Background: an optimization exercise with open tools, aiming at small area, a short achievable clock period and few clock cycles. Do not read the settings as production practice. At most, simulation tests tie the RTL to the original design; equivalence was not proved. The series may have gaps, and a smaller design here may also do less where the tests do not look. The RTL of runs 2 to 6 was laid out without a check of its function. No activity file was given, so power comes from the tool's default toggle rates.

## flow/run.sh

```bash
#!/bin/bash
# synth_recipe.tcl (not shown) runs the flow's synth.tcl, then flattens the netlist and writes it again
# the make line also repeats each setting of config.mk as NAME=value (left out here)
make -C /OpenROAD-flow-scripts/flow DESIGN_CONFIG=/design/flow/config.mk WORK_HOME=/design/flow/orfs CLKGATE_MAP_FILE= SYNTH_SCRIPT=/design/flow/synth_recipe.tcl finish
```

## flow/config.mk

```make
export PLATFORM = sky130hd
export DESIGN_NAME = MIPS
export DESIGN_NICKNAME = MIPS
export VERILOG_FILES = /design/flow/design.v
export SDC_FILE = /design/flow/constraint.sdc
export NUM_CORES = 4
export LEC_CHECK = 0
export CAP_MARGIN = 20
export CELL_PAD_IN_SITES_DETAIL_PLACEMENT = 1
export CELL_PAD_IN_SITES_GLOBAL_PLACEMENT = 2
export CORE_MARGIN = 2
export CORE_UTILIZATION = 32
export PLACE_DENSITY = 0.55
export SLEW_MARGIN = 20
```

## flow/constraint.sdc

```tcl
create_clock -name core_clock -period 7.5 [get_ports {clk}]
set_input_delay 1.5000 -clock core_clock [delete_from_list [all_inputs] [get_ports {clk}]]
set_output_delay 1.5000 -clock core_clock [all_outputs]
set_load 0.01 [all_outputs]
```

## flow/design.v

```verilog
`timescale 1ns / 1ps
module alu(
    input [N:0] operB,
    input [N:0] operA,
    input [2:0] alu_fun,
    output carry,
    output zero,
	 output negative,
	 output [N:0] result
    );
	 localparam N = 31;
	 localparam [2:0] op_add = 3'd1, op_sub = 3'd2, op_nor = 3'd3, op_and = 3'd4, op_or = 3'd5, op_xor = 3'd6; 
	 reg [N+1:0] result_reg;
	 reg flag_carry, flag_zero, flag_negative;
	 always @ (*) begin
		case(alu_fun)
			op_add: result_reg = operA + operB;
			op_sub: result_reg = operA - operB;
			op_nor: result_reg = ~(operA | operB);
			op_and: result_reg = operA & operB;
			op_or:  result_reg = operA | operB;					  
			op_xor: result_reg = operA ^ operB;  
			default: result_reg = 0;
		endcase
		if(alu_fun == op_sub && operA < operB) flag_negative = 1;
		else flag_negative = 0;
		if (result_reg[N+1] == 1) flag_carry = 1;
		else flag_carry = 0;
		if (result_reg == 0) flag_zero = 1;
		else flag_zero = 0;
	 end
	 assign result = result_reg[N:0];
	 assign carry = flag_carry;
	 assign zero = flag_zero;
	 assign negative = flag_negative;
endmodule
`timescale 1ns / 1ps
module Mux_Sel_PC(
    input [31:0] output_ALU,
    input [31:0] output_reg,
    input [31:0] output_concat,
    input [1:0] sel_pc,
    output [31:0] output_sel_pc
    );
	reg [31:0] output_sel_pc_reg; 
	always @ (output_ALU or output_reg or output_concat or sel_pc)
	begin
		case (sel_pc)
			2'b00: output_sel_pc_reg = output_ALU;
			2'b01: output_sel_pc_reg = output_reg;
			2'b10: output_sel_pc_reg = output_concat;
			default: output_sel_pc_reg = output_ALU;
		endcase
	end
	assign output_sel_pc = output_sel_pc_reg;
endmodule
`timescale 1ns / 1ps
module Mux_OperA(
    input [31:0] input_number,
	 input [31:0] immediate_ext,
	 input [31:0] immediate_desp,
	 input [1:0] sel_operA,
    output [31:0] output_A
   );
	localparam mask4 = 32'h00000004;
	reg [31:0] output_reg;
	always @ (input_number or immediate_ext or immediate_desp or sel_operA)
	begin
		case (sel_operA)
			2'b00: output_reg = input_number;
			2'b01: output_reg = mask4;
			2'b10: output_reg = immediate_ext;
			2'b11: output_reg = immediate_desp;
		endcase
	end
	assign output_A = output_reg;
endmodule
`timescale 1ns / 1ps
module Mux_OperB(
    input [31:0] pc,
    input [31:0] input_number,
	 input sel_operb,
    output [31:0] output_Y
    );
	 assign output_Y = (sel_operb) ? input_number : pc;
endmodule
`timescale 1ns / 1ps
module Mux_Sel_Dir(
    input [31:0] pc,
    input [31:0] direction,
    input sel_dir,
    output [31:0] output_dir
    );
	 assign output_dir = (sel_dir) ? direction : pc;
endmodule
`timescale 1ns / 1ps
module Mux_Sel_Dat(
    input [31:0] output_reg_ALU,
    input [31:0] output_reg_mem,
    input sel_dat,
    output [31:0] output_Y
    );
	 assign output_Y = (sel_dat) ? output_reg_mem : output_reg_ALU;
endmodule
`timescale 1ns / 1ps
module Mux_Sel_Dest(
    input [4:0] rt,
    input [4:0] rd,
    input sel_dest,
    output [4:0] output_dir
    );
	assign output_dir = (sel_dest) ? rd : rt;
endmodule
`timescale 1ns / 1ps
module ExtensionSigno(
    input [15:0] immediate,
    output [31:0] output_imm
    );
	 assign output_imm = { {16{immediate[15]}}, immediate };
endmodule
`timescale 1ns / 1ps
module Desplazamiento_imm(
    input [31:0] immediate,
    output [31:0] output_imm
    );
	assign output_imm = immediate << 2;
endmodule
`timescale 1ns / 1ps
module Desplazamiento_jumpAddress(
    input [25:0] jumpAddress,
    output [27:0] output_jump
    );
	assign output_jump = jumpAddress << 2;
endmodule
`timescale 1ns / 1ps
module Concatenacion(
    input [27:0] output_jump,
    input [31:0] PC,
    output [31:0] output_concat
    );
	assign output_concat = { PC[31:28], output_jump }; 
endmodule
`timescale 1ns / 1ps
module RegA(
	input [31:0] data_input,
	input clk,
	output [31:0] data_output
   );
	reg [31:0] data_output_reg;
	always @ (posedge clk)
	begin
		data_output_reg <= data_input;
	end
	assign data_output = data_output_reg;
endmodule
`timescale 1ns / 1ps
module RegB(
	input [31:0] data_input,
	input clk,
	output [31:0] data_output
   );
	reg [31:0] data_output_reg;
	always @ (posedge clk)
	begin
		data_output_reg <= data_input;
	end
	assign data_output = data_output_reg;
endmodule
`timescale 1ns / 1ps
module RegPC(
	input [31:0] pc_in,
	input pc_ld,
	input clk,
	input reset,
	output [31:0] pc_out
   );
	reg [31:0] pc_reg;
	always @ (posedge clk or posedge reset) begin
		if(reset) pc_reg <= 32'h400000;
		else if(pc_ld) pc_reg <= pc_in;
	end
	assign pc_out = pc_reg;
endmodule
`timescale 1ns / 1ps
module RegInstruccion(
    input [31:0] instruction,
    input clk,
    input ir_w,
    output [25:0] jumpAddress,
    output [5:0] opcode,
    output [5:0] funct,
    output [4:0] rs,
    output [4:0] rt,
    output [4:0] rd,
    output [15:0] immediate
    );
	 reg [31:0] instruction_reg;
	 always @ (posedge clk) begin
		if(ir_w) instruction_reg <= instruction;
	 end
	 assign jumpAddress = instruction_reg[25:0];
	 assign opcode      = instruction_reg[31:26];
	 assign funct       = instruction_reg[5:0];
	 assign rs          = instruction_reg[25:21];
	 assign rt          = instruction_reg[20:16];
	 assign rd          = instruction_reg[15:11];
	 assign immediate   = instruction_reg[15:0];
endmodule
`timescale 1ns / 1ps
module RegALU(
	input [31:0] data_input,
	input clk,
	output [31:0] data_output
   );
	reg [31:0] data_output_reg;
	always @ (posedge clk)
	begin
		data_output_reg <= data_input;
	end
	assign data_output = data_output_reg;
endmodule
`timescale 1ns / 1ps
module RegMemoria(
	input [31:0] data_input,
	input clk,
	output [31:0] data_output
   );
	reg [31:0] data_output_reg;
	always @ (posedge clk)
	begin
		data_output_reg <= data_input;
	end
	assign data_output = data_output_reg;
endmodule
`timescale 1ns / 1ps
module BancoRegistros(
    input clk,
    input reset,
    input [4:0] dir_a,
    input [4:0] dir_b,
    input [4:0] dir_wra,
    input [31:0] di,
    input reg_wr,
    output [31:0] doa,
    output [31:0] dob
    );
	 reg [31:0] registers [0:31];
	 integer i;
	always @ (posedge clk or posedge reset) begin
		if(reset) begin
			for(i = 0; i < 32; i = i + 1)
				registers[i] <= (i < 14) ? i : ((i == 14) ? 32'h400000 : 32'd0);
		end
		else if(reg_wr) registers[dir_wra] <= di;
	end
	assign doa = registers[dir_a];
	assign dob = registers[dir_b];
endmodule
`timescale 1ns / 1ps
module MIPS(
    input clk,
	 input reset,
	 input [31:0] memOutput,
	 output [31:0] memDir,
	 output [31:0] memDato,
	 output mem_wd,
	 output mem_rd
    );
	 localparam [2:0] 
		fetch = 3'd0,
		deco  = 3'd1,
		exe 	= 3'd2,
		mem	= 3'd3,
		wb		= 3'd4;
	 reg [2:0] state_reg, state_next;	
	 reg pc_ld, ir_w, reg_rd, reg_wr, mem_wd_reg, mem_rd_reg;
	 reg sel_dir, sel_dest, sel_dat, sel_operB;
	 reg [1:0] sel_pc, sel_operA;
	 reg [2:0] alu_fun;
	 wire [31:0] pc_out, muxSelDir_out, output_sel_pc, output_operA, output_operB, result_alu, 
					extSign_out, regA_out, regB_out, despImm_out, conc_out, 
					banRegA_out, banRegB_out, regALU_out, muxSelDat_out, regMem_out;
	 wire [25:0] jumpAddress;
	 wire [27:0] despAddr_out;
	 wire [5:0] opcode, funct;
	 wire [4:0] rs, rt, rd, muxSelDest_out;
	 wire [15:0] immediate;
	 wire carry_alu, zero_alu, negative_alu;
	 RegPC regPC_unit(
		.pc_in(output_sel_pc),
		.pc_ld(pc_ld),
		.clk(clk),
		.reset(reset),
		.pc_out(pc_out)
	 );
	Mux_Sel_Dir muxSelDir(
		.pc(pc_out),
		.direction(regALU_out),
		.sel_dir(sel_dir),
		.output_dir(memDir)
	 );
	 RegInstruccion regInst_unit(
		.instruction(memOutput),
		.clk(clk),
		.ir_w(ir_w),
		.jumpAddress(jumpAddress),
		.opcode(opcode),
		.funct(funct),
		.rs(rs),
		.rt(rt),
		.rd(rd),
		.immediate(immediate)
	 );
	 Mux_Sel_PC muxSelPC(
		.output_ALU(result_alu),
		.output_reg(regALU_out),
		.output_concat(conc_out),
		.sel_pc(sel_pc),
		.output_sel_pc(output_sel_pc)
	 );
	 Mux_OperA muxOperA(
		.input_number(regB_out),
		.immediate_ext(extSign_out),
		.immediate_desp(despImm_out),
		.sel_operA(sel_operA),
		.output_A(output_operA)
	 );
	 Mux_OperB muxOperB(
		.pc(pc_out),
		.input_number(regA_out),
		.sel_operb(sel_operB),
		.output_Y(output_operB)
	 );
	 alu alu_unit(
		.operB(output_operA),
		.operA(output_operB),
		.alu_fun(alu_fun),
		.carry(carry_alu),
		.zero(zero_alu),
		.negative(negative_alu),
		.result(result_alu)
	 );
	 Mux_Sel_Dest muxSelDest(
		.rt(rt),
		.rd(rd),
		.sel_dest(sel_dest),
		.output_dir(muxSelDest_out)
	 );
	 ExtensionSigno extSign(
		.immediate(immediate),
		.output_imm(extSign_out)
	 );
	 RegA regiA(
		.data_input(banRegA_out),
		.clk(clk),
		.data_output(regA_out)
	 );
	 RegB regiB(
		.data_input(banRegB_out),
		.clk(clk),
		.data_output(regB_out)
	 );
	 Desplazamiento_imm despImm(
		.immediate(extSign_out),
		.output_imm(despImm_out)
	 );
	 Desplazamiento_jumpAddress despAddr(
		.jumpAddress(jumpAddress),
		.output_jump(despAddr_out)
	 );
	 Concatenacion conc(
		.output_jump(despAddr_out),
		.PC(pc_out),
		.output_concat(conc_out)
	 );
	 BancoRegistros banReg(
		.clk(clk),
		.reset(reset),
		.dir_a(rs),
		.dir_b(rt),
		.dir_wra(muxSelDest_out),
		.di(muxSelDat_out),
		.reg_wr(reg_wr),
		.doa(banRegA_out),
		.dob(banRegB_out)
	 );
	 RegALU regiALU(
		.data_input(result_alu),
		.clk(clk),
		.data_output(regALU_out)
	 );
	 RegMemoria regiMem(
		.data_input(memOutput),
		.clk(clk),
		.data_output(regMem_out)
	 );
	 Mux_Sel_Dat muxSelDat(
		.output_reg_ALU(regALU_out),
		.output_reg_mem(regMem_out),
		.sel_dat(sel_dat),
		.output_Y(muxSelDat_out)
	 );
	 always @(posedge clk, posedge reset) begin
       if (reset) state_reg <= fetch;
       else state_reg <= state_next;
	 end
	 reg [2:0] alu_fun_r;
	 always @ * begin
		case(funct)
			6'h20: alu_fun_r = 3'd1;  
			6'h24: alu_fun_r = 3'd4;  
			6'h27: alu_fun_r = 3'd3;  
			6'h25: alu_fun_r = 3'd5;  
			6'h22: alu_fun_r = 3'd2;  
			default: alu_fun_r = 3'd1;
		endcase
	 end
	 always @ * begin
		state_next = state_reg;
		pc_ld 	  = 0;
		ir_w 		  = 0;
		reg_rd 	  = 0;
		reg_wr 	  = 0;
		sel_dir 	  = 0;
		sel_dest   = 0;
		sel_dat 	  = 0;
		sel_operB  = 0;
		sel_pc 	  = 0;
		sel_operA  = 0;
		alu_fun 	  = 3'd1;
		mem_wd_reg = 0;
		mem_rd_reg = 0;
		case(state_reg)
			fetch: begin
						state_next = deco;
						pc_ld 	  = 1;
						mem_rd_reg = 1;
						ir_w 		  = 1;
						sel_operA  = 1;
					 end
			deco: begin
						reg_rd 	  = 1;
						if(opcode == 6'h2) begin
							sel_pc = 2'd2;
							pc_ld 	  = 1;
							state_next = fetch;
						end
						else state_next = exe;
					end
			exe: begin
						case(opcode)
							6'h0: begin
										state_next = wb;
										sel_operB  = 1;
										alu_fun    = alu_fun_r;
									end
							6'h4: begin   
										sel_operA  = 2'd3;
										pc_ld 	  = (regA_out == regB_out);
										state_next = fetch;
									end
							6'h5: begin   
										sel_operA  = 2'd3;
										pc_ld 	  = (regA_out != regB_out);
										state_next = fetch;
									end
							6'h23: begin   
										state_next = mem;
										sel_operB  = 1;
										sel_operA  = 2'd2;
									end
							6'h2B: begin   
										state_next = mem;
										sel_operB  = 1;
										sel_operA  = 2'd2;
									end
							default: ;
						endcase
				  end
			mem: begin
						sel_dir 	  = 1;
						sel_operB  = 1;
						sel_operA  = 2'd2;
						if(opcode == 6'h2B) begin   
							state_next = fetch;
							mem_wd_reg = 1;
						end
						else begin   
							state_next = wb;
							mem_rd_reg = 1;
						end
				  end
			wb: begin
						state_next = fetch;
						reg_wr 	  = 1;
						if(opcode == 6'h23) begin
							sel_dat 	  = 1;
							sel_dir 	  = 1;
						end else begin
							sel_dest   = 1;
							sel_operB  = 1;
							alu_fun    = alu_fun_r;
						end
				 end
			default: state_next = fetch;
		endcase
	 end
	 assign mem_rd  = mem_rd_reg;
	 assign memDato = regB_out;
	 assign mem_wd  = mem_wd_reg;
endmodule
```

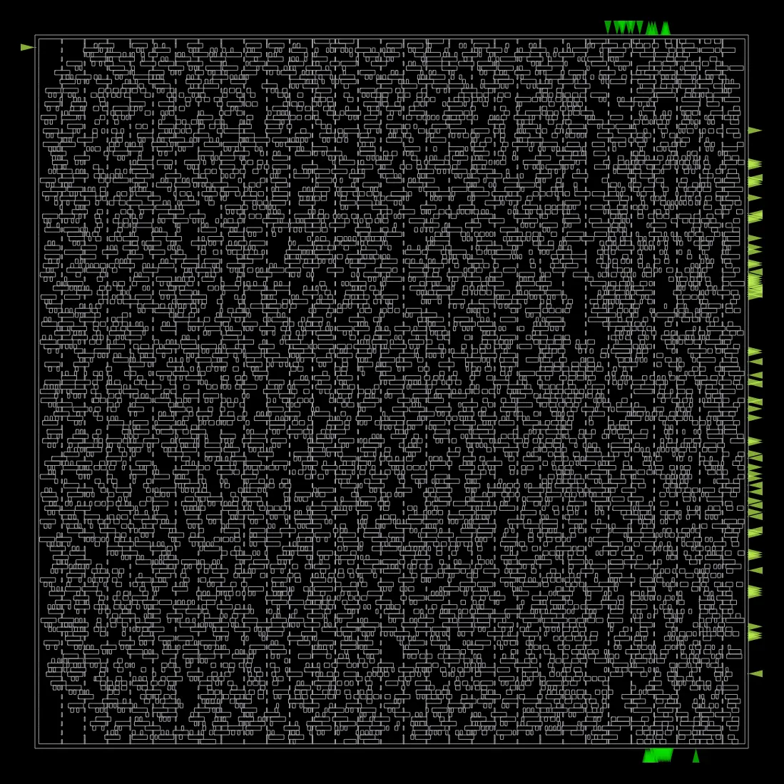
run_1/placement.png
non-filler cells, final: 8,655
share of the core filled with cells: 37.7%
FFs & Latches: 1,219
Seq area share: 43.7%

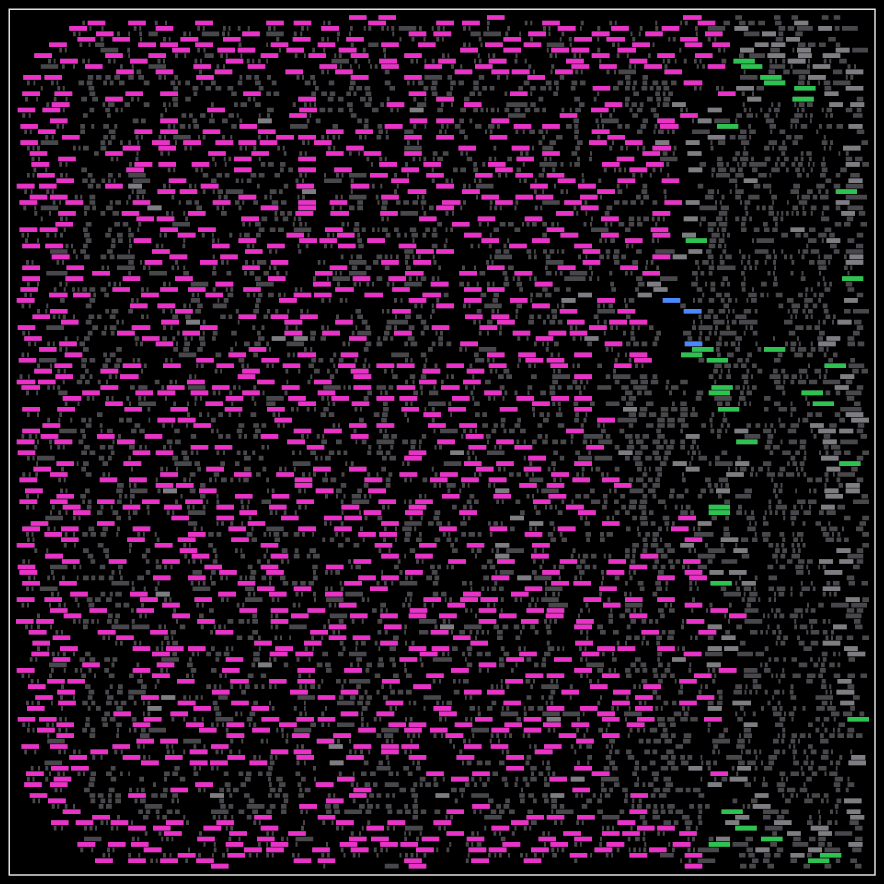
run_1/flops_by_reg.png
(2 px per um)
Magenta shows `banReg.registers`, sequential cells 1,024, where spread over the die. Blue shows `state_reg`, sequential cells 3. Green shows `regInst_unit.instruction_reg`, sequential cells 32, where a column on the right.
Another 160 sequential cells are not colored.

==> flow_summary.ini, run 1 <==
[sta]
drv_slew = 0
clock.fmax_mhz = 144
finalCritPeriodShare_pct = 92.7
setup_violations = 0
finalHoldViolations = 0
holdWs_ns = 0.512
worstMarginPinSlew_ns = 1.27
rsz0062_at_grt = false
slew-limit-headroom_pct = 15.3
fin_skew_ns = 0.0313
finalSetupTns_ns = 0
layout_min_cycle_time_ns = 6.95

[clock_tree]
cts_buffer_depth = 3
cts-root-buf = clkbuf_16
numCtsBuffers = 149
clock-sinks = 1219
tritoncts = yes
postCtsSetupBuffers = 0
htree_levels = 4
clk_latency_ns = 0.82
clkTransAtPathRegs_ns = 0.06
cts_hold_buf = 0

[floorplanning]
die_w_um = 432
io_pins = 100
coreArea_sq_um = 183000
die_h_um = 432
start_util_pct = 32.1
fp-row-count = 157
die-area_sq_um = 187000

[power]
finalPower_w = 0.0327
power-per-cell-area_nw_per_um2 = 476
static-leakage-power_nw = 29.5
peakVddDrop_v = 0.000249

[route]
wl_per_cell_um = 43.7
ant_nets = 0
vias = 56452
wl_um = 378000
routed_via_density = 6.52
firstDrtPassIters = 7
drc = 0
drtIter0Drc = 7211

[global_route]
met2_usage_pct = 58.9
grt_overflow_total = 0
grt_pass1_wl_um = 506000
grt_max_degree = 167
antenna_found_initial = 39
grtUsageTotal_pct = 39.9
first_global_vias = 54793
grt_busiest_layer = met2
grt_util_met3_pct = 10.9
grt_util_met1_pct = 54.2

[run_status]
status = no timing/DRC/antenna violations

[place]
placed_cells = 8364
hpwl_um = 225000
gp_congestion = 0.900
io_buffers = 99

[synthesis]
synth_mux_area_share_pct = 2.05
synthSimpleGateAreaFrac_pct = 11.6
synthDistinctLibCells = 77
synthFlopType = dfrtp_1
synth-xor-area-share_pct = 1.40
synthCells = 6203
yosys_warnings = 12
synth_seq_cells = 1219
synth_top_family_by_area = compound AO/OA/AOI/OAI gates
synthArstFlopShare_pct = 86.9
synth_fa_ha_area_share_pct = 2.08
synth_area_sq_um = 58700
synthesis.nets = 6334
synth_edf_count = 32
ys_seq_area_share_pct = 51.2
syn_area_per_cell_sq_um = 9.46
synth_compound_area_share_pct = 27.5

[setup_path]
rrSetupSlack_ns = 0.55
worstPathArrival_ns = 7.65
endpoint_kind = flip-flop
critPathMaxFanout = 15
crit_required_ns = 8.19
path_common_cell = a21oi_1
start_kind = flip-flop
cpPeakStageDelay_ns = 0.68
critical_path_class = reg -> reg
crit_slowest_cell = dfrtp_1
path_cells = clkinv_1 -> o21ai_4 -> o221ai_4 -> a222oi_1 -> inv_1 -> nor4_1 -> buf_4 -> nor2b_1 -> a21oi_1 -> xnor2_1 -> ha_1 -> nand3_1 -> a211oi_1 -> o31ai_1 -> a21boi_1 -> a21oi_1 -> o311ai_0 -> buf_4 -> xor2_1 -> a222oi_1 -> a21oi_1 -> a21o_1

[job]
maxCapViolCount = 0

[layout]
area_growth_pct = 17.3
fin_nets = 6264
largest_reg_flops = 1024
drive_gt1_share_pct = 11.1
nFillCells = 20282
final_cell_mix = dfrtp_1 (1,032), a21oi_1 (676), nor2_1 (605), nand2_1 (602), o21ai_0 (555)
top_register = banReg.registers

[hold_path]
hold_class = reg -> reg
Testbench counts for the RTL of run 1, summed over its fixed seeds: cycles 147,968.
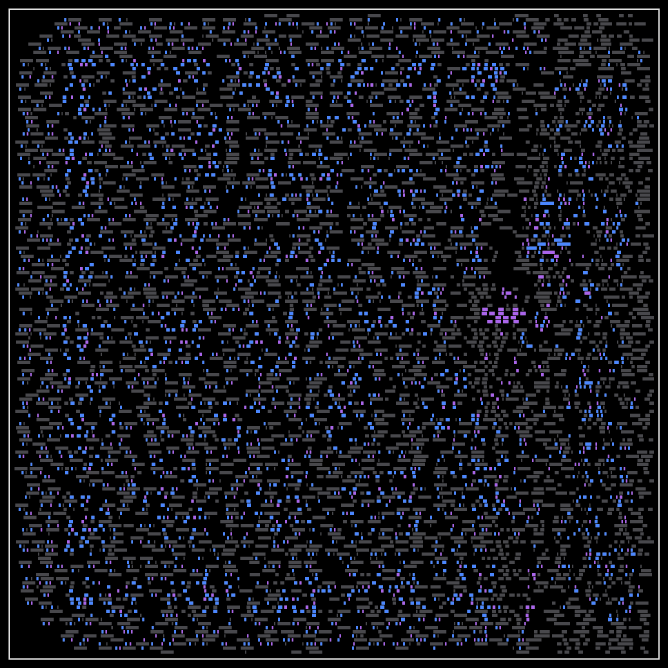
run_1/logic_types.png
(1.5 px per um)
Purple shows nand cells, cells 863, most used nand2_1, where spread over the die. Blue shows aoi and oai cells, cells 1,994, most used a21oi_1, where spread over the die.
most common cell after layout, fill and taps aside: dfrtp_1
fraction of area in multi-input gates: 39.7%

-- run 1: cell type report --
cell class | instances | area (sq um) | area share, %
Multi-Input combinational cell | 4343 | 27300 | 39.7
Antenna cell | 10 | 25.0 | 0.0364
Sequential cell | 1219 | 30100 | 43.7
Clock inverter | 38 | 469 | 0.682
Timing Repair Buffer | 335 | 3070 | 4.46
Inverter | 85 | 325 | 0.473
Clock buffer | 240 | 4540 | 6.60
Tap cell | 2385 | 2980 | 4.34
-- run 1: synthesized netlist by cell type (all sizes together), types with 72 or more instances --
library cell,instances,area [sq um]
dfrtp,1032,25800
a21oi,678,3400
nor2,675,2530
nand2,619,2320
o21ai,564,2840
clkbuf,521,1960
a22oi,341,2560
a22o,323,2830
a221oi,322,2820
nand4,136,857
dfxtp,128,2560
ha,96,1200
nand3,86,430
inv,84,315
mux2i,72,721
-- run 1: where the power goes --
group	total (W)	switching, W	internal (W)
Combinational	0.0134	0.00880	0.00460
Sequential	0.0118	0.00263	0.00913
Clock	0.00757	0.00314	0.00443
Total	0.0327	0.0146	0.0182
-- run 1: through the flow --
step	util, %	cell area [sq um]	worst slack (ns)
after floorplan	-	58700	-8.58
after global routing	37.6	68800	0.131
after global placement	34.8	63500	0.274
after detailed placement	34.9	63700	0.369
after CTS	37.6	68700	0.320
final	37.7	68800	0.546
-- run 1: path summary, 6_finish.rpt --
| check | from | end | depth (start not counted) |
|---|---|---|---|
| max | state_reg[0] | regPC_unit.pc_reg[27] | 22 |
| min in group asynchronous | reset | regPC_unit.pc_reg[25] | 2 |
| min reg2reg | banReg.registers[22][14] | banReg.registers[22][14] | 2 |
| max reg2reg | state_reg[0] | regPC_unit.pc_reg[27] | 22 |
| max in group asynchronous | reset | banReg.registers[9][28] | 4 |
| min | banReg.registers[22][14] | banReg.registers[22][14] | 2 |
-- run 1: logic make-up (layout without fill, tap and decap cells) --
| kind of cell | Yosys count | count (layout) |
|---|---|---|
| AO/OA/AOI/OAI | 2419 | 2419 |
| XOR/XNOR | 94 | 94 |
| adder cells (fa/ha/maj) | 97 | 97 |
| buffers and inverters | 641 | 698 |
| flip-flops | 1219 | 1219 |
| multiplexers | 115 | 115 |
| other | 0 | 10 |
| AND/OR/NAND/NOR | 1618 | 1618 |
-- run 1: repair_timing --
action / 4_1_cts / 5_1_grt
endpoints found under the setup margin: 0 / 2
endpoints found under the hold margin: 0 / 0
resized for setup: 0 / 2
-- run 1: metal layers --
metal	up-vias	share of wire (%)
met4	14	5.0
met3	856	10
met1	29428	42
met5	-	0.026
met2	3336	43
li1	22818	-
-- run 1: worst max-delay path, delay by kind of cell (launching register included) --
family	cells	cell delay [ns]
adders and majority gates	1	0.38
buffers and inverters	4	1.14
xor gates and xnor gates	2	0.22
and+or+nand+nor	3	0.73
AOI/OAI and AO/OA	12	3.68
DFF	1	0.68
run_1/layer_met1.png
(1 px per um) Supply wires on this layer in gray.
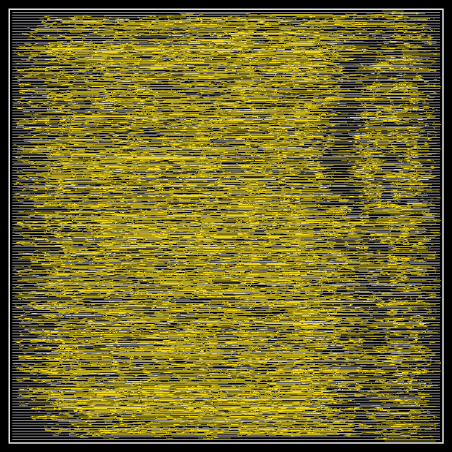

## Run 2: files that changed since run 1, shown whole
==> flow/design.v <==
`timescale 1ns / 1ps
module MIPS(
    input clk,
    input reset,
    input [31:0] memOutput,
    output [31:0] memDir,
    output [31:0] memDato,
    output mem_wd,
    output mem_rd
    );
  reg [31:0] fa;           
  reg [29:0] fpc;          
  reg        mcyc;         
  reg        mlw;          
  reg [4:0]  mrt;          
  reg        wd_r;         
  reg [31:0] md;           
  reg [31:0] ir;
  reg        vD;
  reg        vE;
  reg [31:0] A, B, SD;
  reg [29:0] tgtE;         
  reg [4:0]  rsE, rtE, rdE;
  reg        eR, eLw, eSw, eBeq, eBne, eJ, ePred, eSub, eBrt;
  reg [1:0]  eOp;          
  reg [31:0] rf [0:31];
  reg [31:0] valid;
  assign memDir  = fa;
  assign memDato = md;
  assign mem_wd  = wd_r;
  assign mem_rd  = ~wd_r;
  wire [31:0] sum = A + B + {31'd0, eSub};
  reg  [31:0] alu;
  always @* begin
    case (eOp)
      2'd1: alu = A & B;
      2'd2: alu = A | B;
      2'd3: alu = ~(A | B);
      default: alu = sum;
    endcase
  end
  wire eAct   = vE & ~mcyc;
  wire eq     = (A == B);
  wire eTaken = eJ | (eBeq & eq) | (eBne & ~eq);
  wire eRedir = eAct & (eBeq | eBne | eJ) & (eTaken ^ ePred);
  wire eWr    = eAct & eR;
  wire eMem   = eAct & (eLw | eSw);
  wire [5:0] op    = ir[31:26];
  wire [4:0] rs    = ir[25:21];
  wire [4:0] rt    = ir[20:16];
  wire [4:0] rd    = ir[15:11];
  wire [5:0] funct = ir[5:0];
  wire dR   = (op == 6'h00);
  wire dLw  = (op == 6'h23);
  wire dSw  = (op == 6'h2B);
  wire dBeq = (op == 6'h04);
  wire dBne = (op == 6'h05);
  wire dJ   = (op == 6'h02);
  wire dSub = dR & (funct == 6'h22);
  wire dImm = dLw | dSw;
  reg [1:0] dOp;
  always @* begin
    dOp = 2'd0;
    if (dR)
      case (funct)
        6'h24: dOp = 2'd1;
        6'h25: dOp = 2'd2;
        6'h27: dOp = 2'd3;
        default: dOp = 2'd0;
      endcase
  end
  function [31:0] rinit(input [4:0] i);
    rinit = (i < 5'd14) ? {27'd0, i} : ((i == 5'd14) ? 32'h00400000 : 32'd0);
  endfunction
  reg [31:0] rfA, rfB;
  integer k;
  always @* begin
    rfA = valid[rs] ? 32'd0 : rinit(rs);
    rfB = valid[rt] ? 32'd0 : rinit(rt);
    for (k = 0; k < 32; k = k + 1) begin
      rfA = rfA | ({32{(rs == k) & valid[k]}} & rf[k]);
      rfB = rfB | ({32{(rt == k) & valid[k]}} & rf[k]);
    end
  end
  wire [31:0] srcA = (eWr && rdE == rs) ? alu : rfA;
  wire [31:0] srcB = (eWr && rdE == rt) ? alu : rfB;
  wire [31:0] immx = {{16{ir[15]}}, ir[15:0]};
  wire [31:0] nB   = dImm ? immx : (dSub ? ~srcB : srcB);
  wire dAct   = vD & ~mcyc & ~eRedir;
  wire dBr    = dBeq | dBne;
  wire [29:0] dTgt  = dJ ? {fpc[29:26], ir[25:0]} : fpc + {{14{ir[15]}}, ir[15:0]};
  wire dPred  = (dJ | (dBr & ir[15])) & ~(vE & eSw);
  wire dRedir = dAct & dPred;
  wire [9:0] fidx = fpc[9:0];
  wire [9:0] sidx = fa[11:2];
  wire sHit = (sidx == fidx - 10'd1) | (sidx == fidx - 10'd2);
  wire [29:0] fpcBack = fpc - 30'd2;
  wire        rfWe = (mcyc & mlw) | eWr;
  wire [4:0]  rfWa = mcyc ? mrt : rdE;
  wire [31:0] rfWd = mcyc ? memOutput : alu;
  always @(posedge clk) begin
    if (rfWe) rf[rfWa] <= rfWd;
  end
  always @(posedge clk or posedge reset) begin
    if (reset) valid <= 32'd0;
    else if (rfWe) valid[rfWa] <= 1'b1;
  end
  reg [29:0] fpcN;
  always @* begin
    if (eRedir)      fpcN = tgtE;
    else if (dRedir) fpcN = dTgt;
    else             fpcN = fpc + 30'd1;
  end
  always @(posedge clk or posedge reset) begin
    if (reset) begin
      fa   <= 32'h00400000;
      fpc  <= 30'h00100000;
      mcyc <= 1'b0;
      wd_r <= 1'b0;
      vD   <= 1'b0;
      vE   <= 1'b0;
    end else if (mcyc) begin
      mcyc <= 1'b0;
      wd_r <= 1'b0;
      if (~mlw & sHit) begin
        vD  <= 1'b0;
        vE  <= 1'b0;
        fpc <= fpcBack;
        fa  <= {fpcBack, 2'b00};
      end else
        fa <= {fpc, 2'b00};
    end else begin
      mcyc <= eMem;
      wd_r <= eMem & eSw;
      vE   <= dAct;
      vD   <= ~(eRedir | dRedir);
      fpc  <= fpcN;
      fa   <= eMem ? alu : {fpcN, 2'b00};
    end
  end
  always @(posedge clk) begin
    if (mcyc) begin
      if (mlw) begin
        if (rsE == mrt) A <= memOutput;
        if (eBrt && rtE == mrt) B <= eSub ? ~memOutput : memOutput;
        if (rtE == mrt) SD <= memOutput;
      end
    end else begin
      if (eMem) begin
        mlw <= eLw;
        mrt <= rtE;
        md  <= SD;
      end
      ir    <= memOutput;
      A     <= srcA;
      B     <= nB;
      SD    <= srcB;
      tgtE  <= dPred ? fpc : dTgt;
      rsE   <= rs;
      rtE   <= rt;
      rdE   <= rd;
      eR    <= dR;
      eLw   <= dLw;
      eSw   <= dSw;
      eBeq  <= dBeq;
      eBne  <= dBne;
      eJ    <= dJ;
      ePred <= dPred;
      eSub  <= dSub;
      eBrt  <= ~dImm;
      eOp   <= dOp;
    end
  end
endmodule
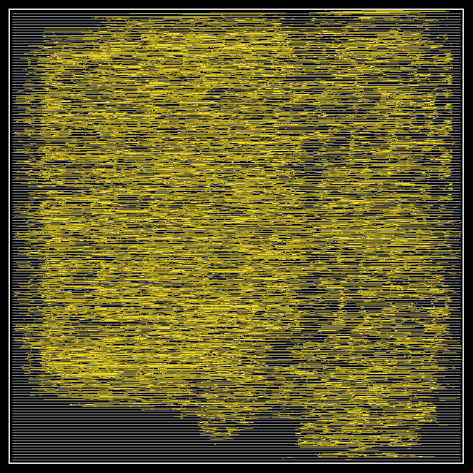
run_2/layer_met1.png
(1 px per um) Supply wires on this layer in gray.
The layer holds 38% of the routed length. 5,125 nets have wire on it. The longest straight run is 186 um.

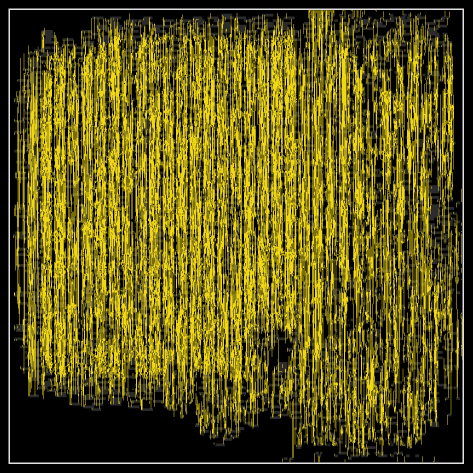
run_2/layer_met2.png
(1 px per um) Cells faint in the background.
The longest straight run is 241 um. The layer holds 45% of the routed length. 4,726 nets have wire on it.
Global Route met2 Usage: 55.3%
final wirelength: 374,000 um
vias: 54,041

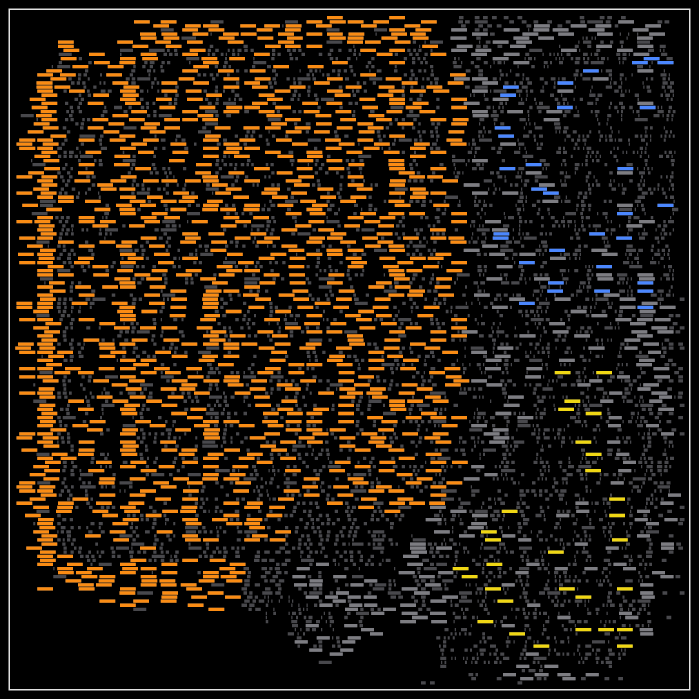
run_2/flops_by_reg.png
(1.5 px per um)
Orange shows `rf`, sequential cells 1,024. Blue shows `B`, sequential cells 32. Yellow shows `tgtE`, sequential cells 30, where bottom right.
Another 258 sequential cells are not colored.

==> run 2 against run 1 <==
Still clean. First-iteration DRC count up 29%. Register-to-register slack better by 1.7 ns. Design area up 8.6%. Critical path type unchanged. Largest cell class unchanged.
==> flow_summary.ini, run 2 <==
[synthesis]
synthDistinctLibCells = 100
yosys_warnings = 1
ys_seq_area_share_pct = 61.9
synth_area_sq_um = 64400
synthCells = 5156
synth_edf_count = 1246
synthesis.nets = 5295
synth_common_cells = edfxtp_1 (1,246), a22oi_1 (805), nand2_1 (325)
synthArstFlopShare_pct = 7.29
syn_area_per_cell_sq_um = 12.5
synth_area_leaders = edfxtp_1 (58%), a22oi_1 (9.4%), dfrtp_1 (3.7%), ha_1 (2.0%), nand4_1 (1.9%)
synth_largest_area_cell = edfxtp_1
synthFlopType = edfxtp_1

[place]
gp_congestion = 0.891
placed_cells = 7728
io_buffers = 99

[floorplanning]
die-area_sq_um = 205000
coreArea_sq_um = 200000
die_h_um = 453
fp-row-count = 164
io_pins = 100
die_w_um = 453

[setup_path]
r2r_end = B[26]
critical_path_class = reg -> reg
worstPathArrival_ns = 5.76
crit_required_ns = 8.03
r2r-start = ir[16]
start_kind = flip-flop
endpoint_kind = flip-flop
rr_worst_depth = 10
critPathMaxFanout = 18

[layout]
top_register = rf
area_growth_pct = 16.0
nFillCells = 20962
mostFrequentLayoutCell = edfxtp_1
drive_gt1_share_pct = 12.5
largest_reg_flops = 1024
fin_nets = 5374

[global_route]
grt_overflow_total = 0
first_global_vias = 52856
antenna_found_initial = 26
grtUsageTotal_pct = 35.6
grt_pass1_wl_um = 493000
grt_max_degree = 61

[route]
firstDrtPassIters = 7
drc = 0
routed_via_density = 6.73
wl_per_cell_um = 46.6

[clock_tree]
clkTransAtPathRegs_ns = 0.06
numCtsBuffers = 159
cts-root-buf = clkbuf_16
cts_buffer_depth = 3
tritoncts = yes
ctsResizeCount = 0
postCtsSetupBuffers = 0

[hold_path]
whs_endpoint = md[10]
hold_class = reg -> reg
min_path_cells = 0

[power]
power-per-cell-area_nw_per_um2 = 401
static-leakage-power_nw = 25.3
peakVddDrop_v = 0.000252

[sta]
finalCritPeriodShare_pct = 69.7
rsz0062_at_grt = false
fin_skew_ns = 0.0343
finalHoldViolations = 0
drv_slew = 0

[job]
maxCapViolCount = 0

[run_status]
status = no timing/DRC/antenna violations
[run 2: cell count changes in the layout (fill, tap and decap cells not counted), sizes merged, moves of 63 or more]
| cell | before | now |
|---|---|---|
| dfxtp | 128 | 0 |
| o32a | 64 | 1 |
| dfrtp | 1032 | 96 |
| nor2 | 675 | 253 |
| nand4 | 136 | 200 |
| a221oi | 322 | 66 |
| edfxtp | 32 | 1246 |
| a21oi | 678 | 186 |
| o21ai | 564 | 164 |
| a22o | 323 | 68 |
| and3 | 4 | 104 |
| a22oi | 341 | 805 |
| xnor2 | 42 | 115 |
| nand2 | 619 | 325 |
[run 2: worst max-delay path by stage]
stage / from / cells past startpoint / slack [ns] / endpoint
finish: ir[16] / 10 / 2.27 / B[26]
global route: ir[16] / 10 / 2.20 / B[26]
CTS: ir[16] / 10 / 2.39 / B[26]
detailed placement: ir[16] / 10 / 2.39 / B[26]
global placement: A[0] / 13 / 2.14 / rf[3][30]
floorplan: mrt[4] / 4 / 2.94 / B[0]
[run 2: critical path, cell delays in order (launching register included)]
cell,delay [ns]
edfxtp_1,0.77
nor3b_1,0.23
and3_2,0.59
buf_4,0.44
a22oi_1,0.26
nand4_1,0.17
a2111oi_0,0.53
nand3_1,0.84
nand2_1,0.25
o21ai_0,0.12
o41ai_1,0.63
[run 2: kinds of logic (layout without fill, tap and decap cells)]
family | Yosys count | in the layout | share of synthesized area, %
buffers and inverters | 524 | 736 | 3.28
xor gates and xnor gates | 173 | 173 | 2.35
muxes | 88 | 88 | 1.54
DFF | 1344 | 1344 | 61.9
and+or+nand+nor | 1256 | 1256 | 9.93
AOI/OAI and AO/OA | 1666 | 1666 | 18.9
other | 0 | 6 | 0
adders and majority gates | 105 | 105 | 2.08
[run 2: area by class of cell]
| type | instances | area [sq um] | share of cell area (%) |
|---|---|---|---|
| flip-flops and latches | 1344 | 39900 | 53.4 |
| multi-input cells | 3288 | 23100 | 30.9 |
| clock buffers | 186 | 4210 | 5.63 |
| well taps | 2656 | 3320 | 4.45 |
| repair buffers | 322 | 2740 | 3.67 |
| clock inverters | 108 | 997 | 1.33 |
| inverters | 120 | 459 | 0.615 |
| diodes | 6 | 15.0 | 0.0201 |
[run 2: routing by layer]
| metal | global-route usage, % | routed length, um |
|---|---|---|
| met4 | 20.2 | 24800 |
| met3 | 8.72 | 39000 |
| met5 | 0.326 | 213 |
| met1 | 45.3 | 143000 |
| met2 | 55.3 | 167000 |
[run 2: report_power, final]
part	internal (W)	total (W)	switching [W]
clock network	0.00454	0.00799	0.00345
registers	0.0109	0.0118	0.000926
logic	0.00285	0.0102	0.00730
[run 2: through the flow]
step	power (W)	area (sq um)	worst slack [ns]	utilization (%)
final	0.0300	74700	2.27	37.4
after CTS	0.0299	74600	2.39	37.3
after global placement	0.0218	69300	2.14	34.7
after global routing	0.0310	74700	2.20	37.4
after detailed placement	0.0219	69400	2.39	34.7
after floorplan	0.0169	64400	2.94	-
run_2/placement.png
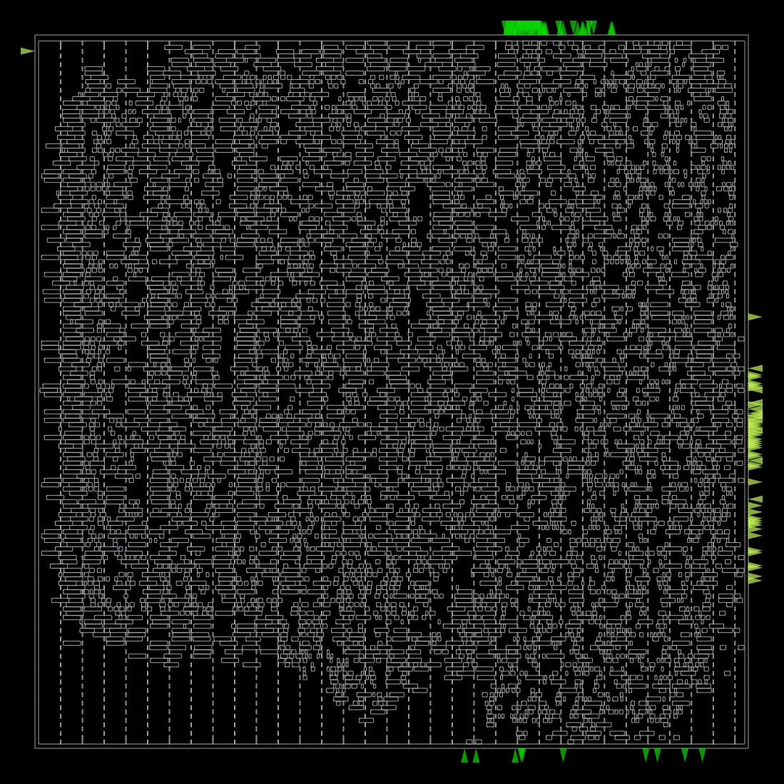

## Run 3: what changed since run 2
--- a/flow/config.mk
+++ b/flow/config.mk
@@ -6,4 +6,5 @@
 export NUM_CORES = 4
 export LEC_CHECK = 0
+export ABC_CLOCK_PERIOD_IN_PS = 3000
 export CAP_MARGIN = 20
 export CELL_PAD_IN_SITES_DETAIL_PLACEMENT = 1
@@ -12,3 +13,4 @@
 export CORE_UTILIZATION = 32
 export PLACE_DENSITY = 0.55
+export SETUP_SLACK_MARGIN = 4.0
 export SLEW_MARGIN = 20
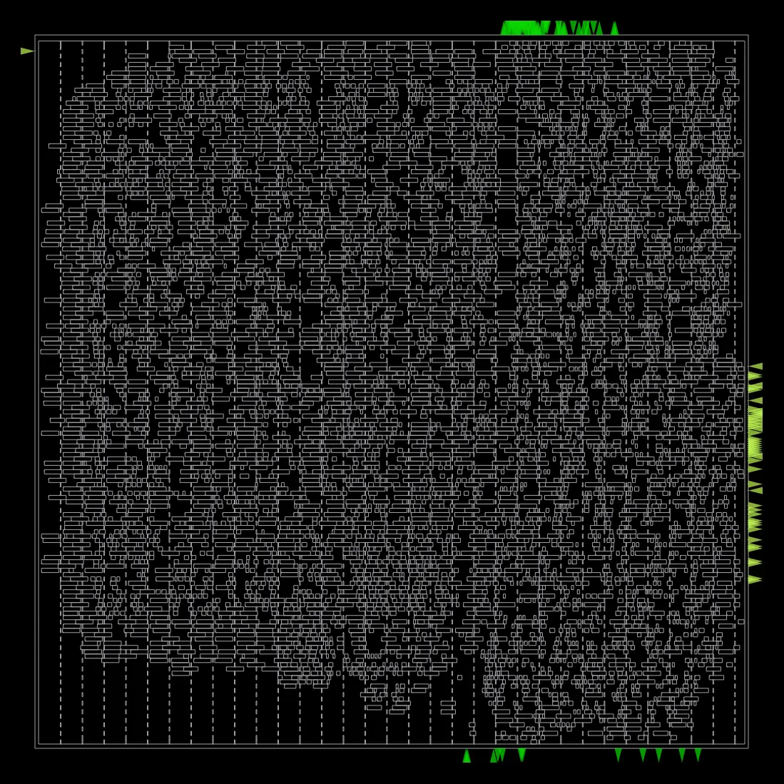
run_3/placement.png
FFs & Latches: 1,344
FP Rows: 164

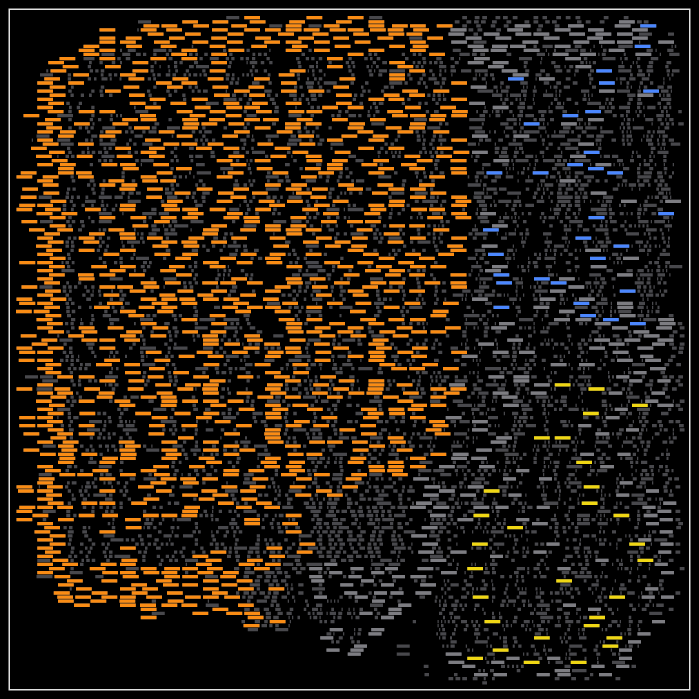
run_3/flops_by_reg.png
(1.5 px per um)
Blue shows `B`, sequential cells 32. Orange shows `rf`, sequential cells 1,024. Yellow shows `tgtE`, sequential cells 30, where bottom right.
P_seq: 0.0118 W
Reg area: 39,900 sq um
share of the core filled with cells: 41.0%
Seq area share: 48.6%

==> run 3 against run 2 <==
Still clean. Critical path depth up 5. Die area unchanged. First-iteration DRC count up 6.6%. Combinational power up 29%. Non-clock buffer count up 343. Fmax up 35%. Sequential share of layout area down 4.8 points. Utilization up 3.7 points. Critical path type unchanged.
==> flow_summary.ini, run 3 <==
[setup_path]
start_kind = flip-flop
worstPathArrival_ns = 4.35
path_cells = fa_2 -> inv_2 -> fa_2 -> nor2b_2 -> o31a_1 -> o31ai_4 -> nand4b_1 -> buf_6 -> and3_4 -> a31o_4 -> a21oi_4 -> mux2_4 -> o31ai_4 -> buf_12 -> o21ai_4
crit_slowest_cell = edfxtp_1
critPathMaxFanout = 8

[synthesis]
synth_common_cells = edfxtp_1 (1,246), a22oi_1 (805), nand2_1 (325)
yosys_warnings = 1
ys_seq_area_share_pct = 61.9
syn_area_per_cell_sq_um = 12.5
synth_area_leaders = edfxtp_1 (58%), a22oi_1 (9.4%), dfrtp_1 (3.7%), ha_1 (2.0%), nand4_1 (1.9%)
synthCells = 5156
synthArstFlopShare_pct = 7.29
synth_area_sq_um = 64400
synth_largest_area_cell = edfxtp_1

[route]
vias = 57080
wl_um = 399000
drc = 0
routed_via_density = 6.80

[global_route]
grt_pass1_wl_um = 517000
met2_usage_pct = 56.9
first_global_vias = 54964
grt_overflow_total = 0
grt_util_met3_pct = 11.0
grt_util_met1_pct = 46.7
grt_max_degree = 120
grtUsageTotal_pct = 37.5

[job]
maxCapViolCount = 0

[floorplanning]
die-area_sq_um = 205000
io_pins = 100
die_w_um = 453

[layout]
largest_reg_flops = 1024
fin_nets = 5740
nFillCells = 20570
mostFrequentLayoutCell = edfxtp_1
drive_gt1_share_pct = 24.0
top_register = rf

[clock_tree]
cts-root-buf = clkbuf_16
numCtsBuffers = 160

[sta]
drv_slew = 0
setup_slack_ns = 3.63
fin_skew_ns = 0.0511
finalHoldViolations = 0

[place]
gp_congestion = 0.884
placed_cells = 7717

[power]
power-per-cell-area_nw_per_um2 = 408
peakVddDrop_v = 0.000268

[run_status]
status = no timing/DRC/antenna violations
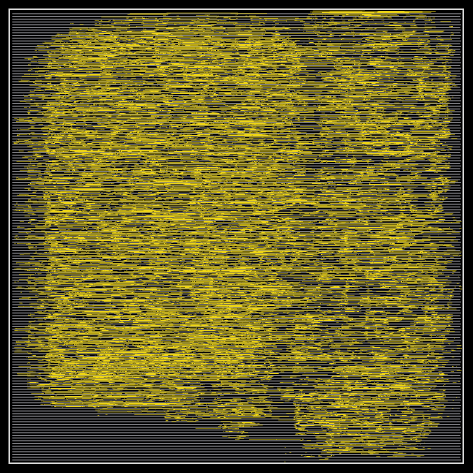
run_3/layer_met1.png
(1 px per um) Supply wires on this layer in gray.
The longest straight run is 229 um. 5,452 nets have wire on it. The layer holds 37% of the routed length. The wires run mostly horizontal. The layer carries 149 mm of wire.

[run 3: path summary, 6_finish.rpt]
path	from	end	slack (ns)	cells past startpoint
max	eSub	rf[13][30]	3.63	15
min	SD[7]	md[7]	0.41	0
max reg2reg	eSub	rf[13][30]	3.63	15
min reg2reg	SD[7]	md[7]	0.41	0
max in group asynchronous	reset	fpc[2]	5.22	3
min in group asynchronous	reset	fpc[21]	1.09	2
[run 3: final cells by class]
class                      count  area, sq um  share of cell area (%)
timing repair buffer         665         6990                    8.52
inverter                     120          467                   0.569
antenna                       12         30.0                  0.0366
multi-input combinational   3310        25800                    31.4
clock buffer                 189         4320                    5.27
tap                         2656         3320                    4.05
sequential                  1344        39900                    48.6
clock inverter               102         1250                    1.53
[run 3: metrics by stage]
step	instance area (sq um)	hold slack, ns
after floorplan	64500	0.400
after global placement	69200	0.409
after detailed placement	69300	0.406
after CTS	79500	0.418
after global routing	82000	0.427
final	82000	0.414
[run 3: report_power, final]
group          internal, W  total (W)  switching (W)
Clock              0.00502    0.00848        0.00346
Combinational      0.00446     0.0132        0.00875
Sequential          0.0109     0.0118       0.000869
[run 3: metal layers]
metal / wire length [um] / vias to the layer above
li1: - / 21670
met1: 149000 / 29904
met2: 175000 / 4332
met3: 45100 / 1153
met4: 29800 / 21
met5: 320 / -
[run 3: critical path, delay by kind of cell, from the launching register on]
| kind | cells | cell delay (ns) |
|---|---|---|
| adders and majority gates | 2 | 0.64 |
| muxes | 1 | 0.33 |
| DFF | 1 | 0.42 |
| and+or+nand+nor | 3 | 0.35 |
| buffers and inverters | 3 | 0.42 |
| AOI/OAI and AO/OA | 6 | 1.38 |
[run 3: logic make-up (layout without fill, tap and decap cells)]
logic type               Yosys count  in the layout  synth area share (%)
AO/OA/AOI/OAI                   1666           1682                  18.9
flip-flops                      1344           1344                  61.9
AND/OR/NAND/NOR                 1256           1259                  9.93
buffers and inverters            524           1076                  3.28
XOR/XNOR                         173            173                  2.35
adder cells (fa/ha/maj)          105            105                  2.08
multiplexers                      88             91                  1.54
other                              0             12                     0
[run 3: timing repair]
| action | CTS | global route |
|---|---|---|
| setup buffers | 241 | 107 |
| gates cloned | 21 | 9 |
| gates resized for setup | 481 | 305 |
| setup endpoints to repair | 2128 | 1005 |
| hold buffers | 0 | 0 |
| pin swaps | 133 | 126 |
run_3/layer_met2.png
(1 px per um) Cells faint in the background.
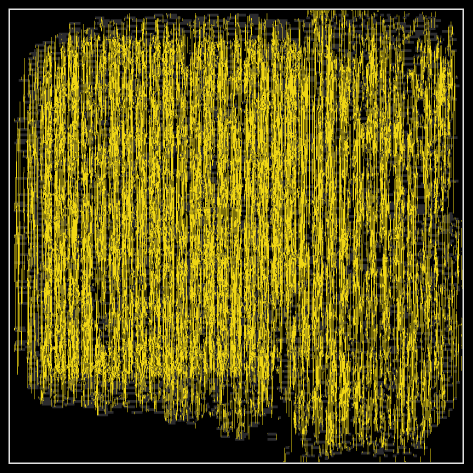

## Run 4: files that changed since run 3, shown whole
==> flow/design.v <==
`timescale 1ns / 1ps
module MIPS(
    input clk,
    input reset,
    input [31:0] memOutput,
    output [31:0] memDir,
    output [31:0] memDato,
    output mem_wd,
    output mem_rd
    );
  reg [31:0] fa;           
  reg [9:0]  fpc;          
  reg        mcyc;         
  reg        mlw;          
  reg [4:0]  mrt;          
  reg        wd_r;         
  reg [31:0] md;           
  reg [31:0] ir;           
  reg [9:0]  pcD;
  reg        vD, pD;       
  reg        vE;           
  reg [31:0] A, B, SD;
  reg [9:0]  pcE;
  reg [9:0]  tgtE;         
  reg [4:0]  rsE, rtE, rdE;
  reg        eR, eLw, eSw, eBeq, eBne, ePred, eSub, eBrt;
  reg [1:0]  eOp;          
  reg [31:0] rf [0:31];
  reg [31:0] valid;
  assign memDir  = fa;
  assign memDato = md;
  assign mem_wd  = wd_r;
  assign mem_rd  = ~wd_r;
  wire [32:0] sum33 = {A, 1'b1} + {B ^ {32{eSub}}, eSub};
  wire [31:0] sum   = sum33[32:1];
  reg  [31:0] alu;
  always @* begin
    case (eOp)
      2'd1: alu = A & B;
      2'd2: alu = A | B;
      2'd3: alu = ~(A | B);
      default: alu = sum;
    endcase
  end
  wire eAct   = vE & ~mcyc;
  wire eq     = (A == B);
  wire eTaken = (eBeq & eq) | (eBne & ~eq);
  wire eRedir = eAct & (eBeq | eBne) & (eTaken ^ ePred);
  wire eWr    = eAct & eR;
  wire eMem   = eAct & (eLw | eSw);
  wire [5:0] op    = ir[31:26];
  wire [4:0] rs    = ir[25:21];
  wire [4:0] rt    = ir[20:16];
  wire [4:0] rd    = ir[15:11];
  wire [5:0] funct = ir[5:0];
  wire dR   = (op == 6'h00);
  wire dLw  = (op == 6'h23);
  wire dSw  = (op == 6'h2B);
  wire dBeq = (op == 6'h04);
  wire dBne = (op == 6'h05);
  wire dSub = dR & (funct == 6'h22);
  wire dImm = dLw | dSw;
  reg [1:0] dOp;
  always @* begin
    dOp = 2'd0;
    if (dR)
      case (funct)
        6'h24: dOp = 2'd1;
        6'h25: dOp = 2'd2;
        6'h27: dOp = 2'd3;
        default: dOp = 2'd0;
      endcase
  end
  reg [31:0] selA, selB;   
  reg [4:0]  iniA, iniB;   
  reg [31:0] rfA, rfB;
  integer k;
  always @* begin
    rfA = {9'd0, iniA[4], 18'd0, iniA[3:0]};
    rfB = {9'd0, iniB[4], 18'd0, iniB[3:0]};
    for (k = 0; k < 32; k = k + 1) begin
      rfA = rfA | ({32{selA[k]}} & rf[k]);
      rfB = rfB | ({32{selB[k]}} & rf[k]);
    end
  end
  wire [31:0] srcA = (eWr && rdE == rs) ? alu : rfA;
  wire [31:0] srcB = (eWr && rdE == rt) ? alu : rfB;
  wire [31:0] immx = {{16{ir[15]}}, ir[15:0]};
  wire [31:0] nB   = dImm ? immx : srcB;
  wire dAct   = vD & ~mcyc & ~eRedir;
  wire [9:0] dFall = pcD + 10'd1;
  wire [9:0] dTgt  = dFall + ir[9:0];
  wire [5:0] fop  = memOutput[31:26];
  wire fJ    = (fop == 6'h02);
  wire fBr   = (fop == 6'h04) | (fop == 6'h05);
  wire fPred = fJ | (fBr & memOutput[15]) | (fop == 6'h05);
  wire [9:0] fTgt = fJ ? memOutput[9:0] : fpc + 10'd1 + memOutput[9:0];
  wire [9:0] sidx = fa[11:2];
  wire hitE = vE & (sidx == pcE);
  wire hitD = vD & (sidx == pcD);
  wire        rfWe = (mcyc & mlw) | eWr;
  wire [4:0]  rfWa = mcyc ? mrt : rdE;
  wire [31:0] rfWd = mcyc ? memOutput : alu;
  always @(posedge clk) begin
    if (rfWe) rf[rfWa] <= rfWd;
  end
  wire [31:0] wdec  = rfWe ? (32'd1 << rfWa) : 32'd0;
  wire [31:0] vNext = valid | wdec;
  always @(posedge clk or posedge reset) begin
    if (reset) valid <= 32'd0;
    else valid <= vNext;
  end
  function [4:0] ini(input [4:0] i, input v);
    ini = v ? 5'd0 : ((i < 5'd14) ? {1'b0, i[3:0]} : {(i == 5'd14), 4'd0});
  endfunction
  wire [4:0] nRs = mcyc ? rs : memOutput[25:21];
  wire [4:0] nRt = mcyc ? rt : memOutput[20:16];
  always @(posedge clk) begin
    selA <= (32'd1 << nRs) & vNext;
    selB <= (32'd1 << nRt) & vNext;
    iniA <= ini(nRs, vNext[nRs]);
    iniB <= ini(nRt, vNext[nRt]);
  end
  reg [9:0] fpcN;
  always @* begin
    if (mcyc) begin
      if (~mlw & hitE)      fpcN = pcE;
      else if (~mlw & hitD) fpcN = pcD;
      else                  fpcN = fpc;
    end
    else if (eRedir) fpcN = tgtE;
    else if (fPred)  fpcN = fTgt;
    else             fpcN = fpc + 10'd1;
  end
  always @(posedge clk or posedge reset) begin
    if (reset) begin
      fpc  <= 10'd0;
      fa[11:2] <= 10'd0;
      mcyc <= 1'b0;
      wd_r <= 1'b0;
      vD   <= 1'b0;
      vE   <= 1'b0;
    end else begin
      fpc <= fpcN;
      fa[11:2] <= eMem ? alu[11:2] : fpcN;
      if (mcyc) begin
        mcyc <= 1'b0;
        wd_r <= 1'b0;
        if (~mlw & hitE) vE <= 1'b0;
        if (~mlw & (hitE | hitD)) vD <= 1'b0;
      end else begin
        mcyc <= eMem;
        wd_r <= eMem & eSw;
        vE   <= dAct;
        vD   <= ~eRedir;
      end
    end
  end
  always @(posedge clk) begin
    fa[31:12] <= alu[31:12];
    fa[1:0]   <= alu[1:0];
    md        <= SD;
    if (mcyc) begin
      if (mlw) begin
        if (rsE == mrt) A <= memOutput;
        if (eBrt && rtE == mrt) B <= memOutput;
        if (rtE == mrt) SD <= memOutput;
      end
    end else begin
      if (eMem) begin
        mlw <= eLw;
        mrt <= rtE;
      end
      ir    <= memOutput;
      pcD   <= fpc;
      pD    <= fPred;
      A     <= srcA;
      B     <= nB;
      SD    <= srcB;
      pcE   <= pcD;
      tgtE  <= pD ? dFall : dTgt;
      rsE   <= rs;
      rtE   <= rt;
      rdE   <= rd;
      eR    <= dR;
      eLw   <= dLw;
      eSw   <= dSw;
      eBeq  <= dBeq;
      eBne  <= dBne;
      ePred <= pD;
      eSub  <= dSub;
      eBrt  <= ~dImm;
      eOp   <= dOp;
    end
  end
endmodule
==> flow/config.mk <==
export PLATFORM = sky130hd
export DESIGN_NAME = MIPS
export DESIGN_NICKNAME = MIPS
export VERILOG_FILES = /design/flow/design.v
export SDC_FILE = /design/flow/constraint.sdc
export NUM_CORES = 4
export LEC_CHECK = 0
export CAP_MARGIN = 20
export CELL_PAD_IN_SITES_DETAIL_PLACEMENT = 1
export CELL_PAD_IN_SITES_GLOBAL_PLACEMENT = 2
export CORE_MARGIN = 2
export CORE_UTILIZATION = 32
export PLACE_DENSITY = 0.55
export SETUP_SLACK_MARGIN = 4.0
export SLEW_MARGIN = 20
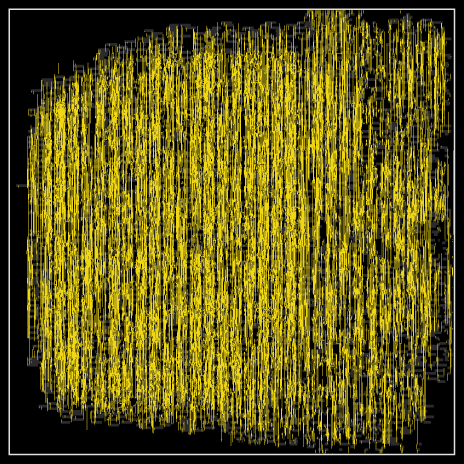
run_4/layer_met2.png
(1 px per um) Cells faint in the background.
The wires run mostly vertical. The layer carries 161 mm of wire. 4,710 nets have wire on it.
Global Route met2 Usage: 54.4%
vias: 52,689
final wirelength: 371,000 um

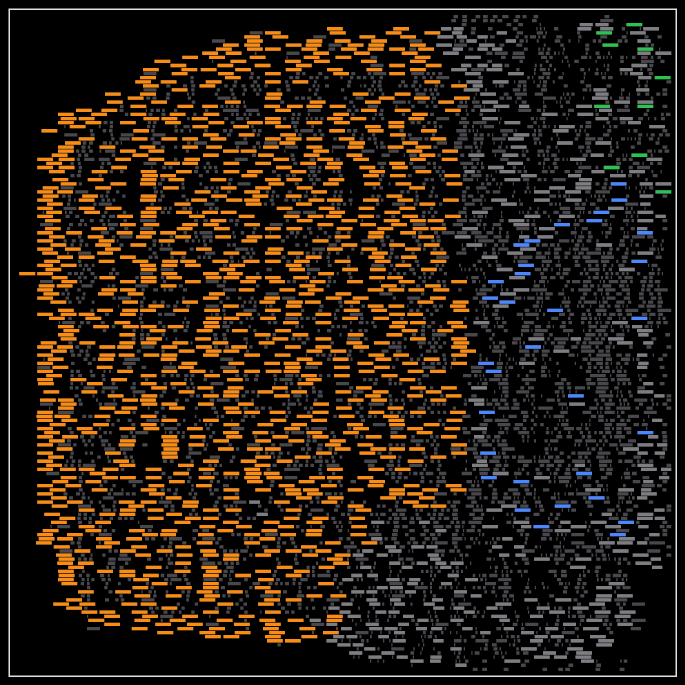
run_4/flops_by_reg.png
(1.5 px per um)
Blue shows `B`, sequential cells 32, where right middle. Green shows `pcD`, sequential cells 10, where top right. Orange shows `rf`, sequential cells 1,024.
Seq area share: 51.5%
Reg area: 40,500 sq um

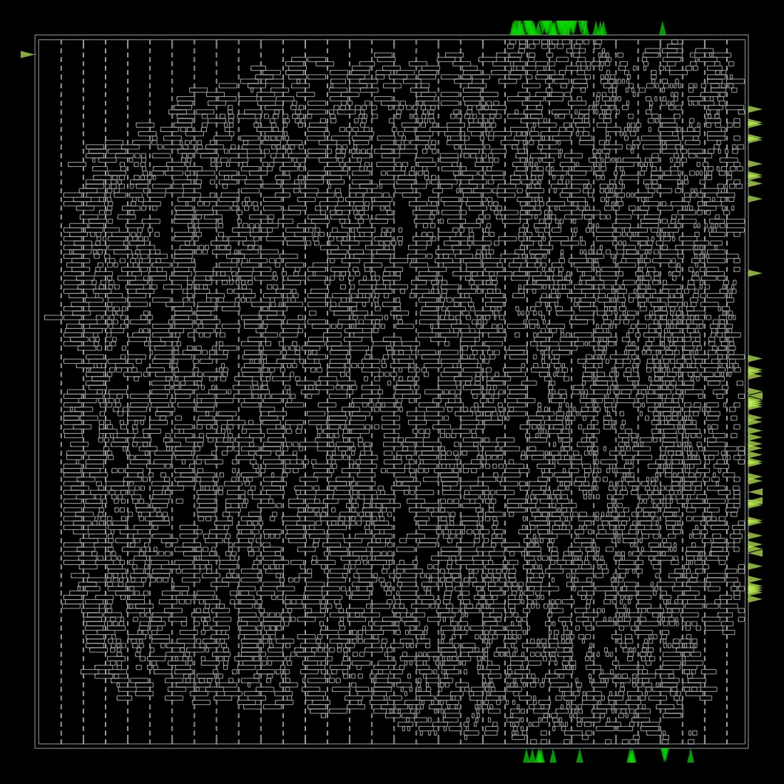
run_4/placement.png
# Taps: 2,526
fillers: 19,392

==> run 4 against run 3 <==
Still clean. Critical path depth is 1 higher. Worst hold slack got worse by 0.073 ns. Design area fell by 4.2%. Combinational power down 5%. Sequential share of layout area rose by 2.9 points. Sequential power is essentially flat. Utilization fell by 0.20 points. Global-route usage down 1.5 points. Synthesized cell count fell by 10%. Largest cell class unchanged.
==> flow_summary.ini, run 4 <==
[synthesis]
synth_largest_area_cell = edfxtp_1
synth_common_cells = edfxtp_1 (1,214), a22oi_1 (572), a22o_1 (225)
synth_compound_area_share_pct = 18.8
synth_area_sq_um = 61800
ys_seq_area_share_pct = 65.4
synth_mux_area_share_pct = 1.33
synthSimpleGateAreaFrac_pct = 7.76
synth_area_leaders = edfxtp_1 (59%), a22oi_1 (6.9%), dfxtp_1 (4.1%), a22o_1 (3.2%), a221oi_1 (3.2%)
yosys_warnings = 1
synth_fa_ha_area_share_pct = 2.39
synthFlopType = edfxtp_1
synthCells = 4615

[layout]
largest_reg_flops = 1024
fin_util_pct = 40.8
mostFrequentLayoutCell = edfxtp_1

[place]
dp_slack_ns = 2.65
gp_congestion = 0.886

[power]
clock_power_share_pct = 24.9
internal_power_w = 0.0204
p_comb_share_pct = 38.6
pwr-share-seq_pct = 36.4
switching_share_pct = 37.5
power_switching_w = 0.0122

[global_route]
grt_max_degree = 105
grt_overflow_total = 0
grt_pass1_wl_um = 477000
grtUsageTotal_pct = 35.9

[floorplanning]
fp-row-count = 161
die-area_sq_um = 197000

[setup_path]
rrSetupSlack_ns = 3.54
start_kind = flip-flop
worstPathArrival_ns = 4.59
critPathMaxFanout = 8

[route]
routed_via_density = 6.81
drc = 0

[sta]
drv_slew = 0
fin_skew_ns = 0.0330

[clock_tree]
cts_hold_buf = 0
cts-root-buf = clkbuf_16
numCtsBuffers = 159

[run_status]
status = no timing/DRC/antenna violations
[run 4: metal layers]
layer	vias up	part of all wire, %	track usage, %
li1	19881	-	-
met2	4174	43	54.4
met4	28	5.6	17.0
met5	-	0.050	0
met3	1079	13	11.3
met1	27527	38	46.7
[run 4: area by class of cell]
type,count,area [sq um],share of cell area (%)
Sequential cell,1398,40500,51.5
Multi-Input combinational cell,2813,23000,29.2
Timing Repair Buffer,542,5960,7.58
Clock buffer,214,4520,5.75
Tap cell,2526,3160,4.02
Clock inverter,83,836,1.06
Inverter,150,588,0.748
Antenna cell,13,32.5,0.0414
[run 4: power by group through the flow]
| stage | Clock (W) | Combinational (W) | Sequential (W) |
|---|---|---|---|
| 2_1_floorplan | 0 | 0.00409 | 0.0117 |
| 3_3_place_gp | 0 | 0.00794 | 0.0121 |
| 3_5_place_dp | 0 | 0.00801 | 0.0121 |
| 4_1_cts | 0.00822 | 0.0102 | 0.0119 |
| 5_1_grt | 0.00847 | 0.0130 | 0.0120 |
| 6_report | 0.00815 | 0.0126 | 0.0119 |
[run 4: final timing paths]
check	from	endpoint	cells after the start
min reg2reg	SD[0]	md[0]	0
min	SD[0]	md[0]	0
max	eSub	rf[31][20]	16
min in group asynchronous	reset	mcyc	3
max reg2reg	eSub	rf[31][20]	16
max in group asynchronous	reset	fa[5]	3
[run 4: kinds of logic (layout without fill, tap and decap cells)]
family / after synthesis / in the layout
adder cells (fa/ha/maj): 117 / 117
flip-flops: 1398 / 1398
multiplexers: 79 / 79
other: 0 / 13
AND/OR/NAND/NOR: 924 / 933
AO/OA/AOI/OAI: 1539 / 1566
buffers and inverters: 440 / 989
XOR/XNOR: 118 / 118
[run 4: timing repair]
item	CTS	global route
pin swaps	87	107
gates resized for setup	348	252
endpoints found under the setup margin	1675	1104
buffers inserted	144	69
gates cloned	24	38
[run 4: worst max-delay path, cell delays in order (launching register included)]
cell,delay [ns]
edfxtp_1,0.43
buf_12,0.18
buf_12,0.14
xor2_1,0.16
ha_1,0.32
and3_4,0.20
buf_6,0.11
buf_6,0.11
a221oi_4,0.31
a21oi_4,0.12
buf_12,0.15
a211oi_4,0.25
buf_4,0.16
mux2_4,0.30
a221oi_4,0.29
buf_6,0.18
o21a_4,0.30
[run 4: per-stage QoR]
stage / hold WS [ns] / area (sq um)
after CTS: 0.344 / 75900
final: 0.341 / 78600
after floorplan: 0.323 / 62100
after global placement: 0.324 / 67100
after detailed placement: 0.329 / 67200
after global routing: 0.347 / 78500
run_4/layer_met1.png
(1 px per um) Supply wires on this layer in gray.
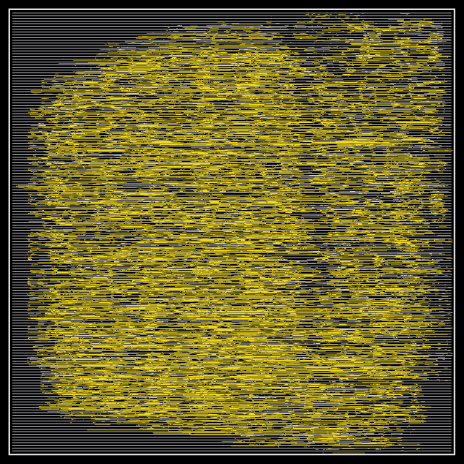

## Run 5: what changed since run 4
--- a/flow/config.mk
+++ b/flow/config.mk
@@ -12,4 +12,4 @@
 export CORE_UTILIZATION = 32
 export PLACE_DENSITY = 0.55
-export SETUP_SLACK_MARGIN = 4.0
+export SETUP_SLACK_MARGIN = 4.6
 export SLEW_MARGIN = 20
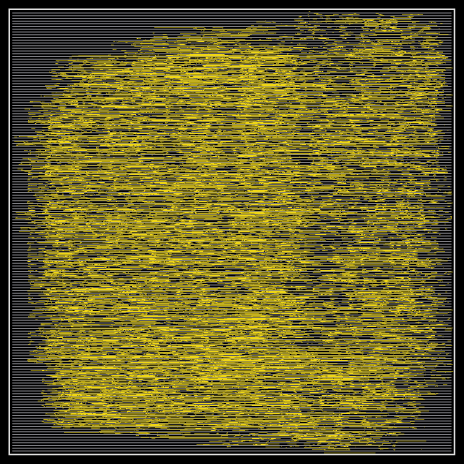
run_5/layer_met1.png
(1 px per um) Supply wires on this layer in gray.
The longest straight run is 224 um. The layer holds 38% of the routed length. The layer carries 144 mm of wire.

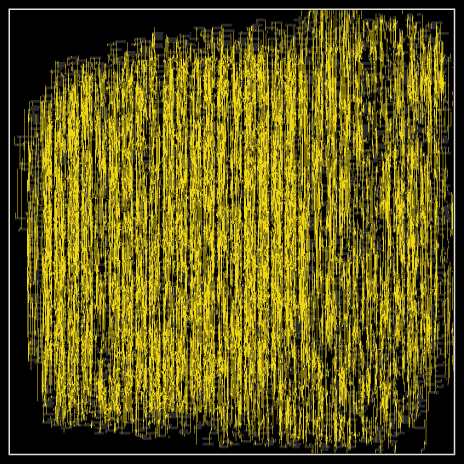
run_5/layer_met2.png
(1 px per um) Cells faint in the background.
The layer holds 43% of the routed length. The wires run mostly vertical. The longest straight run is 220 um.

==> run 5 against run 4 <==
Combinational power increased by 13%. Total power grew 3.9%. Worst hold slack lost 0.0039 ns. Largest cell class unchanged. Fmax is 4.6% higher. Routed wire length up 1.3%. Synthesized cell count unchanged.
==> flow_summary.ini, run 5 <==
[setup_path]
rrSetupSlack_ns = 3.72
path_depth = 16
cpPeakStageDelay_ns = 0.40
start_kind = flip-flop
r2r-start = eSub
worst-path-buf-inv = 6
r2r_end = rf[17][13]
crit_required_ns = 8.01
cp_top_family = compound AO/OA/AOI/OAI gates
path_common_cell = buf_12
critical_path_class = reg -> reg
endpoint_kind = flip-flop
crit_slowest_cell = a2111oi_4
rr_worst_depth = 16
worstPathArrival_ns = 4.29
path_cells = buf_6 -> buf_12 -> xor2_2 -> ha_1 -> a21o_1 -> buf_4 -> a22o_4 -> a22o_4 -> or2_4 -> a2111oi_4 -> a211oi_4 -> buf_12 -> buf_12 -> nand2_8 -> buf_12 -> nand2_8
critPathMaxFanout = 8

[power]
switching_share_pct = 37.8
p_comb_share_pct = 41.7
power_switching_w = 0.0128
pwr-share-seq_pct = 34.9
internal_power_w = 0.0211
peakVddDrop_v = 0.000276
static-leakage-power_nw = 27.8
power-per-cell-area_nw_per_um2 = 420
clock_power_share_pct = 23.4

[layout]
final_cell_mix = edfxtp_1 (1,214), a22oi_1 (571), buf_4 (317), a22o_1 (222), a221oi_1 (219)
area_growth_pct = 30.7
mostFrequentLayoutCell = edfxtp_1
top_register = rf
largest_reg_flops = 1024
fin_nets = 5337
drive_gt1_share_pct = 28.4
nFillCells = 19203

[sta]
fin_skew_ns = 0.0291
rsz0062_at_grt = true
clock.fmax_mhz = 264
slew-limit-headroom_pct = 13.6
worstMarginPinSlew_ns = 1.29
finalSetupTns_ns = 0
holdWs_ns = 0.337
layout_min_cycle_time_ns = 3.78
drv_slew = 0
finalCritPeriodShare_pct = 50.4
setup_violations = 0
finalHoldViolations = 0

[floorplanning]
die_h_um = 444
die-area_sq_um = 197000
io_pins = 100
coreArea_sq_um = 192000
die_w_um = 444
start_util_pct = 32.1
fp-row-count = 161

[clock_tree]
htree_levels = 4
tritoncts = yes
clock-sinks = 1398
clk_latency_ns = 0.85
clkTransAtPathRegs_ns = 0.06
numCtsBuffers = 162
cts-root-buf = clkbuf_16
cts_buffer_depth = 3

[synthesis]
synth_area_leaders = edfxtp_1 (59%), a22oi_1 (6.9%), dfxtp_1 (4.1%), a22o_1 (3.2%), a221oi_1 (3.2%)
synth_area_sq_um = 61800
synth_edf_count = 1214
ys_seq_area_share_pct = 65.4
synthFlopType = edfxtp_1
synth_top_family_by_area = compound AO/OA/AOI/OAI gates
synth_mux_area_share_pct = 1.33
synthArstFlopShare_pct = 4.01
synthSimpleGateAreaFrac_pct = 7.76
synth_compound_area_share_pct = 18.8
synth_top_cell_area_share_pct = 58.9
synthCells = 4615
synthMostInstantiatedCell = edfxtp_1
synthDistinctLibCells = 88
synth-xor-area-share_pct = 1.67
synth_largest_area_cell = edfxtp_1
syn_area_per_cell_sq_um = 13.4
synth_fa_ha_area_share_pct = 2.39
synth_seq_cells = 1398
yosys_warnings = 1
synthesis.nets = 4766
synth_common_cells = edfxtp_1 (1,214), a22oi_1 (572), a22o_1 (225)

[route]
wl_um = 375000
ant_nets = 0
drc = 0
wl_per_cell_um = 47.8
firstDrtPassIters = 6
vias = 53302
routed_via_density = 6.78
drtIter0Drc = 8870

[global_route]
first_global_vias = 51629
antenna_found_initial = 26
grt_max_degree = 72
grt_pass1_wl_um = 488000
grtUsageTotal_pct = 36.9
grt_overflow_total = 0

[hold_path]
hp-start = SD[11]
min_path_cells = 0
whs_endpoint = md[11]
hold_class = reg -> reg

[place]
io_buffers = 99
hpwl_um = 214000
gp_congestion = 0.887

[run_status]
status = no timing/DRC/antenna violations

[job]
maxCapViolCount = 0
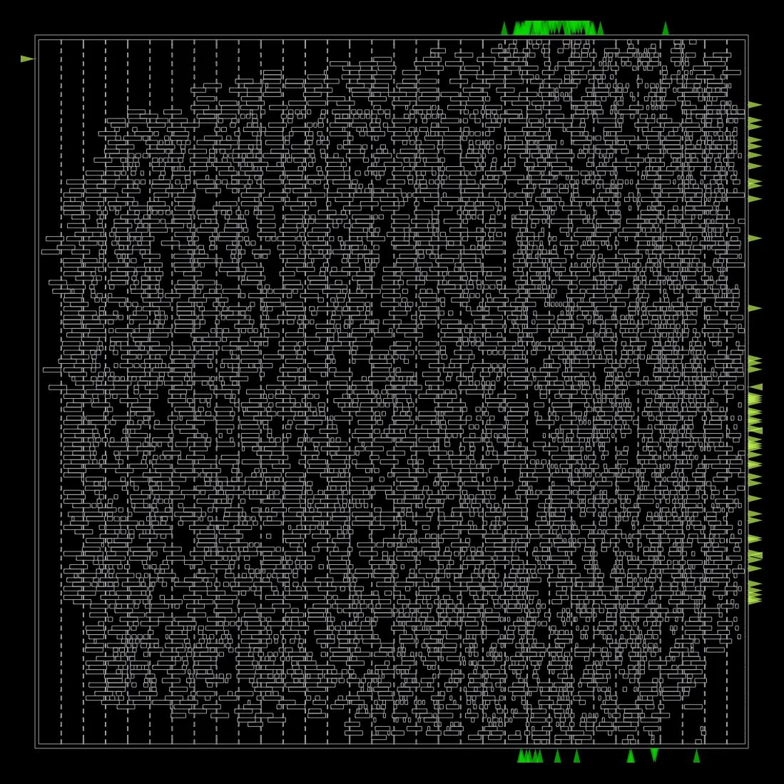
run_5/placement.png
share of the core filled with cells: 42.0%
Seq area share: 50.2%

==> run 5: cell counts after synthesis <==
Identical to the previous run, type by type.
==> run 5: worst max-delay path by stage <==
stage / start / endpoint / slack (ns)
floorplan: eSub / rf[0][21] / 4.04
global placement: eSub / rf[3][17] / 2.71
detailed placement: eSub / rf[29][17] / 2.69
CTS: eSub / rf[8][29] / 3.77
global route: eSub / rf[27][25] / 3.61
finish: eSub / rf[17][13] / 3.72
==> run 5: kinds of logic (layout without fill, tap and decap cells) <==
kind of cell	Yosys count	in the layout
AND/OR/NAND/NOR	924	933
XOR/XNOR	118	118
flip-flops	1398	1398
other	0	18
adder cells (fa/ha/maj)	117	117
buffers and inverters	440	1092
multiplexers	79	79
AO/OA/AOI/OAI	1539	1575
==> run 5: layer usage <==
layer  global-route usage, %  routed length [um]
met4                    20.3               24300
met1                    47.8              144000
met2                    54.9              161000
met5                       0                  90
met3                    11.5               46200
==> run 5: power groups by stage <==
| stage | registers [W] | clock network [W] | logic (W) |
|---|---|---|---|
| global placement | 0.0121 | 0 | 0.00798 |
| global route | 0.0119 | 0.00826 | 0.0146 |
| finish | 0.0118 | 0.00793 | 0.0142 |
| CTS | 0.0118 | 0.00798 | 0.0122 |
| detailed placement | 0.0121 | 0 | 0.00808 |
| floorplan | 0.0117 | 0 | 0.00444 |
==> run 5: metrics by stage <==
| stage | std cells | utilization, % | power [W] | setup slack [ns] | area (sq um) |
|---|---|---|---|---|---|
| global placement | 7148 | 35.1 | 0.0201 | 2.71 | 67600 |
| finish | 7856 | 42.0 | 0.0339 | 3.72 | 80800 |
| CTS | 7716 | 40.6 | 0.0320 | 3.77 | 78200 |
| floorplan | 4615 | - | 0.0161 | 4.04 | 62800 |
| detailed placement | 7150 | 35.2 | 0.0202 | 2.69 | 67600 |
| global route | 7844 | 42.0 | 0.0348 | 3.61 | 80800 |
==> run 5: layout make-up <==
cell class | instances | area [sq um] | area share [%]
timing repair buffer | 652 | 6950 | 8.60
inverter | 150 | 627 | 0.775
antenna | 18 | 45.0 | 0.0557
clock buffer | 214 | 4390 | 5.43
multi-input combinational | 2822 | 24400 | 30.2
clock inverter | 76 | 701 | 0.867
sequential | 1398 | 40500 | 50.2
tap | 2526 | 3160 | 3.91
==> run 5: what timing repair did <==
item	4_1_cts	5_1_grt
gates cloned	55	14
setup buffers	221	107
resized for setup	787	311
pin swaps	135	121
setup endpoints to repair	2316	1326
hold endpoints to repair	0	0
hold buffers	0	0
## Run 6: what changed since run 5
--- a/flow/design.v
+++ b/flow/design.v
@@ -20,10 +20,12 @@
   reg        vD, pD;       
   reg        vE;           
-  reg [31:0] A, B, SD;
+  reg [31:0] A, B, SD;     
   reg [9:0]  pcE;
   reg [9:0]  tgtE;         
   reg [4:0]  rsE, rtE, rdE;
+  reg        eSkip1;
   reg        eR, eLw, eSw, eBeq, eBne, ePred, eSub, eBrt;
   reg [1:0]  eOp;          
+  reg        eAdd;         
   reg [31:0] rf [0:31];
   reg [31:0] valid;
@@ -32,19 +34,21 @@
   assign mem_wd  = wd_r;
   assign mem_rd  = ~wd_r;
-  wire [32:0] sum33 = {A, 1'b1} + {B ^ {32{eSub}}, eSub};
+  wire [32:0] sum33 = {A, 1'b1} + {B, eSub};
   wire [31:0] sum   = sum33[32:1];
-  reg  [31:0] alu;
+  reg  [31:0] logic_r;
   always @* begin
     case (eOp)
-      2'd1: alu = A & B;
-      2'd2: alu = A | B;
-      2'd3: alu = ~(A | B);
-      default: alu = sum;
+      2'd1: logic_r = A & B;
+      2'd2: logic_r = A | B;
+      2'd3: logic_r = ~(A | B);
+      default: logic_r = 32'd0;
     endcase
   end
+  wire [31:0] alu = (sum & {32{eAdd}}) | logic_r;
   wire eAct   = vE & ~mcyc;
   wire eq     = (A == B);
   wire eTaken = (eBeq & eq) | (eBne & ~eq);
-  wire eRedir = eAct & (eBeq | eBne) & (eTaken ^ ePred);
+  wire eKill  = eAct & (eBeq | eBne) & eTaken & ~ePred & eSkip1 & vD & ~pD;
+  wire eRedir = eAct & (eBeq | eBne) & (eTaken ^ ePred) & ~eKill;
   wire eWr    = eAct & eR;
   wire eMem   = eAct & (eLw | eSw);
@@ -87,5 +91,5 @@
   wire [31:0] srcB = (eWr && rdE == rt) ? alu : rfB;
   wire [31:0] immx = {{16{ir[15]}}, ir[15:0]};
-  wire [31:0] nB   = dImm ? immx : srcB;
+  wire [31:0] nB   = dImm ? immx : (srcB ^ {32{dSub}});
   wire dAct   = vD & ~mcyc & ~eRedir;
   wire [9:0] dFall = pcD + 10'd1;
@@ -94,5 +98,6 @@
   wire fJ    = (fop == 6'h02);
   wire fBr   = (fop == 6'h04) | (fop == 6'h05);
-  wire fPred = fJ | (fBr & memOutput[15]) | (fop == 6'h05);
+  wire fSkip1 = (memOutput[15:0] == 16'd1);
+  wire fPred = fJ | (fBr & memOutput[15]) | ((fop == 6'h05) & ~fSkip1);
   wire [9:0] fTgt = fJ ? memOutput[9:0] : fpc + 10'd1 + memOutput[9:0];
   wire [9:0] sidx = fa[11:2];
@@ -101,10 +106,14 @@
   wire        rfWe = (mcyc & mlw) | eWr;
   wire [4:0]  rfWa = mcyc ? mrt : rdE;
-  wire [31:0] rfWd = mcyc ? memOutput : alu;
-  always @(posedge clk) begin
-    if (rfWe) rf[rfWa] <= rfWd;
-  end
+  wire [31:0] wOther = mcyc ? memOutput : logic_r;
+  wire [31:0] rfWd   = (sum & {32{~mcyc & eAdd}}) | wOther;
   wire [31:0] wdec  = rfWe ? (32'd1 << rfWa) : 32'd0;
   wire [31:0] vNext = valid | wdec;
+  wire [31:0] wkeep = ~wdec;
+  integer w;
+  always @(posedge clk) begin
+    for (w = 0; w < 32; w = w + 1)
+      rf[w] <= (rfWd & {32{wdec[w]}}) | (rf[w] & {32{wkeep[w]}});
+  end
   always @(posedge clk or posedge reset) begin
     if (reset) valid <= 32'd0;
@@ -143,5 +152,5 @@
     end else begin
       fpc <= fpcN;
-      fa[11:2] <= eMem ? alu[11:2] : fpcN;
+      fa[11:2] <= eMem ? sum[11:2] : fpcN;
       if (mcyc) begin
         mcyc <= 1'b0;
@@ -152,5 +161,5 @@
         mcyc <= eMem;
         wd_r <= eMem & eSw;
-        vE   <= dAct;
+        vE   <= dAct & ~eKill;
         vD   <= ~eRedir;
       end
@@ -158,11 +167,11 @@
   end
   always @(posedge clk) begin
-    fa[31:12] <= alu[31:12];
-    fa[1:0]   <= alu[1:0];
+    fa[31:12] <= sum[31:12];
+    fa[1:0]   <= sum[1:0];
     md        <= SD;
     if (mcyc) begin
       if (mlw) begin
         if (rsE == mrt) A <= memOutput;
-        if (eBrt && rtE == mrt) B <= memOutput;
+        if (eBrt && rtE == mrt) B <= memOutput ^ {32{eSub}};
         if (rtE == mrt) SD <= memOutput;
       end
@@ -189,7 +198,9 @@
       eBne  <= dBne;
       ePred <= pD;
+      eSkip1 <= (ir[15:0] == 16'd1);
       eSub  <= dSub;
       eBrt  <= ~dImm;
       eOp   <= dOp;
+      eAdd  <= (dOp == 2'd0);
     end
   end
--- a/flow/config.mk
+++ b/flow/config.mk
@@ -12,4 +12,4 @@
 export CORE_UTILIZATION = 32
 export PLACE_DENSITY = 0.55
-export SETUP_SLACK_MARGIN = 4.6
+export SETUP_SLACK_MARGIN = 4.2
 export SLEW_MARGIN = 20
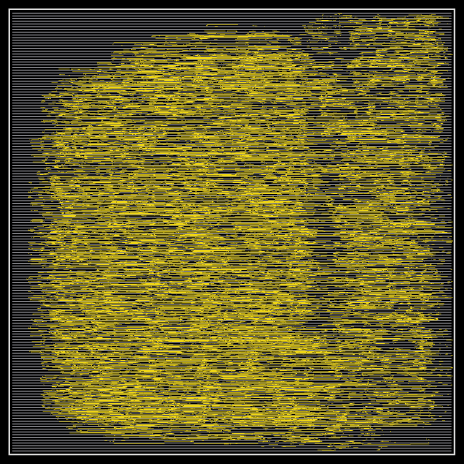
run_6/layer_met1.png
(1 px per um) Supply wires on this layer in gray.
The layer carries 137 mm of wire. The layer holds 38% of the routed length. 4,800 nets have wire on it. The longest straight run is 232 um. The wires run mostly horizontal.

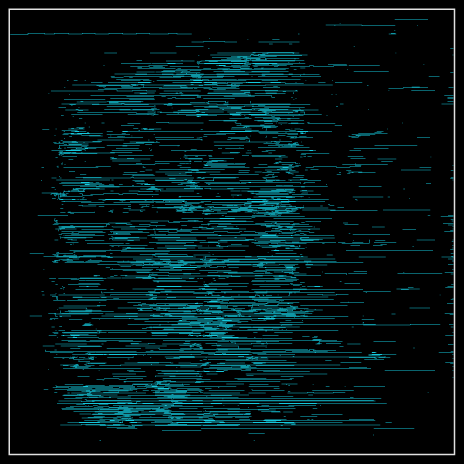
run_6/layer_met3.png
(1 px per um)
The wires run mostly horizontal. The longest straight run is 283 um.
vias: 51,341
final wirelength: 357,000 um

==> run 6 against run 5 <==
Sequential power about the same. Critical path type unchanged. Final cell count down 3.6%. Setup slack better by 0.33 ns. Critical endpoint is now A[9]. Still clean. Total power down 13%. Fmax up 9.5%. Utilization down 2.8 points. Synthesized area about the same.
==> flow_summary.ini, run 6 <==
[power]
static-leakage-power_nw = 25.8
finalPower_w = 0.0296
power-per-cell-area_nw_per_um2 = 392
peakVddDrop_v = 0.000267

[clock_tree]
numCtsBuffers = 162
clock-sinks = 1400
cts_buffer_depth = 3
htree_levels = 4
cts-root-buf = clkbuf_16
tritoncts = yes
clk_latency_ns = 0.84
clkTransAtPathRegs_ns = 0.06

[sta]
finalHoldViolations = 0
finalCritPeriodShare_pct = 46.1
clock.fmax_mhz = 289
layout_min_cycle_time_ns = 3.46
drv_slew = 0
fin_skew_ns = 0.0320
setup_violations = 0
worstMarginPinSlew_ns = 1.24
finalSetupTns_ns = 0
rsz0062_at_grt = true
slew-limit-headroom_pct = 17.0

[global_route]
grt_max_degree = 63
first_global_vias = 49143
antenna_found_initial = 24
grt_overflow_total = 0
grt_pass1_wl_um = 462000
grtUsageTotal_pct = 34.8

[place]
hpwl_um = 207000
gp_congestion = 0.888
io_buffers = 99

[synthesis]
synthCells = 4585
synthesis.nets = 4706
synth_largest_area_cell = edfxtp_1
synthMostInstantiatedCell = edfxtp_1
synth_edf_count = 1216
synth_area_sq_um = 61900
synth_common_cells = edfxtp_1 (1,216), a22oi_1 (594), clkbuf_1 (226)
yosys_warnings = 2
synth_seq_cells = 1400
ys_seq_area_share_pct = 65.4
synthDistinctLibCells = 102
synth_top_cell_area_share_pct = 59.0
synthFlopType = edfxtp_1
syn_area_per_cell_sq_um = 13.5
synthArstFlopShare_pct = 4.00
synth_area_leaders = edfxtp_1 (59%), a22oi_1 (7.2%), dfxtp_1 (4.1%), a221oi_1 (3.1%), a22o_1 (2.9%)

[hold_path]
hold_class = reg -> reg

[route]
drtIter0Drc = 8437
drc = 0
firstDrtPassIters = 9
routed_via_density = 6.78
wl_per_cell_um = 47.1
ant_nets = 0

[setup_path]
worstPathArrival_ns = 4.06
endpoint_kind = flip-flop
crit_slowest_cell = dfxtp_2
critPathMaxFanout = 13
cpPeakStageDelay_ns = 0.99
crit_required_ns = 8.10
start_kind = flip-flop
critical_path_class = reg -> reg
path_cells = buf_4 -> buf_4 -> a22oi_1 -> nand3_1 -> nor4_2 -> nand2_1 -> o21ai_0 -> o21ai_0

[run_status]
status = no timing/DRC/antenna violations

[floorplanning]
die-area_sq_um = 197000
start_util_pct = 32.2
die_h_um = 444
io_pins = 100
die_w_um = 444

[layout]
fin_nets = 5020
final_cell_mix = edfxtp_1 (1,216), a22oi_1 (592), buf_4 (248), a221oi_1 (214), a22o_1 (208)
area_growth_pct = 22.0
drive_gt1_share_pct = 20.3
nFillCells = 19570
mostFrequentLayoutCell = edfxtp_1

[job]
maxCapViolCount = 0
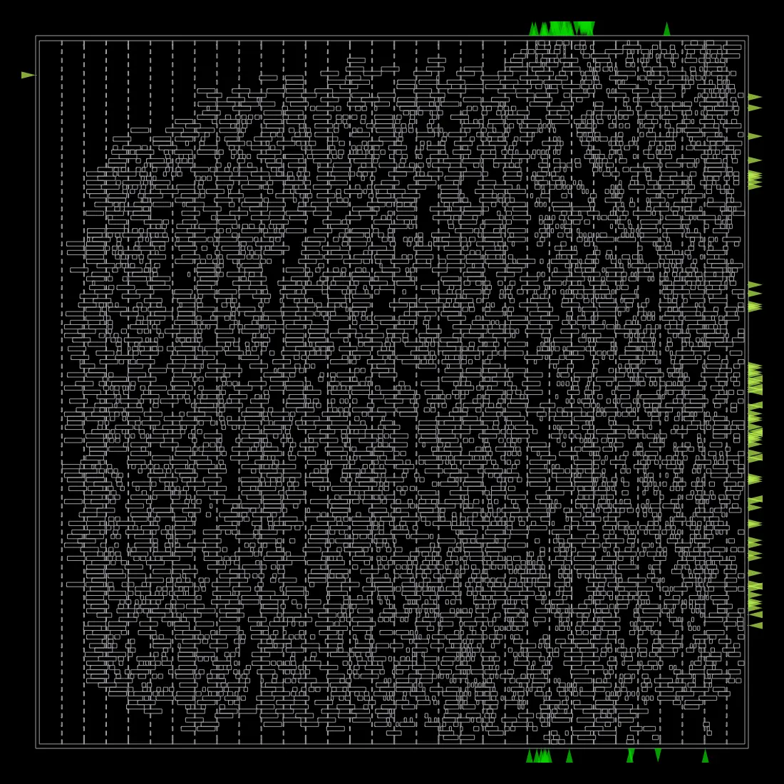
run_6/placement.png
Seq area share: 53.7%
CORE AREA: 192,000 sq um
FFs & Latches: 1,400
FP Rows: 161
non-filler cells, final: 7,574

run 6: cell types whose count changed in the layout (fill, tap and decap cells not counted), moves of 22 or more:
cell / previous run / this run
mux2_2: 10 / 46
buf_6: 115 / 31
buf_4: 317 / 248
o21ai_0: 57 / 118
a21oi_1: 55 / 92
nand3_1: 87 / 112
xnor2_1: 46 / 84
o21ai_4: 51 / 5
buf_12: 90 / 27
buf_2: 49 / 3
nor2_4: 43 / 19
o21ai_2: 35 / 13
o21a_4: 24 / 0
clkdlybuf4s50_1: 16 / 64
run 6: kinds of logic (layout without fill, tap and decap cells):
kind of cell    after synthesis  after routing  share of synthesized area, %
other cells                   0             13                             0
compound gates             1516           1519                          18.6
flops                      1400           1400                          65.4
xor+xnor                    152            152                          2.15
buf+inv                     428            853                          2.69
simple gates                887            892                          7.37
fa+ha+maj                    87             87                          1.80
mux                         115            132                          2.00
run 6: layout make-up:
cell class | instances | area (sq um) | share of cell area (%)
Antenna cell | 13 | 32.5 | 0.0431
Tap cell | 2526 | 3160 | 4.18
Inverter | 134 | 520 | 0.689
Clock buffer | 214 | 4410 | 5.83
Timing Repair Buffer | 419 | 3980 | 5.27
Sequential cell | 1400 | 40600 | 53.7
Clock inverter | 86 | 848 | 1.12
Multi-Input combinational cell | 2782 | 22000 | 29.1
run 6: metal layers:
layer	part of all wire [%]	up-vias	track usage, %	wire length, um
met1	38	26928	45.1	137000
met5	0.081	-	0	288
met2	44	3974	53.1	157000
met3	12	1029	10.2	43300
met4	5.6	10	16.7	20000
li1	-	19400	-	-
run 6: worst max-delay path: cells and delay by family (launching register included):
kind / cells / cell delay [ns]
AO/OA/AOI/OAI: 3 / 0.68
flip-flops: 1 / 0.99
AND/OR/NAND/NOR: 3 / 0.60
buffers and inverters: 2 / 0.92
run 6: path summary, 6_finish.rpt:
kind	end	slack, ns	depth (start not counted)	from
setup / recovery	A[9]	4.04	8	selA[15]
hold / removal	md[30]	0.34	0	SD[30]
setup reg to reg	A[9]	4.04	8	selA[15]
hold reg to reg	md[30]	0.34	0	SD[30]
max in group asynchronous	fpc[0]	5.77	4	reset
min in group asynchronous	valid[5]	1.05	3	reset
run 6: timing repair:
action,in CTS,in global routing
setup buffers,71,55
cloned,15,17
hold buffers,0,0
resized for setup,251,194
endpoints found under the setup margin,2001,955
pin swaps,42,58
run 6: power breakdown:
part / internal, W / total, W / switching [W]
logic: 0.00317 / 0.00968 / 0.00652
clock network: 0.00463 / 0.00811 / 0.00348
registers: 0.0110 / 0.0118 / 0.000831
total: 0.0188 / 0.0296 / 0.0108
run 6: metrics by stage:
| stage | std cells | hold WS (ns) | utilization, % | setup WS (ns) | area [sq um] |
|---|---|---|---|---|---|
| 2_1_floorplan | 4585 | 0.323 | - | 2.62 | 62000 |
| 3_3_place_gp | 7100 | 0.325 | 34.7 | 2.60 | 66700 |
| 3_5_place_dp | 7102 | 0.328 | 34.7 | 2.57 | 66800 |
| 4_1_cts | 7488 | 0.332 | 38.4 | 3.87 | 73900 |
| 5_1_grt | 7569 | 0.343 | 39.3 | 4.03 | 75500 |
| 6_report | 7574 | 0.339 | 39.3 | 4.04 | 75500 |
run_6/layer_met2.png
(1 px per um) Cells faint in the background.
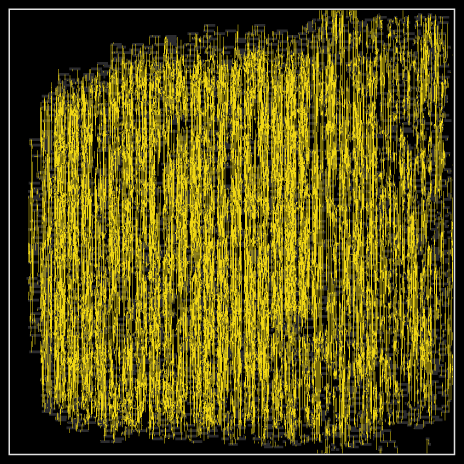

## Run 7: what changed since run 6
--- a/flow/design.v
+++ b/flow/design.v
@@ -108,12 +108,9 @@
   wire [31:0] wOther = mcyc ? memOutput : logic_r;
   wire [31:0] rfWd   = (sum & {32{~mcyc & eAdd}}) | wOther;
+  always @(posedge clk) begin
+    if (rfWe) rf[rfWa] <= rfWd;
+  end
   wire [31:0] wdec  = rfWe ? (32'd1 << rfWa) : 32'd0;
   wire [31:0] vNext = valid | wdec;
-  wire [31:0] wkeep = ~wdec;
-  integer w;
-  always @(posedge clk) begin
-    for (w = 0; w < 32; w = w + 1)
-      rf[w] <= (rfWd & {32{wdec[w]}}) | (rf[w] & {32{wkeep[w]}});
-  end
   always @(posedge clk or posedge reset) begin
     if (reset) valid <= 32'd0;
--- a/flow/config.mk
+++ b/flow/config.mk
@@ -6,4 +6,5 @@
 export NUM_CORES = 4
 export LEC_CHECK = 0
+export ABC_CLOCK_PERIOD_IN_PS = 2500
 export CAP_MARGIN = 20
 export CELL_PAD_IN_SITES_DETAIL_PLACEMENT = 1
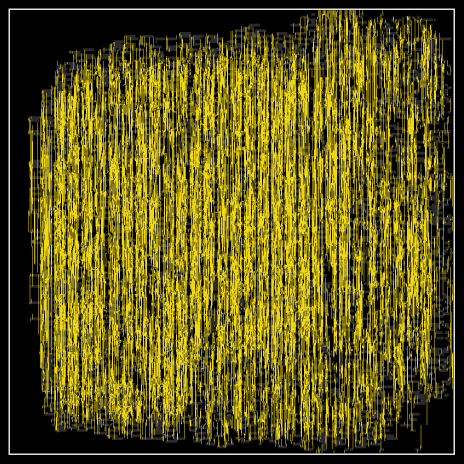
run_7/layer_met2.png
(1 px per um) Cells faint in the background.
The longest straight run is 205 um. The wires run mostly vertical. The layer holds 45% of the routed length.

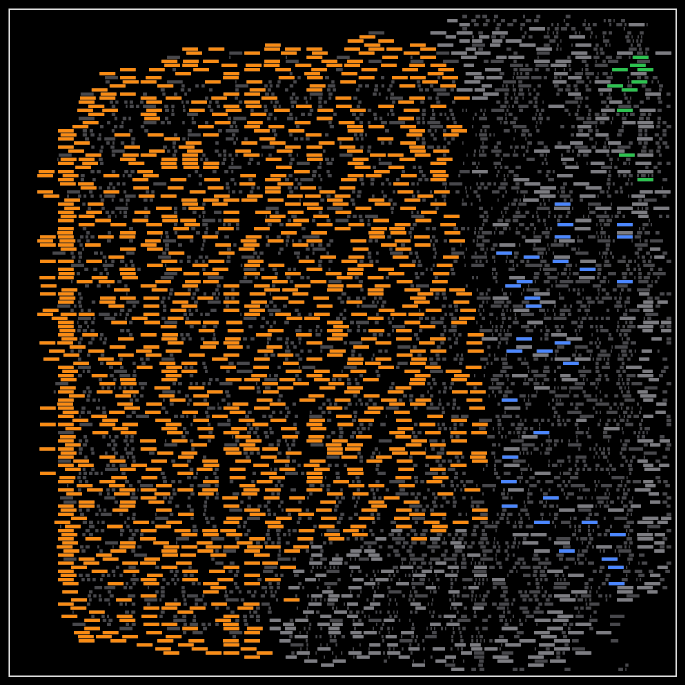
run_7/flops_by_reg.png
(1.5 px per um)
Green shows `pcD`, sequential cells 10, where top right. Blue shows `B`, sequential cells 32. Orange shows `rf`, sequential cells 1,024.
P_seq: 0.0119 W
share of the core filled with cells: 39.5%
Reg area: 40,600 sq um
Seq area share: 53.5%

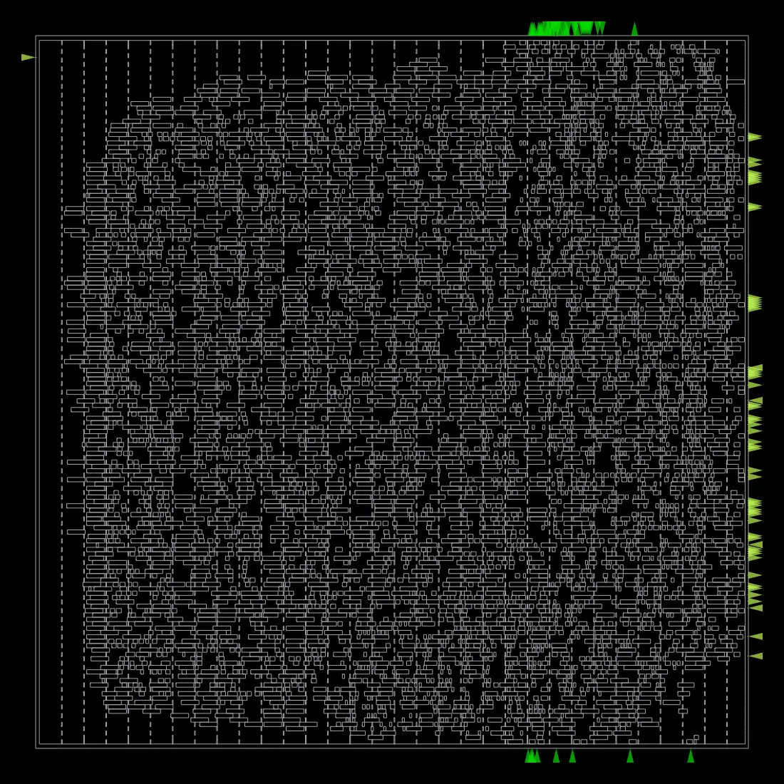
run_7/placement.png
fillers: 19,559
non-filler cells, final: 7,572

==> run 7 against run 6 <==
Critical endpoint is now rf[19][31]. Routed wire length is 0.26% lower. First-iteration DRC count is 8.8% lower. Setup slack better by 0.0044 ns. Utilization grew 0.19 points. Synthesized area hardly changed. Global-route usage fell by 0.16 points. Final cell count hardly changed. Highest routed layer unchanged. Register-to-register slack about the same. Flip-flop and latch count did not move. Design area is 0.50% higher.
==> flow_summary.ini, run 7 <==
[global_route]
antenna_found_initial = 22
first_global_vias = 49130
grt_pass1_wl_um = 460000
grtUsageTotal_pct = 34.6
grt_busiest_layer = met2
grt_util_met1_pct = 44.4

[synthesis]
synthesis.nets = 4700
synth_fa_ha_area_share_pct = 1.80
synth_area_leaders = edfxtp_1 (59%), a22oi_1 (6.8%), dfxtp_1 (4.1%), a221oi_1 (3.3%), a22o_1 (3.2%)
synthDistinctLibCells = 96
synth_edf_count = 1216

[clock_tree]
cts_hold_buf = 0
numCtsBuffers = 160
clk_latency_ns = 0.85
clock-sinks = 1400
tritoncts = yes

[sta]
finalSetupTns_ns = 0
clock.fmax_mhz = 290
finalCritPeriodShare_pct = 46.0

[power]
power_switching_w = 0.0112
internal_power_w = 0.0191
static-leakage-power_nw = 25.9
peakVddDrop_v = 0.000266
p_comb_share_pct = 34.2
pwr-share-seq_pct = 39.2

[setup_path]
crit_required_ns = 8.09
critPathMaxFanout = 8
path_cells = buf_6 -> fa_2 -> a211oi_4 -> nor3_4 -> o211ai_1 -> nand3_2 -> a221oi_4 -> xnor2_4 -> a221oi_4 -> buf_6 -> a21oi_4 -> clkbuf_16

[layout]
mostFrequentLayoutCell = edfxtp_1
final_cell_mix = edfxtp_1 (1,216), a22oi_1 (563), buf_4 (258), a221oi_1 (227), a22o_1 (225)
area_growth_pct = 22.7
drive_gt1_share_pct = 21.0

[hold_path]
hold_class = reg -> reg
min_path_cells = 0

[floorplanning]
fp-row-count = 161
coreArea_sq_um = 192000
die-area_sq_um = 197000

[route]
vias = 51049
drtIter0Drc = 7697

[run_status]
status = no timing/DRC/antenna violations

[place]
io_buffers = 99
gp_congestion = 0.886
Testbench counts for the RTL of run 7, summed over its fixed seeds: cycles 56,325.
-- run 7: routing by layer --
metal | part of all wire, % | up-vias | wire [um]
li1 | - | 19372 | -
met1 | 38 | 26870 | 137000
met2 | 45 | 3762 | 159000
met3 | 11 | 1023 | 40800
met4 | 5.6 | 22 | 19900
met5 | 0.038 | - | 135
-- run 7: final timing paths --
path | start | to | slack (ns)
worst max-delay path | A[0] | rf[19][31] | 4.05
worst min-delay path | SD[27] | md[27] | 0.34
worst max register to register | A[0] | rf[19][31] | 4.05
worst min register to register | SD[27] | md[27] | 0.34
max in group asynchronous | reset | fpc[1] | 5.43
min in group asynchronous | reset | mcyc | 1.31
-- run 7: worst max-delay path, delay by kind of cell, from the launching register on --
kind | cells | cell delay, ns
AND/OR/NAND/NOR | 2 | 0.29
XOR/XNOR | 1 | 0.15
buffers and inverters | 3 | 0.53
flip-flops | 1 | 0.42
adder cells (fa/ha/maj) | 1 | 0.36
AO/OA/AOI/OAI | 5 | 1.46
-- run 7: final cells by class --
class / instances / area, sq um
Antenna cell: 5 / 12.5
Clock buffer: 222 / 4480
Clock inverter: 76 / 795
Fill cell: 19559 / 116000
Inverter: 134 / 517
Multi-Input combinational cell: 2774 / 22100
Sequential cell: 1400 / 40600
Tap cell: 2526 / 3160
Timing Repair Buffer: 435 / 4220
-- run 7: what timing repair did --
| action | 4_1_cts | 5_1_grt |
|---|---|---|
| setup buffers | 73 | 49 |
| pin swaps | 52 | 60 |
| endpoints found under the hold margin | 0 | 0 |
| cloned | 8 | 22 |
| setup endpoints to repair | 1979 | 898 |
| resized for setup | 296 | 214 |
-- run 7: metrics by stage --
stage	setup slack (ns)	std cells	cell area, sq um	hold slack (ns)
floorplan	3.97	4579	62000	0.323
global placement	2.50	7115	66900	0.324
detailed placement	2.57	7117	67000	0.328
CTS	4.01	7496	74200	0.340
global route	3.94	7568	75900	0.347
finish	4.05	7572	75900	0.338
-- run 7: cells by family after synthesis --
| group | count (synthesis) |
|---|---|
| xor gates and xnor gates | 146 |
| muxes | 123 |
| AOI/OAI and AO/OA | 1498 |
| DFF | 1400 |
| adders and majority gates | 87 |
| and+or+nand+nor | 900 |
| buffers and inverters | 425 |
-- run 7: power groups by stage --
stage / clock network, W / registers [W] / logic [W]
finish: 0.00809 / 0.0119 / 0.0104
global route: 0.00842 / 0.0119 / 0.0108
CTS: 0.00817 / 0.0119 / 0.00906
detailed placement: 0 / 0.0121 / 0.00802
global placement: 0 / 0.0121 / 0.00799
floorplan: 0 / 0.0117 / 0.00422
run_7/layer_met1.png
(1 px per um) Supply wires on this layer in gray.
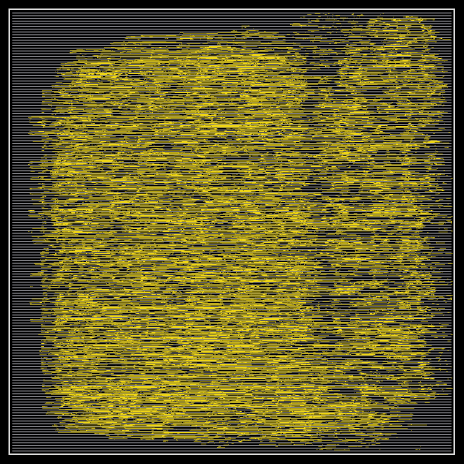

## Run 8: what changed since run 7
--- a/flow/config.mk
+++ b/flow/config.mk
@@ -6,11 +6,13 @@
 export NUM_CORES = 4
 export LEC_CHECK = 0
-export ABC_CLOCK_PERIOD_IN_PS = 2500
 export CAP_MARGIN = 20
 export CELL_PAD_IN_SITES_DETAIL_PLACEMENT = 1
 export CELL_PAD_IN_SITES_GLOBAL_PLACEMENT = 2
 export CORE_MARGIN = 2
-export CORE_UTILIZATION = 32
-export PLACE_DENSITY = 0.55
+export CORE_UTILIZATION = 45
+export CTS_BUF_LIST = sky130_fd_sc_hd__clkbuf_16
+export CTS_CLUSTER_DIAMETER = 70
+export CTS_CLUSTER_SIZE = 24
+export PLACE_DENSITY = 0.65
 export SETUP_SLACK_MARGIN = 4.2
 export SLEW_MARGIN = 20
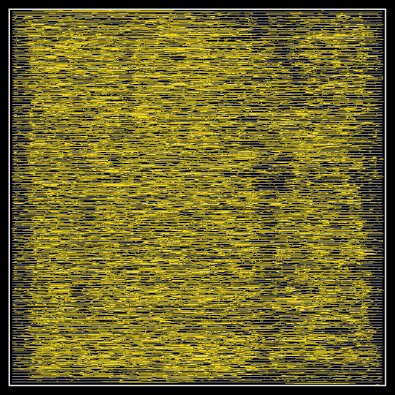
run_8/layer_met1.png
(1 px per um) Supply wires on this layer in gray.
4,732 nets have wire on it. The longest straight run is 213 um.

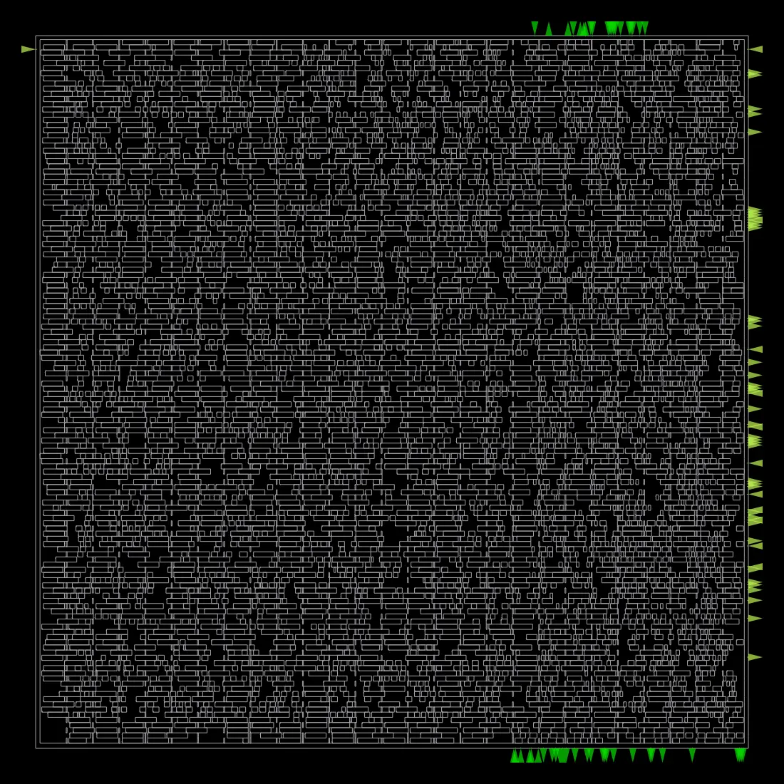
run_8/placement.png
Seq area share: 55.0%
share of the core filled with cells: 53.8%

==> run 8 against run 7 <==
Fmax is 3.6% lower. Die area is 29% lower. Critical path depth shrank 8. Clock power decreased by about 20%. First-iteration DRC count increased by 14%. Setup slack worse by 0.13 ns. Design area is 2.9% lower. Global-route usage increased by 9.7 points. Flip-flop and latch count unchanged. Critical path type is now in -> reg. Highest routed layer unchanged.
==> flow_summary.ini, run 8 <==
[run_status]
status = no timing/DRC/antenna violations

[route]
drc = 0
ant_nets = 0
routed_via_density = 7.69
drtIter0Drc = 8805

[global_route]
grt_max_degree = 67
antenna_found_initial = 18
grt_overflow_total = 0
first_global_vias = 48473
grtUsageTotal_pct = 44.3
grt_pass1_wl_um = 424000

[synthesis]
syn_area_per_cell_sq_um = 13.5
synth_fa_ha_area_share_pct = 1.80
synthDistinctLibCells = 96
synth_area_leaders = edfxtp_1 (59%), a22oi_1 (6.8%), dfxtp_1 (4.1%), a221oi_1 (3.3%), a22o_1 (3.2%)
synth_largest_area_cell = edfxtp_1
synthSimpleGateAreaFrac_pct = 7.32
synthArstFlopShare_pct = 4.00
synth_top_cell_area_share_pct = 59.0
synthesis.nets = 4700
synth-xor-area-share_pct = 2.09
synth_edf_count = 1216
synth_seq_cells = 1400
synth_mux_area_share_pct = 2.15

[place]
gp_congestion = 0.900
dpl_cell_area_sq_um = 65800
hpwl_um = 185000
io_buffers = 99

[floorplanning]
start_util_pct = 45.1
fp-row-count = 136
coreArea_sq_um = 137000
die_h_um = 375
die_w_um = 375
die-area_sq_um = 140000

[power]
static-leakage-power_nw = 25.2
clock_power_share_pct = 22.6
internal_power_w = 0.0177
switching_share_pct = 38.4
peakVddDrop_v = 0.000264
p_comb_share_pct = 36.2
pwr-share-seq_pct = 41.2
power_switching_w = 0.0110

[layout]
largest_reg_flops = 1024
final_cell_area_sq_um = 73700
drive_gt1_share_pct = 20.6
final_cell_mix = edfxtp_1 (1,216), a22oi_1 (563), buf_4 (254), a22o_1 (225), a221oi_1 (225)
mostFrequentLayoutCell = edfxtp_1
fin_nets = 4970
area_growth_pct = 19.2

[setup_path]
path_cells = clkdlybuf4s50_1 -> mux2i_1 -> nand3_1 -> nor4_1
start_kind = input pin
rrSetupSlack_ns = 3.98
worstPathArrival_ns = 4.27
endpoint_kind = flip-flop
crit_slowest_cell = clkdlybuf4s50_1
critPathMaxFanout = 9
crit_required_ns = 8.19

[clock_tree]
cts-root-buf = clkbuf_16
cts_buffer_depth = 3
tritoncts = yes
numCtsBuffers = 107
cts_hold_buf = 0
htree_levels = 3
clock-sinks = 1400
clk_latency_ns = 0.81

[sta]
layout_min_cycle_time_ns = 3.58
rsz0062_at_grt = true
finalCritPeriodShare_pct = 47.7
finalSetupTns_ns = 0
finalHoldViolations = 0
clock.fmax_mhz = 279

[hold_path]
hold_class = reg -> reg

[job]
maxCapViolCount = 0
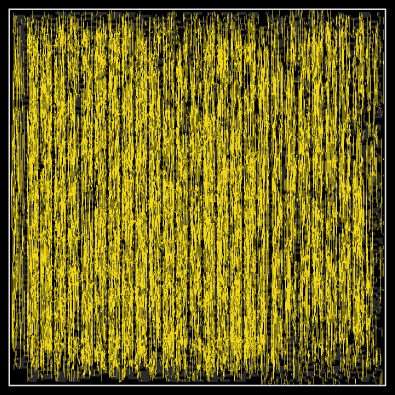
run_8/layer_met2.png
(1 px per um) Cells faint in the background.
The wires run mostly vertical. The longest straight run is 223 um. The layer carries 140 mm of wire. The layer holds 43% of the routed length.
final wirelength: 327,000 um
vias: 51,897
Global Route met2 Usage: 66.5%

run 8: cell counts after synthesis:
Identical to the previous run, type by type.
run 8: cell families after synthesis:
kind of cell | Yosys count
AOI/OAI and AO/OA | 1498
DFF | 1400
and+or+nand+nor | 900
buffers and inverters | 425
xor gates and xnor gates | 146
muxes | 123
adders and majority gates | 87
run 8: worst paths after layout:
check | startpoint | end | cells past startpoint
worst max-delay path | memOutput[25] | iniA[1] | 4
worst min-delay path | SD[31] | md[31] | 0
worst max register to register | B[0] | B[14] | 12
worst min register to register | SD[31] | md[31] | 0
max in group asynchronous | reset | fa[6] | 3
min in group asynchronous | reset | valid[13] | 3
run 8: power groups by stage:
stage               Combinational, W  Sequential, W  Clock (W)
finish                        0.0104         0.0118    0.00649
global route                  0.0107         0.0119    0.00674
CTS                          0.00863         0.0118    0.00651
detailed placement           0.00774         0.0120          0
global placement             0.00765         0.0120          0
floorplan                    0.00422         0.0117          0
run 8: stage by stage:
step | utilization [%] | hold slack, ns | setup WS, ns | instances
after CTS | 52.2 | 0.333 | 3.97 | 6631
after global routing | 53.8 | 0.337 | 3.91 | 6737
final | 53.8 | 0.331 | 3.92 | 6750
after global placement | 48.0 | 0.326 | 2.42 | 6364
after detailed placement | 48.0 | 0.328 | 2.45 | 6364
after floorplan | - | 0.323 | 3.97 | 4579
run 8: worst max-delay path, delay by kind of cell:
| family | cells | cell delay [ns] |
|---|---|---|
| buffers and inverters | 1 | 1.06 |
| AND/OR/NAND/NOR | 2 | 0.77 |
| multiplexers | 1 | 0.92 |
run 8: cell type report:
cell class	instances	area (sq um)
fill	13214	63300
inverter	134	514
antenna	16	40.0
clock inverter	89	1160
clock buffer	111	2780
timing repair buffer	431	4200
sequential	1400	40600
multi-input combinational	2775	22200
tap	1794	2240
run 8: what timing repair did:
item / 4_1_cts / 5_1_grt
resized for setup: 268 / 272
setup buffers: 61 / 72
gates cloned: 6 / 31
endpoints found under the setup margin: 1376 / 865
pin swaps: 49 / 99
run 8: per-layer routing:
| metal | routed length, um | GRT usage (%) | vias up |
|---|---|---|---|
| met1 | 115000 | 57.0 | 26599 |
| met2 | 140000 | 66.5 | 4783 |
| met3 | 47800 | 13.9 | 1271 |
| li1 | - | - | 19228 |
| met5 | 263 | 0 | - |
| met4 | 23700 | 25.0 | 16 |
run_8/logic_types.png
(1.5 px per um)
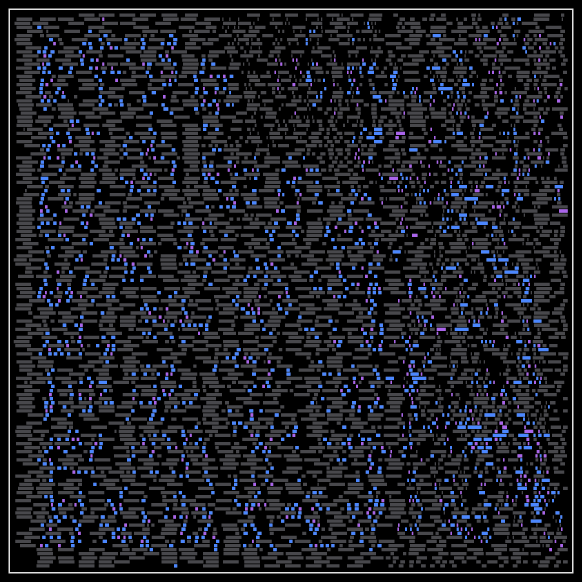

## Run 9: what changed since run 8
--- a/flow/config.mk
+++ b/flow/config.mk
@@ -15,4 +15,4 @@
 export CTS_CLUSTER_SIZE = 24
 export PLACE_DENSITY = 0.65
-export SETUP_SLACK_MARGIN = 4.2
+export SETUP_SLACK_MARGIN = 4.6
 export SLEW_MARGIN = 20
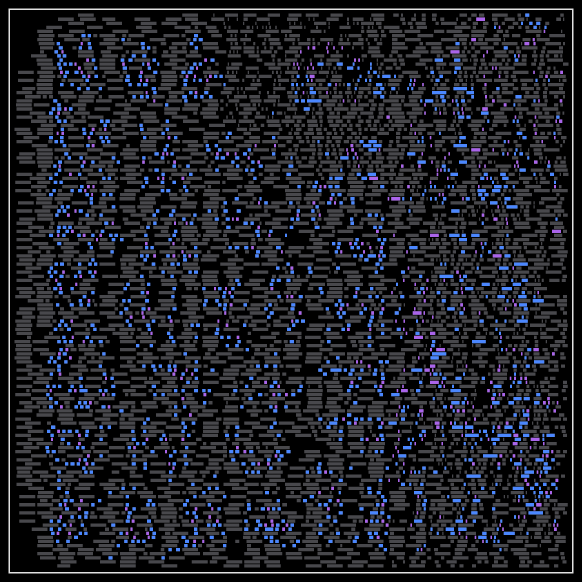
run_9/logic_types.png
(1.5 px per um)
Purple shows nand cells, cells 492, most used nand2_1, where spread over the die. Blue shows aoi and oai cells, cells 1,204, most used a22oi_1, where spread over the die.

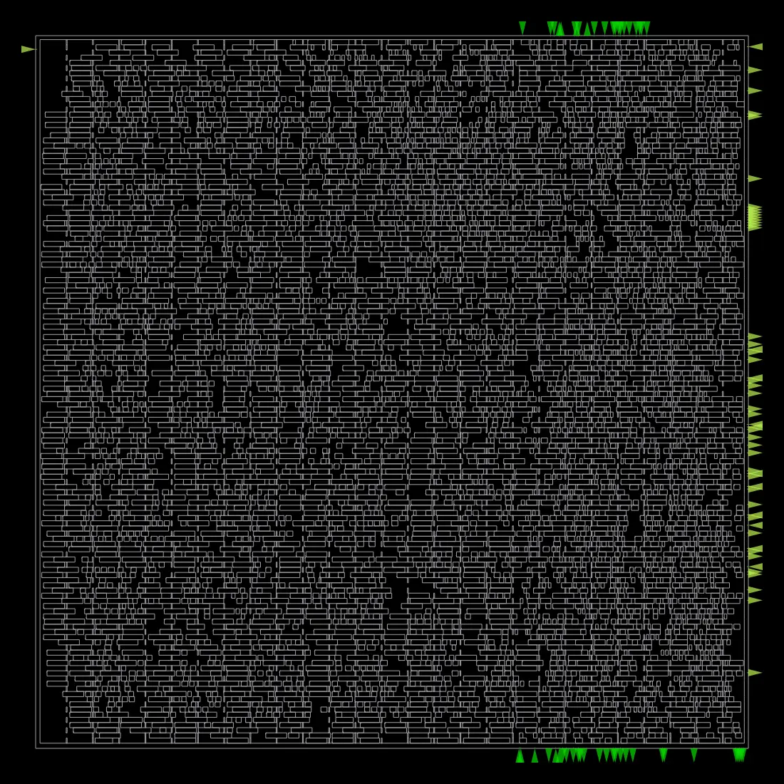
run_9/placement.png
share of the core filled with cells: 57.0%
# Taps: 1,794
non-filler cells, final: 6,988

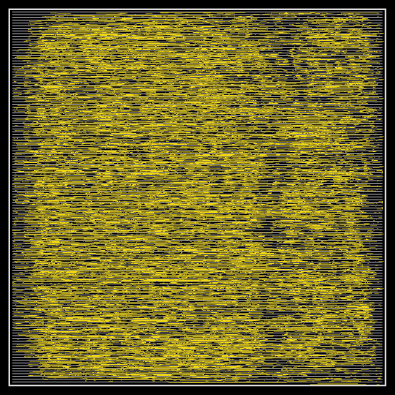
run_9/layer_met1.png
(1 px per um) Supply wires on this layer in gray.
The layer holds 34% of the routed length. The layer carries 120 mm of wire.
GRT met1 Usage: 59.9%
vias: 54,829
final wirelength: 353,000 um

==> run 9 against run 8 <==
First-iteration DRC count is 13% higher. Still clean. Non-clock buffer count is 195 higher. Register-to-register slack hardly changed. Design area is 6.0% higher. Synthesized cell count stayed put. Largest cell class unchanged. Critical path type is now reg -> reg. Total power is 7.9% higher.
==> flow_summary.ini, run 9 <==
[run_status]
status = no timing/DRC/antenna violations

[setup_path]
r2r-start = A[0]
cp_top_family = compound AO/OA/AOI/OAI gates
worst-path-buf-inv = 6
worstPathArrival_ns = 4.02
start_kind = flip-flop
rrSetupSlack_ns = 3.98
r2r_end = B[12]
rr_worst_depth = 16
critPathMaxFanout = 5
path_cells = inv_2 -> ha_4 -> a21o_1 -> nand4_1 -> buf_6 -> buf_4 -> buf_6 -> a21o_4 -> a211oi_4 -> buf_4 -> nor3_1 -> o31ai_2 -> buf_6 -> o21ai_4 -> mux2i_1 -> a311o_1
crit_slowest_cell = edfxtp_1

[floorplanning]
die-area_sq_um = 140000
die_h_um = 375
die_w_um = 375
fp-row-count = 136
start_util_pct = 45.1
coreArea_sq_um = 137000

[power]
peakVddDrop_v = 0.000341

[clock_tree]
clock-sinks = 1400
cts_buffer_depth = 3
numCtsBuffers = 104
htree_levels = 3
tritoncts = yes

[synthesis]
synth-xor-area-share_pct = 2.09
synth_top_cell_area_share_pct = 59.0
synthesis.nets = 4700
synthDistinctLibCells = 96
synth_area_leaders = edfxtp_1 (59%), a22oi_1 (6.8%), dfxtp_1 (4.1%), a221oi_1 (3.3%), a22o_1 (3.2%)
synth_fa_ha_area_share_pct = 1.80

[layout]
final_cell_mix = edfxtp_1 (1,216), a22oi_1 (562), buf_4 (319), a22o_1 (225), a221oi_1 (224)
mostFrequentLayoutCell = edfxtp_1
largest_reg_flops = 1024
fin_nets = 5215
drive_gt1_share_pct = 28.3

[sta]
holdWs_ns = 0.340
clock.fmax_mhz = 284
layout_min_cycle_time_ns = 3.52
finalCritPeriodShare_pct = 46.9
finalHoldViolations = 0

[hold_path]
hold_class = reg -> reg
min_path_cells = 0
hp-start = SD[5]

[route]
routed_via_density = 7.85
drc = 0
drtIter0Drc = 9944
ant_nets = 0

[global_route]
grtUsageTotal_pct = 48.4
met2_usage_pct = 68.3
antenna_found_initial = 27
-- run 9: what timing repair did --
| action | in CTS | in global routing |
|---|---|---|
| resized for setup | 909 | 251 |
| pin swaps | 200 | 112 |
| setup endpoints to repair | 2221 | 1300 |
| gates cloned | 79 | 11 |
| buffers inserted | 233 | 112 |
-- run 9: how the worst max path moves through the flow --
stage / slack [ns] / to / depth (start not counted) / from
global placement: 2.69 / fa[11] / 10 / memOutput[12]
detailed placement: 2.66 / fa[11] / 10 / memOutput[12]
floorplan: 3.97 / fa[11] / 10 / memOutput[1]
CTS: 4.05 / B[31] / 12 / eSub
finish: 3.98 / B[12] / 16 / A[0]
global route: 3.92 / B[12] / 16 / A[0]
-- run 9: per-stage QoR --
step	worst slack, ns	power, W	std cells	cell area [sq um]
2_1_floorplan	3.97	0.0161	4579	62400
4_1_cts	4.05	0.0293	6853	76000
5_1_grt	3.92	0.0315	6976	78100
3_5_place_dp	2.66	0.0198	6347	66000
6_report	3.98	0.0310	6988	78100
3_3_place_gp	2.69	0.0197	6346	65900
-- run 9: worst register-to-register path, cell delays in order (launching register included) --
cell and delay [ns]:
edfxtp_1 0.44, inv_2 0.07, ha_4 0.27, a21o_1 0.13, nand4_1 0.10, buf_6 0.16
buf_4 0.13, buf_6 0.12, a21o_4 0.22, a211oi_4 0.31, buf_4 0.18, nor3_1 0.06
o31ai_2 0.25, buf_6 0.26, o21ai_4 0.12, mux2i_1 0.15, a311o_1 0.29
-- run 9: layer usage --
| metal | vias up | wire (um) |
|---|---|---|
| met1 | 27739 | 120000 |
| met4 | 28 | 31700 |
| li1 | 19847 | - |
| met3 | 1710 | 58400 |
| met5 | - | 340 |
| met2 | 5505 | 142000 |
-- run 9: cell type report --
cell class                 count  area (sq um)
timing repair buffer         626          6510
inverter                     134           539
clock buffer                 107          2680
clock inverter                87          1100
sequential                  1400         40600
tap                         1794          2240
antenna                       12          30.0
multi-input combinational   2828         24400
fill                       12926         58900
-- run 9: kinds of logic after synthesis --
family          after synthesis
flops                      1400
fa+ha+maj                    87
xor+xnor                    146
buf+inv                     425
simple gates                900
compound gates             1498
mux                         123
-- run 9: power breakdown --
| group | internal, W | total [W] | switching, W |
|---|---|---|---|
| registers | 0.0110 | 0.0119 | 0.000827 |
| logic | 0.00477 | 0.0127 | 0.00798 |
| clock network | 0.00299 | 0.00639 | 0.00339 |
| total | 0.0188 | 0.0310 | 0.0122 |

## Gallery

Sequential cells colored by netlist name.
picture 1
(1.5 px per um)
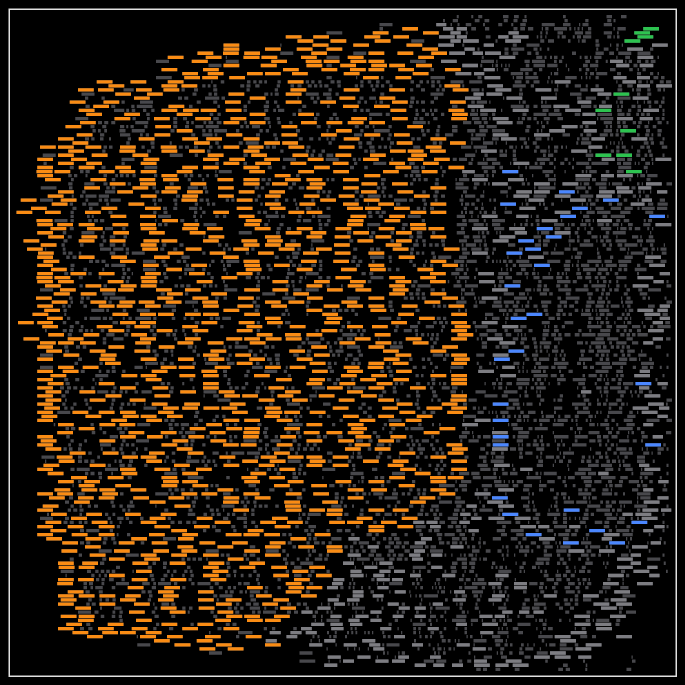
picture 2
(2 px per um)
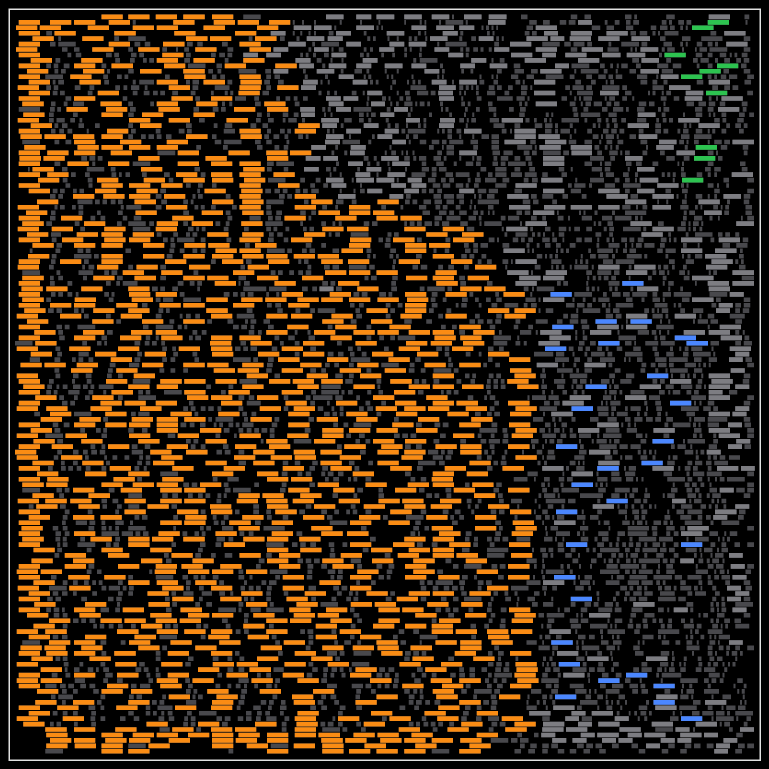
For run 5, see picture 1.
For run 8, see picture 2.
- largest die: picture 1
- most cells: picture 1

Key to picture 2:
Green shows `pcD`, sequential cells 10, where top right. Orange shows `rf`, sequential cells 1,024. Blue shows `B`, sequential cells 32.

[separate check: timing with driven ports]
In the flow no input, the clock included, has a driving cell. The finished layouts below were timed again as built, in two steps. Step 1: set_driving_cell puts a clkbuf_16 on clk and a buf_2 on each other input, an assumption about the parent block. Step 2 also shifts input and output timing later by t, the mid clock arrival at the registers, as if the neighbouring blocks saw the same clock. Slacks: no drivers / after step 1 / after step 2; pairs: no drivers / after step 1.
run | shift t [ns] | setup WS [ns] | worst hold slack (ns) | worst setup path after step 2 | pins driven straight from the clock port
run 1 | 0.902 | 0.546 / 0.546 / 0.546 | 0.512 / 0.512 / 0.512 | register to register | 1
run 2 | 0.932 | 2.272 / 2.272 / 2.272 | 0.418 / 0.418 / 0.418 | register to register | 1
run 3 | 0.915 | 3.635 / 3.635 / 3.540 | 0.414 / 0.414 / 0.414 | input to register | 1
run 4 | 0.926 | 3.545 / 3.545 / 3.140 | 0.341 / 0.341 / 0.341 | input to register | 1
run 5 | 0.919 | 3.717 / 3.717 / 3.450 | 0.337 / 0.337 / 0.337 | input to register | 1
run 6 | 0.918 | 4.044 / 4.044 / 3.295 | 0.339 / 0.339 / 0.339 | input to register | 1
run 7 | 0.915 | 4.048 / 4.048 / 3.324 | 0.338 / 0.338 / 0.338 | input to register | 1
run 8 | 0.852 | 3.920 / 3.969 / 3.118 | 0.331 / 0.331 / 0.331 | input to register | 1
run 9 | 0.850 | 3.985 / 3.985 / 3.384 | 0.340 / 0.340 / 0.340 | input to register | 1
After both steps every run listed still meets setup and hold. The setup slack of run 8, which loses most, moves by +0.049 ns with the drivers and by -0.802 ns with both steps.
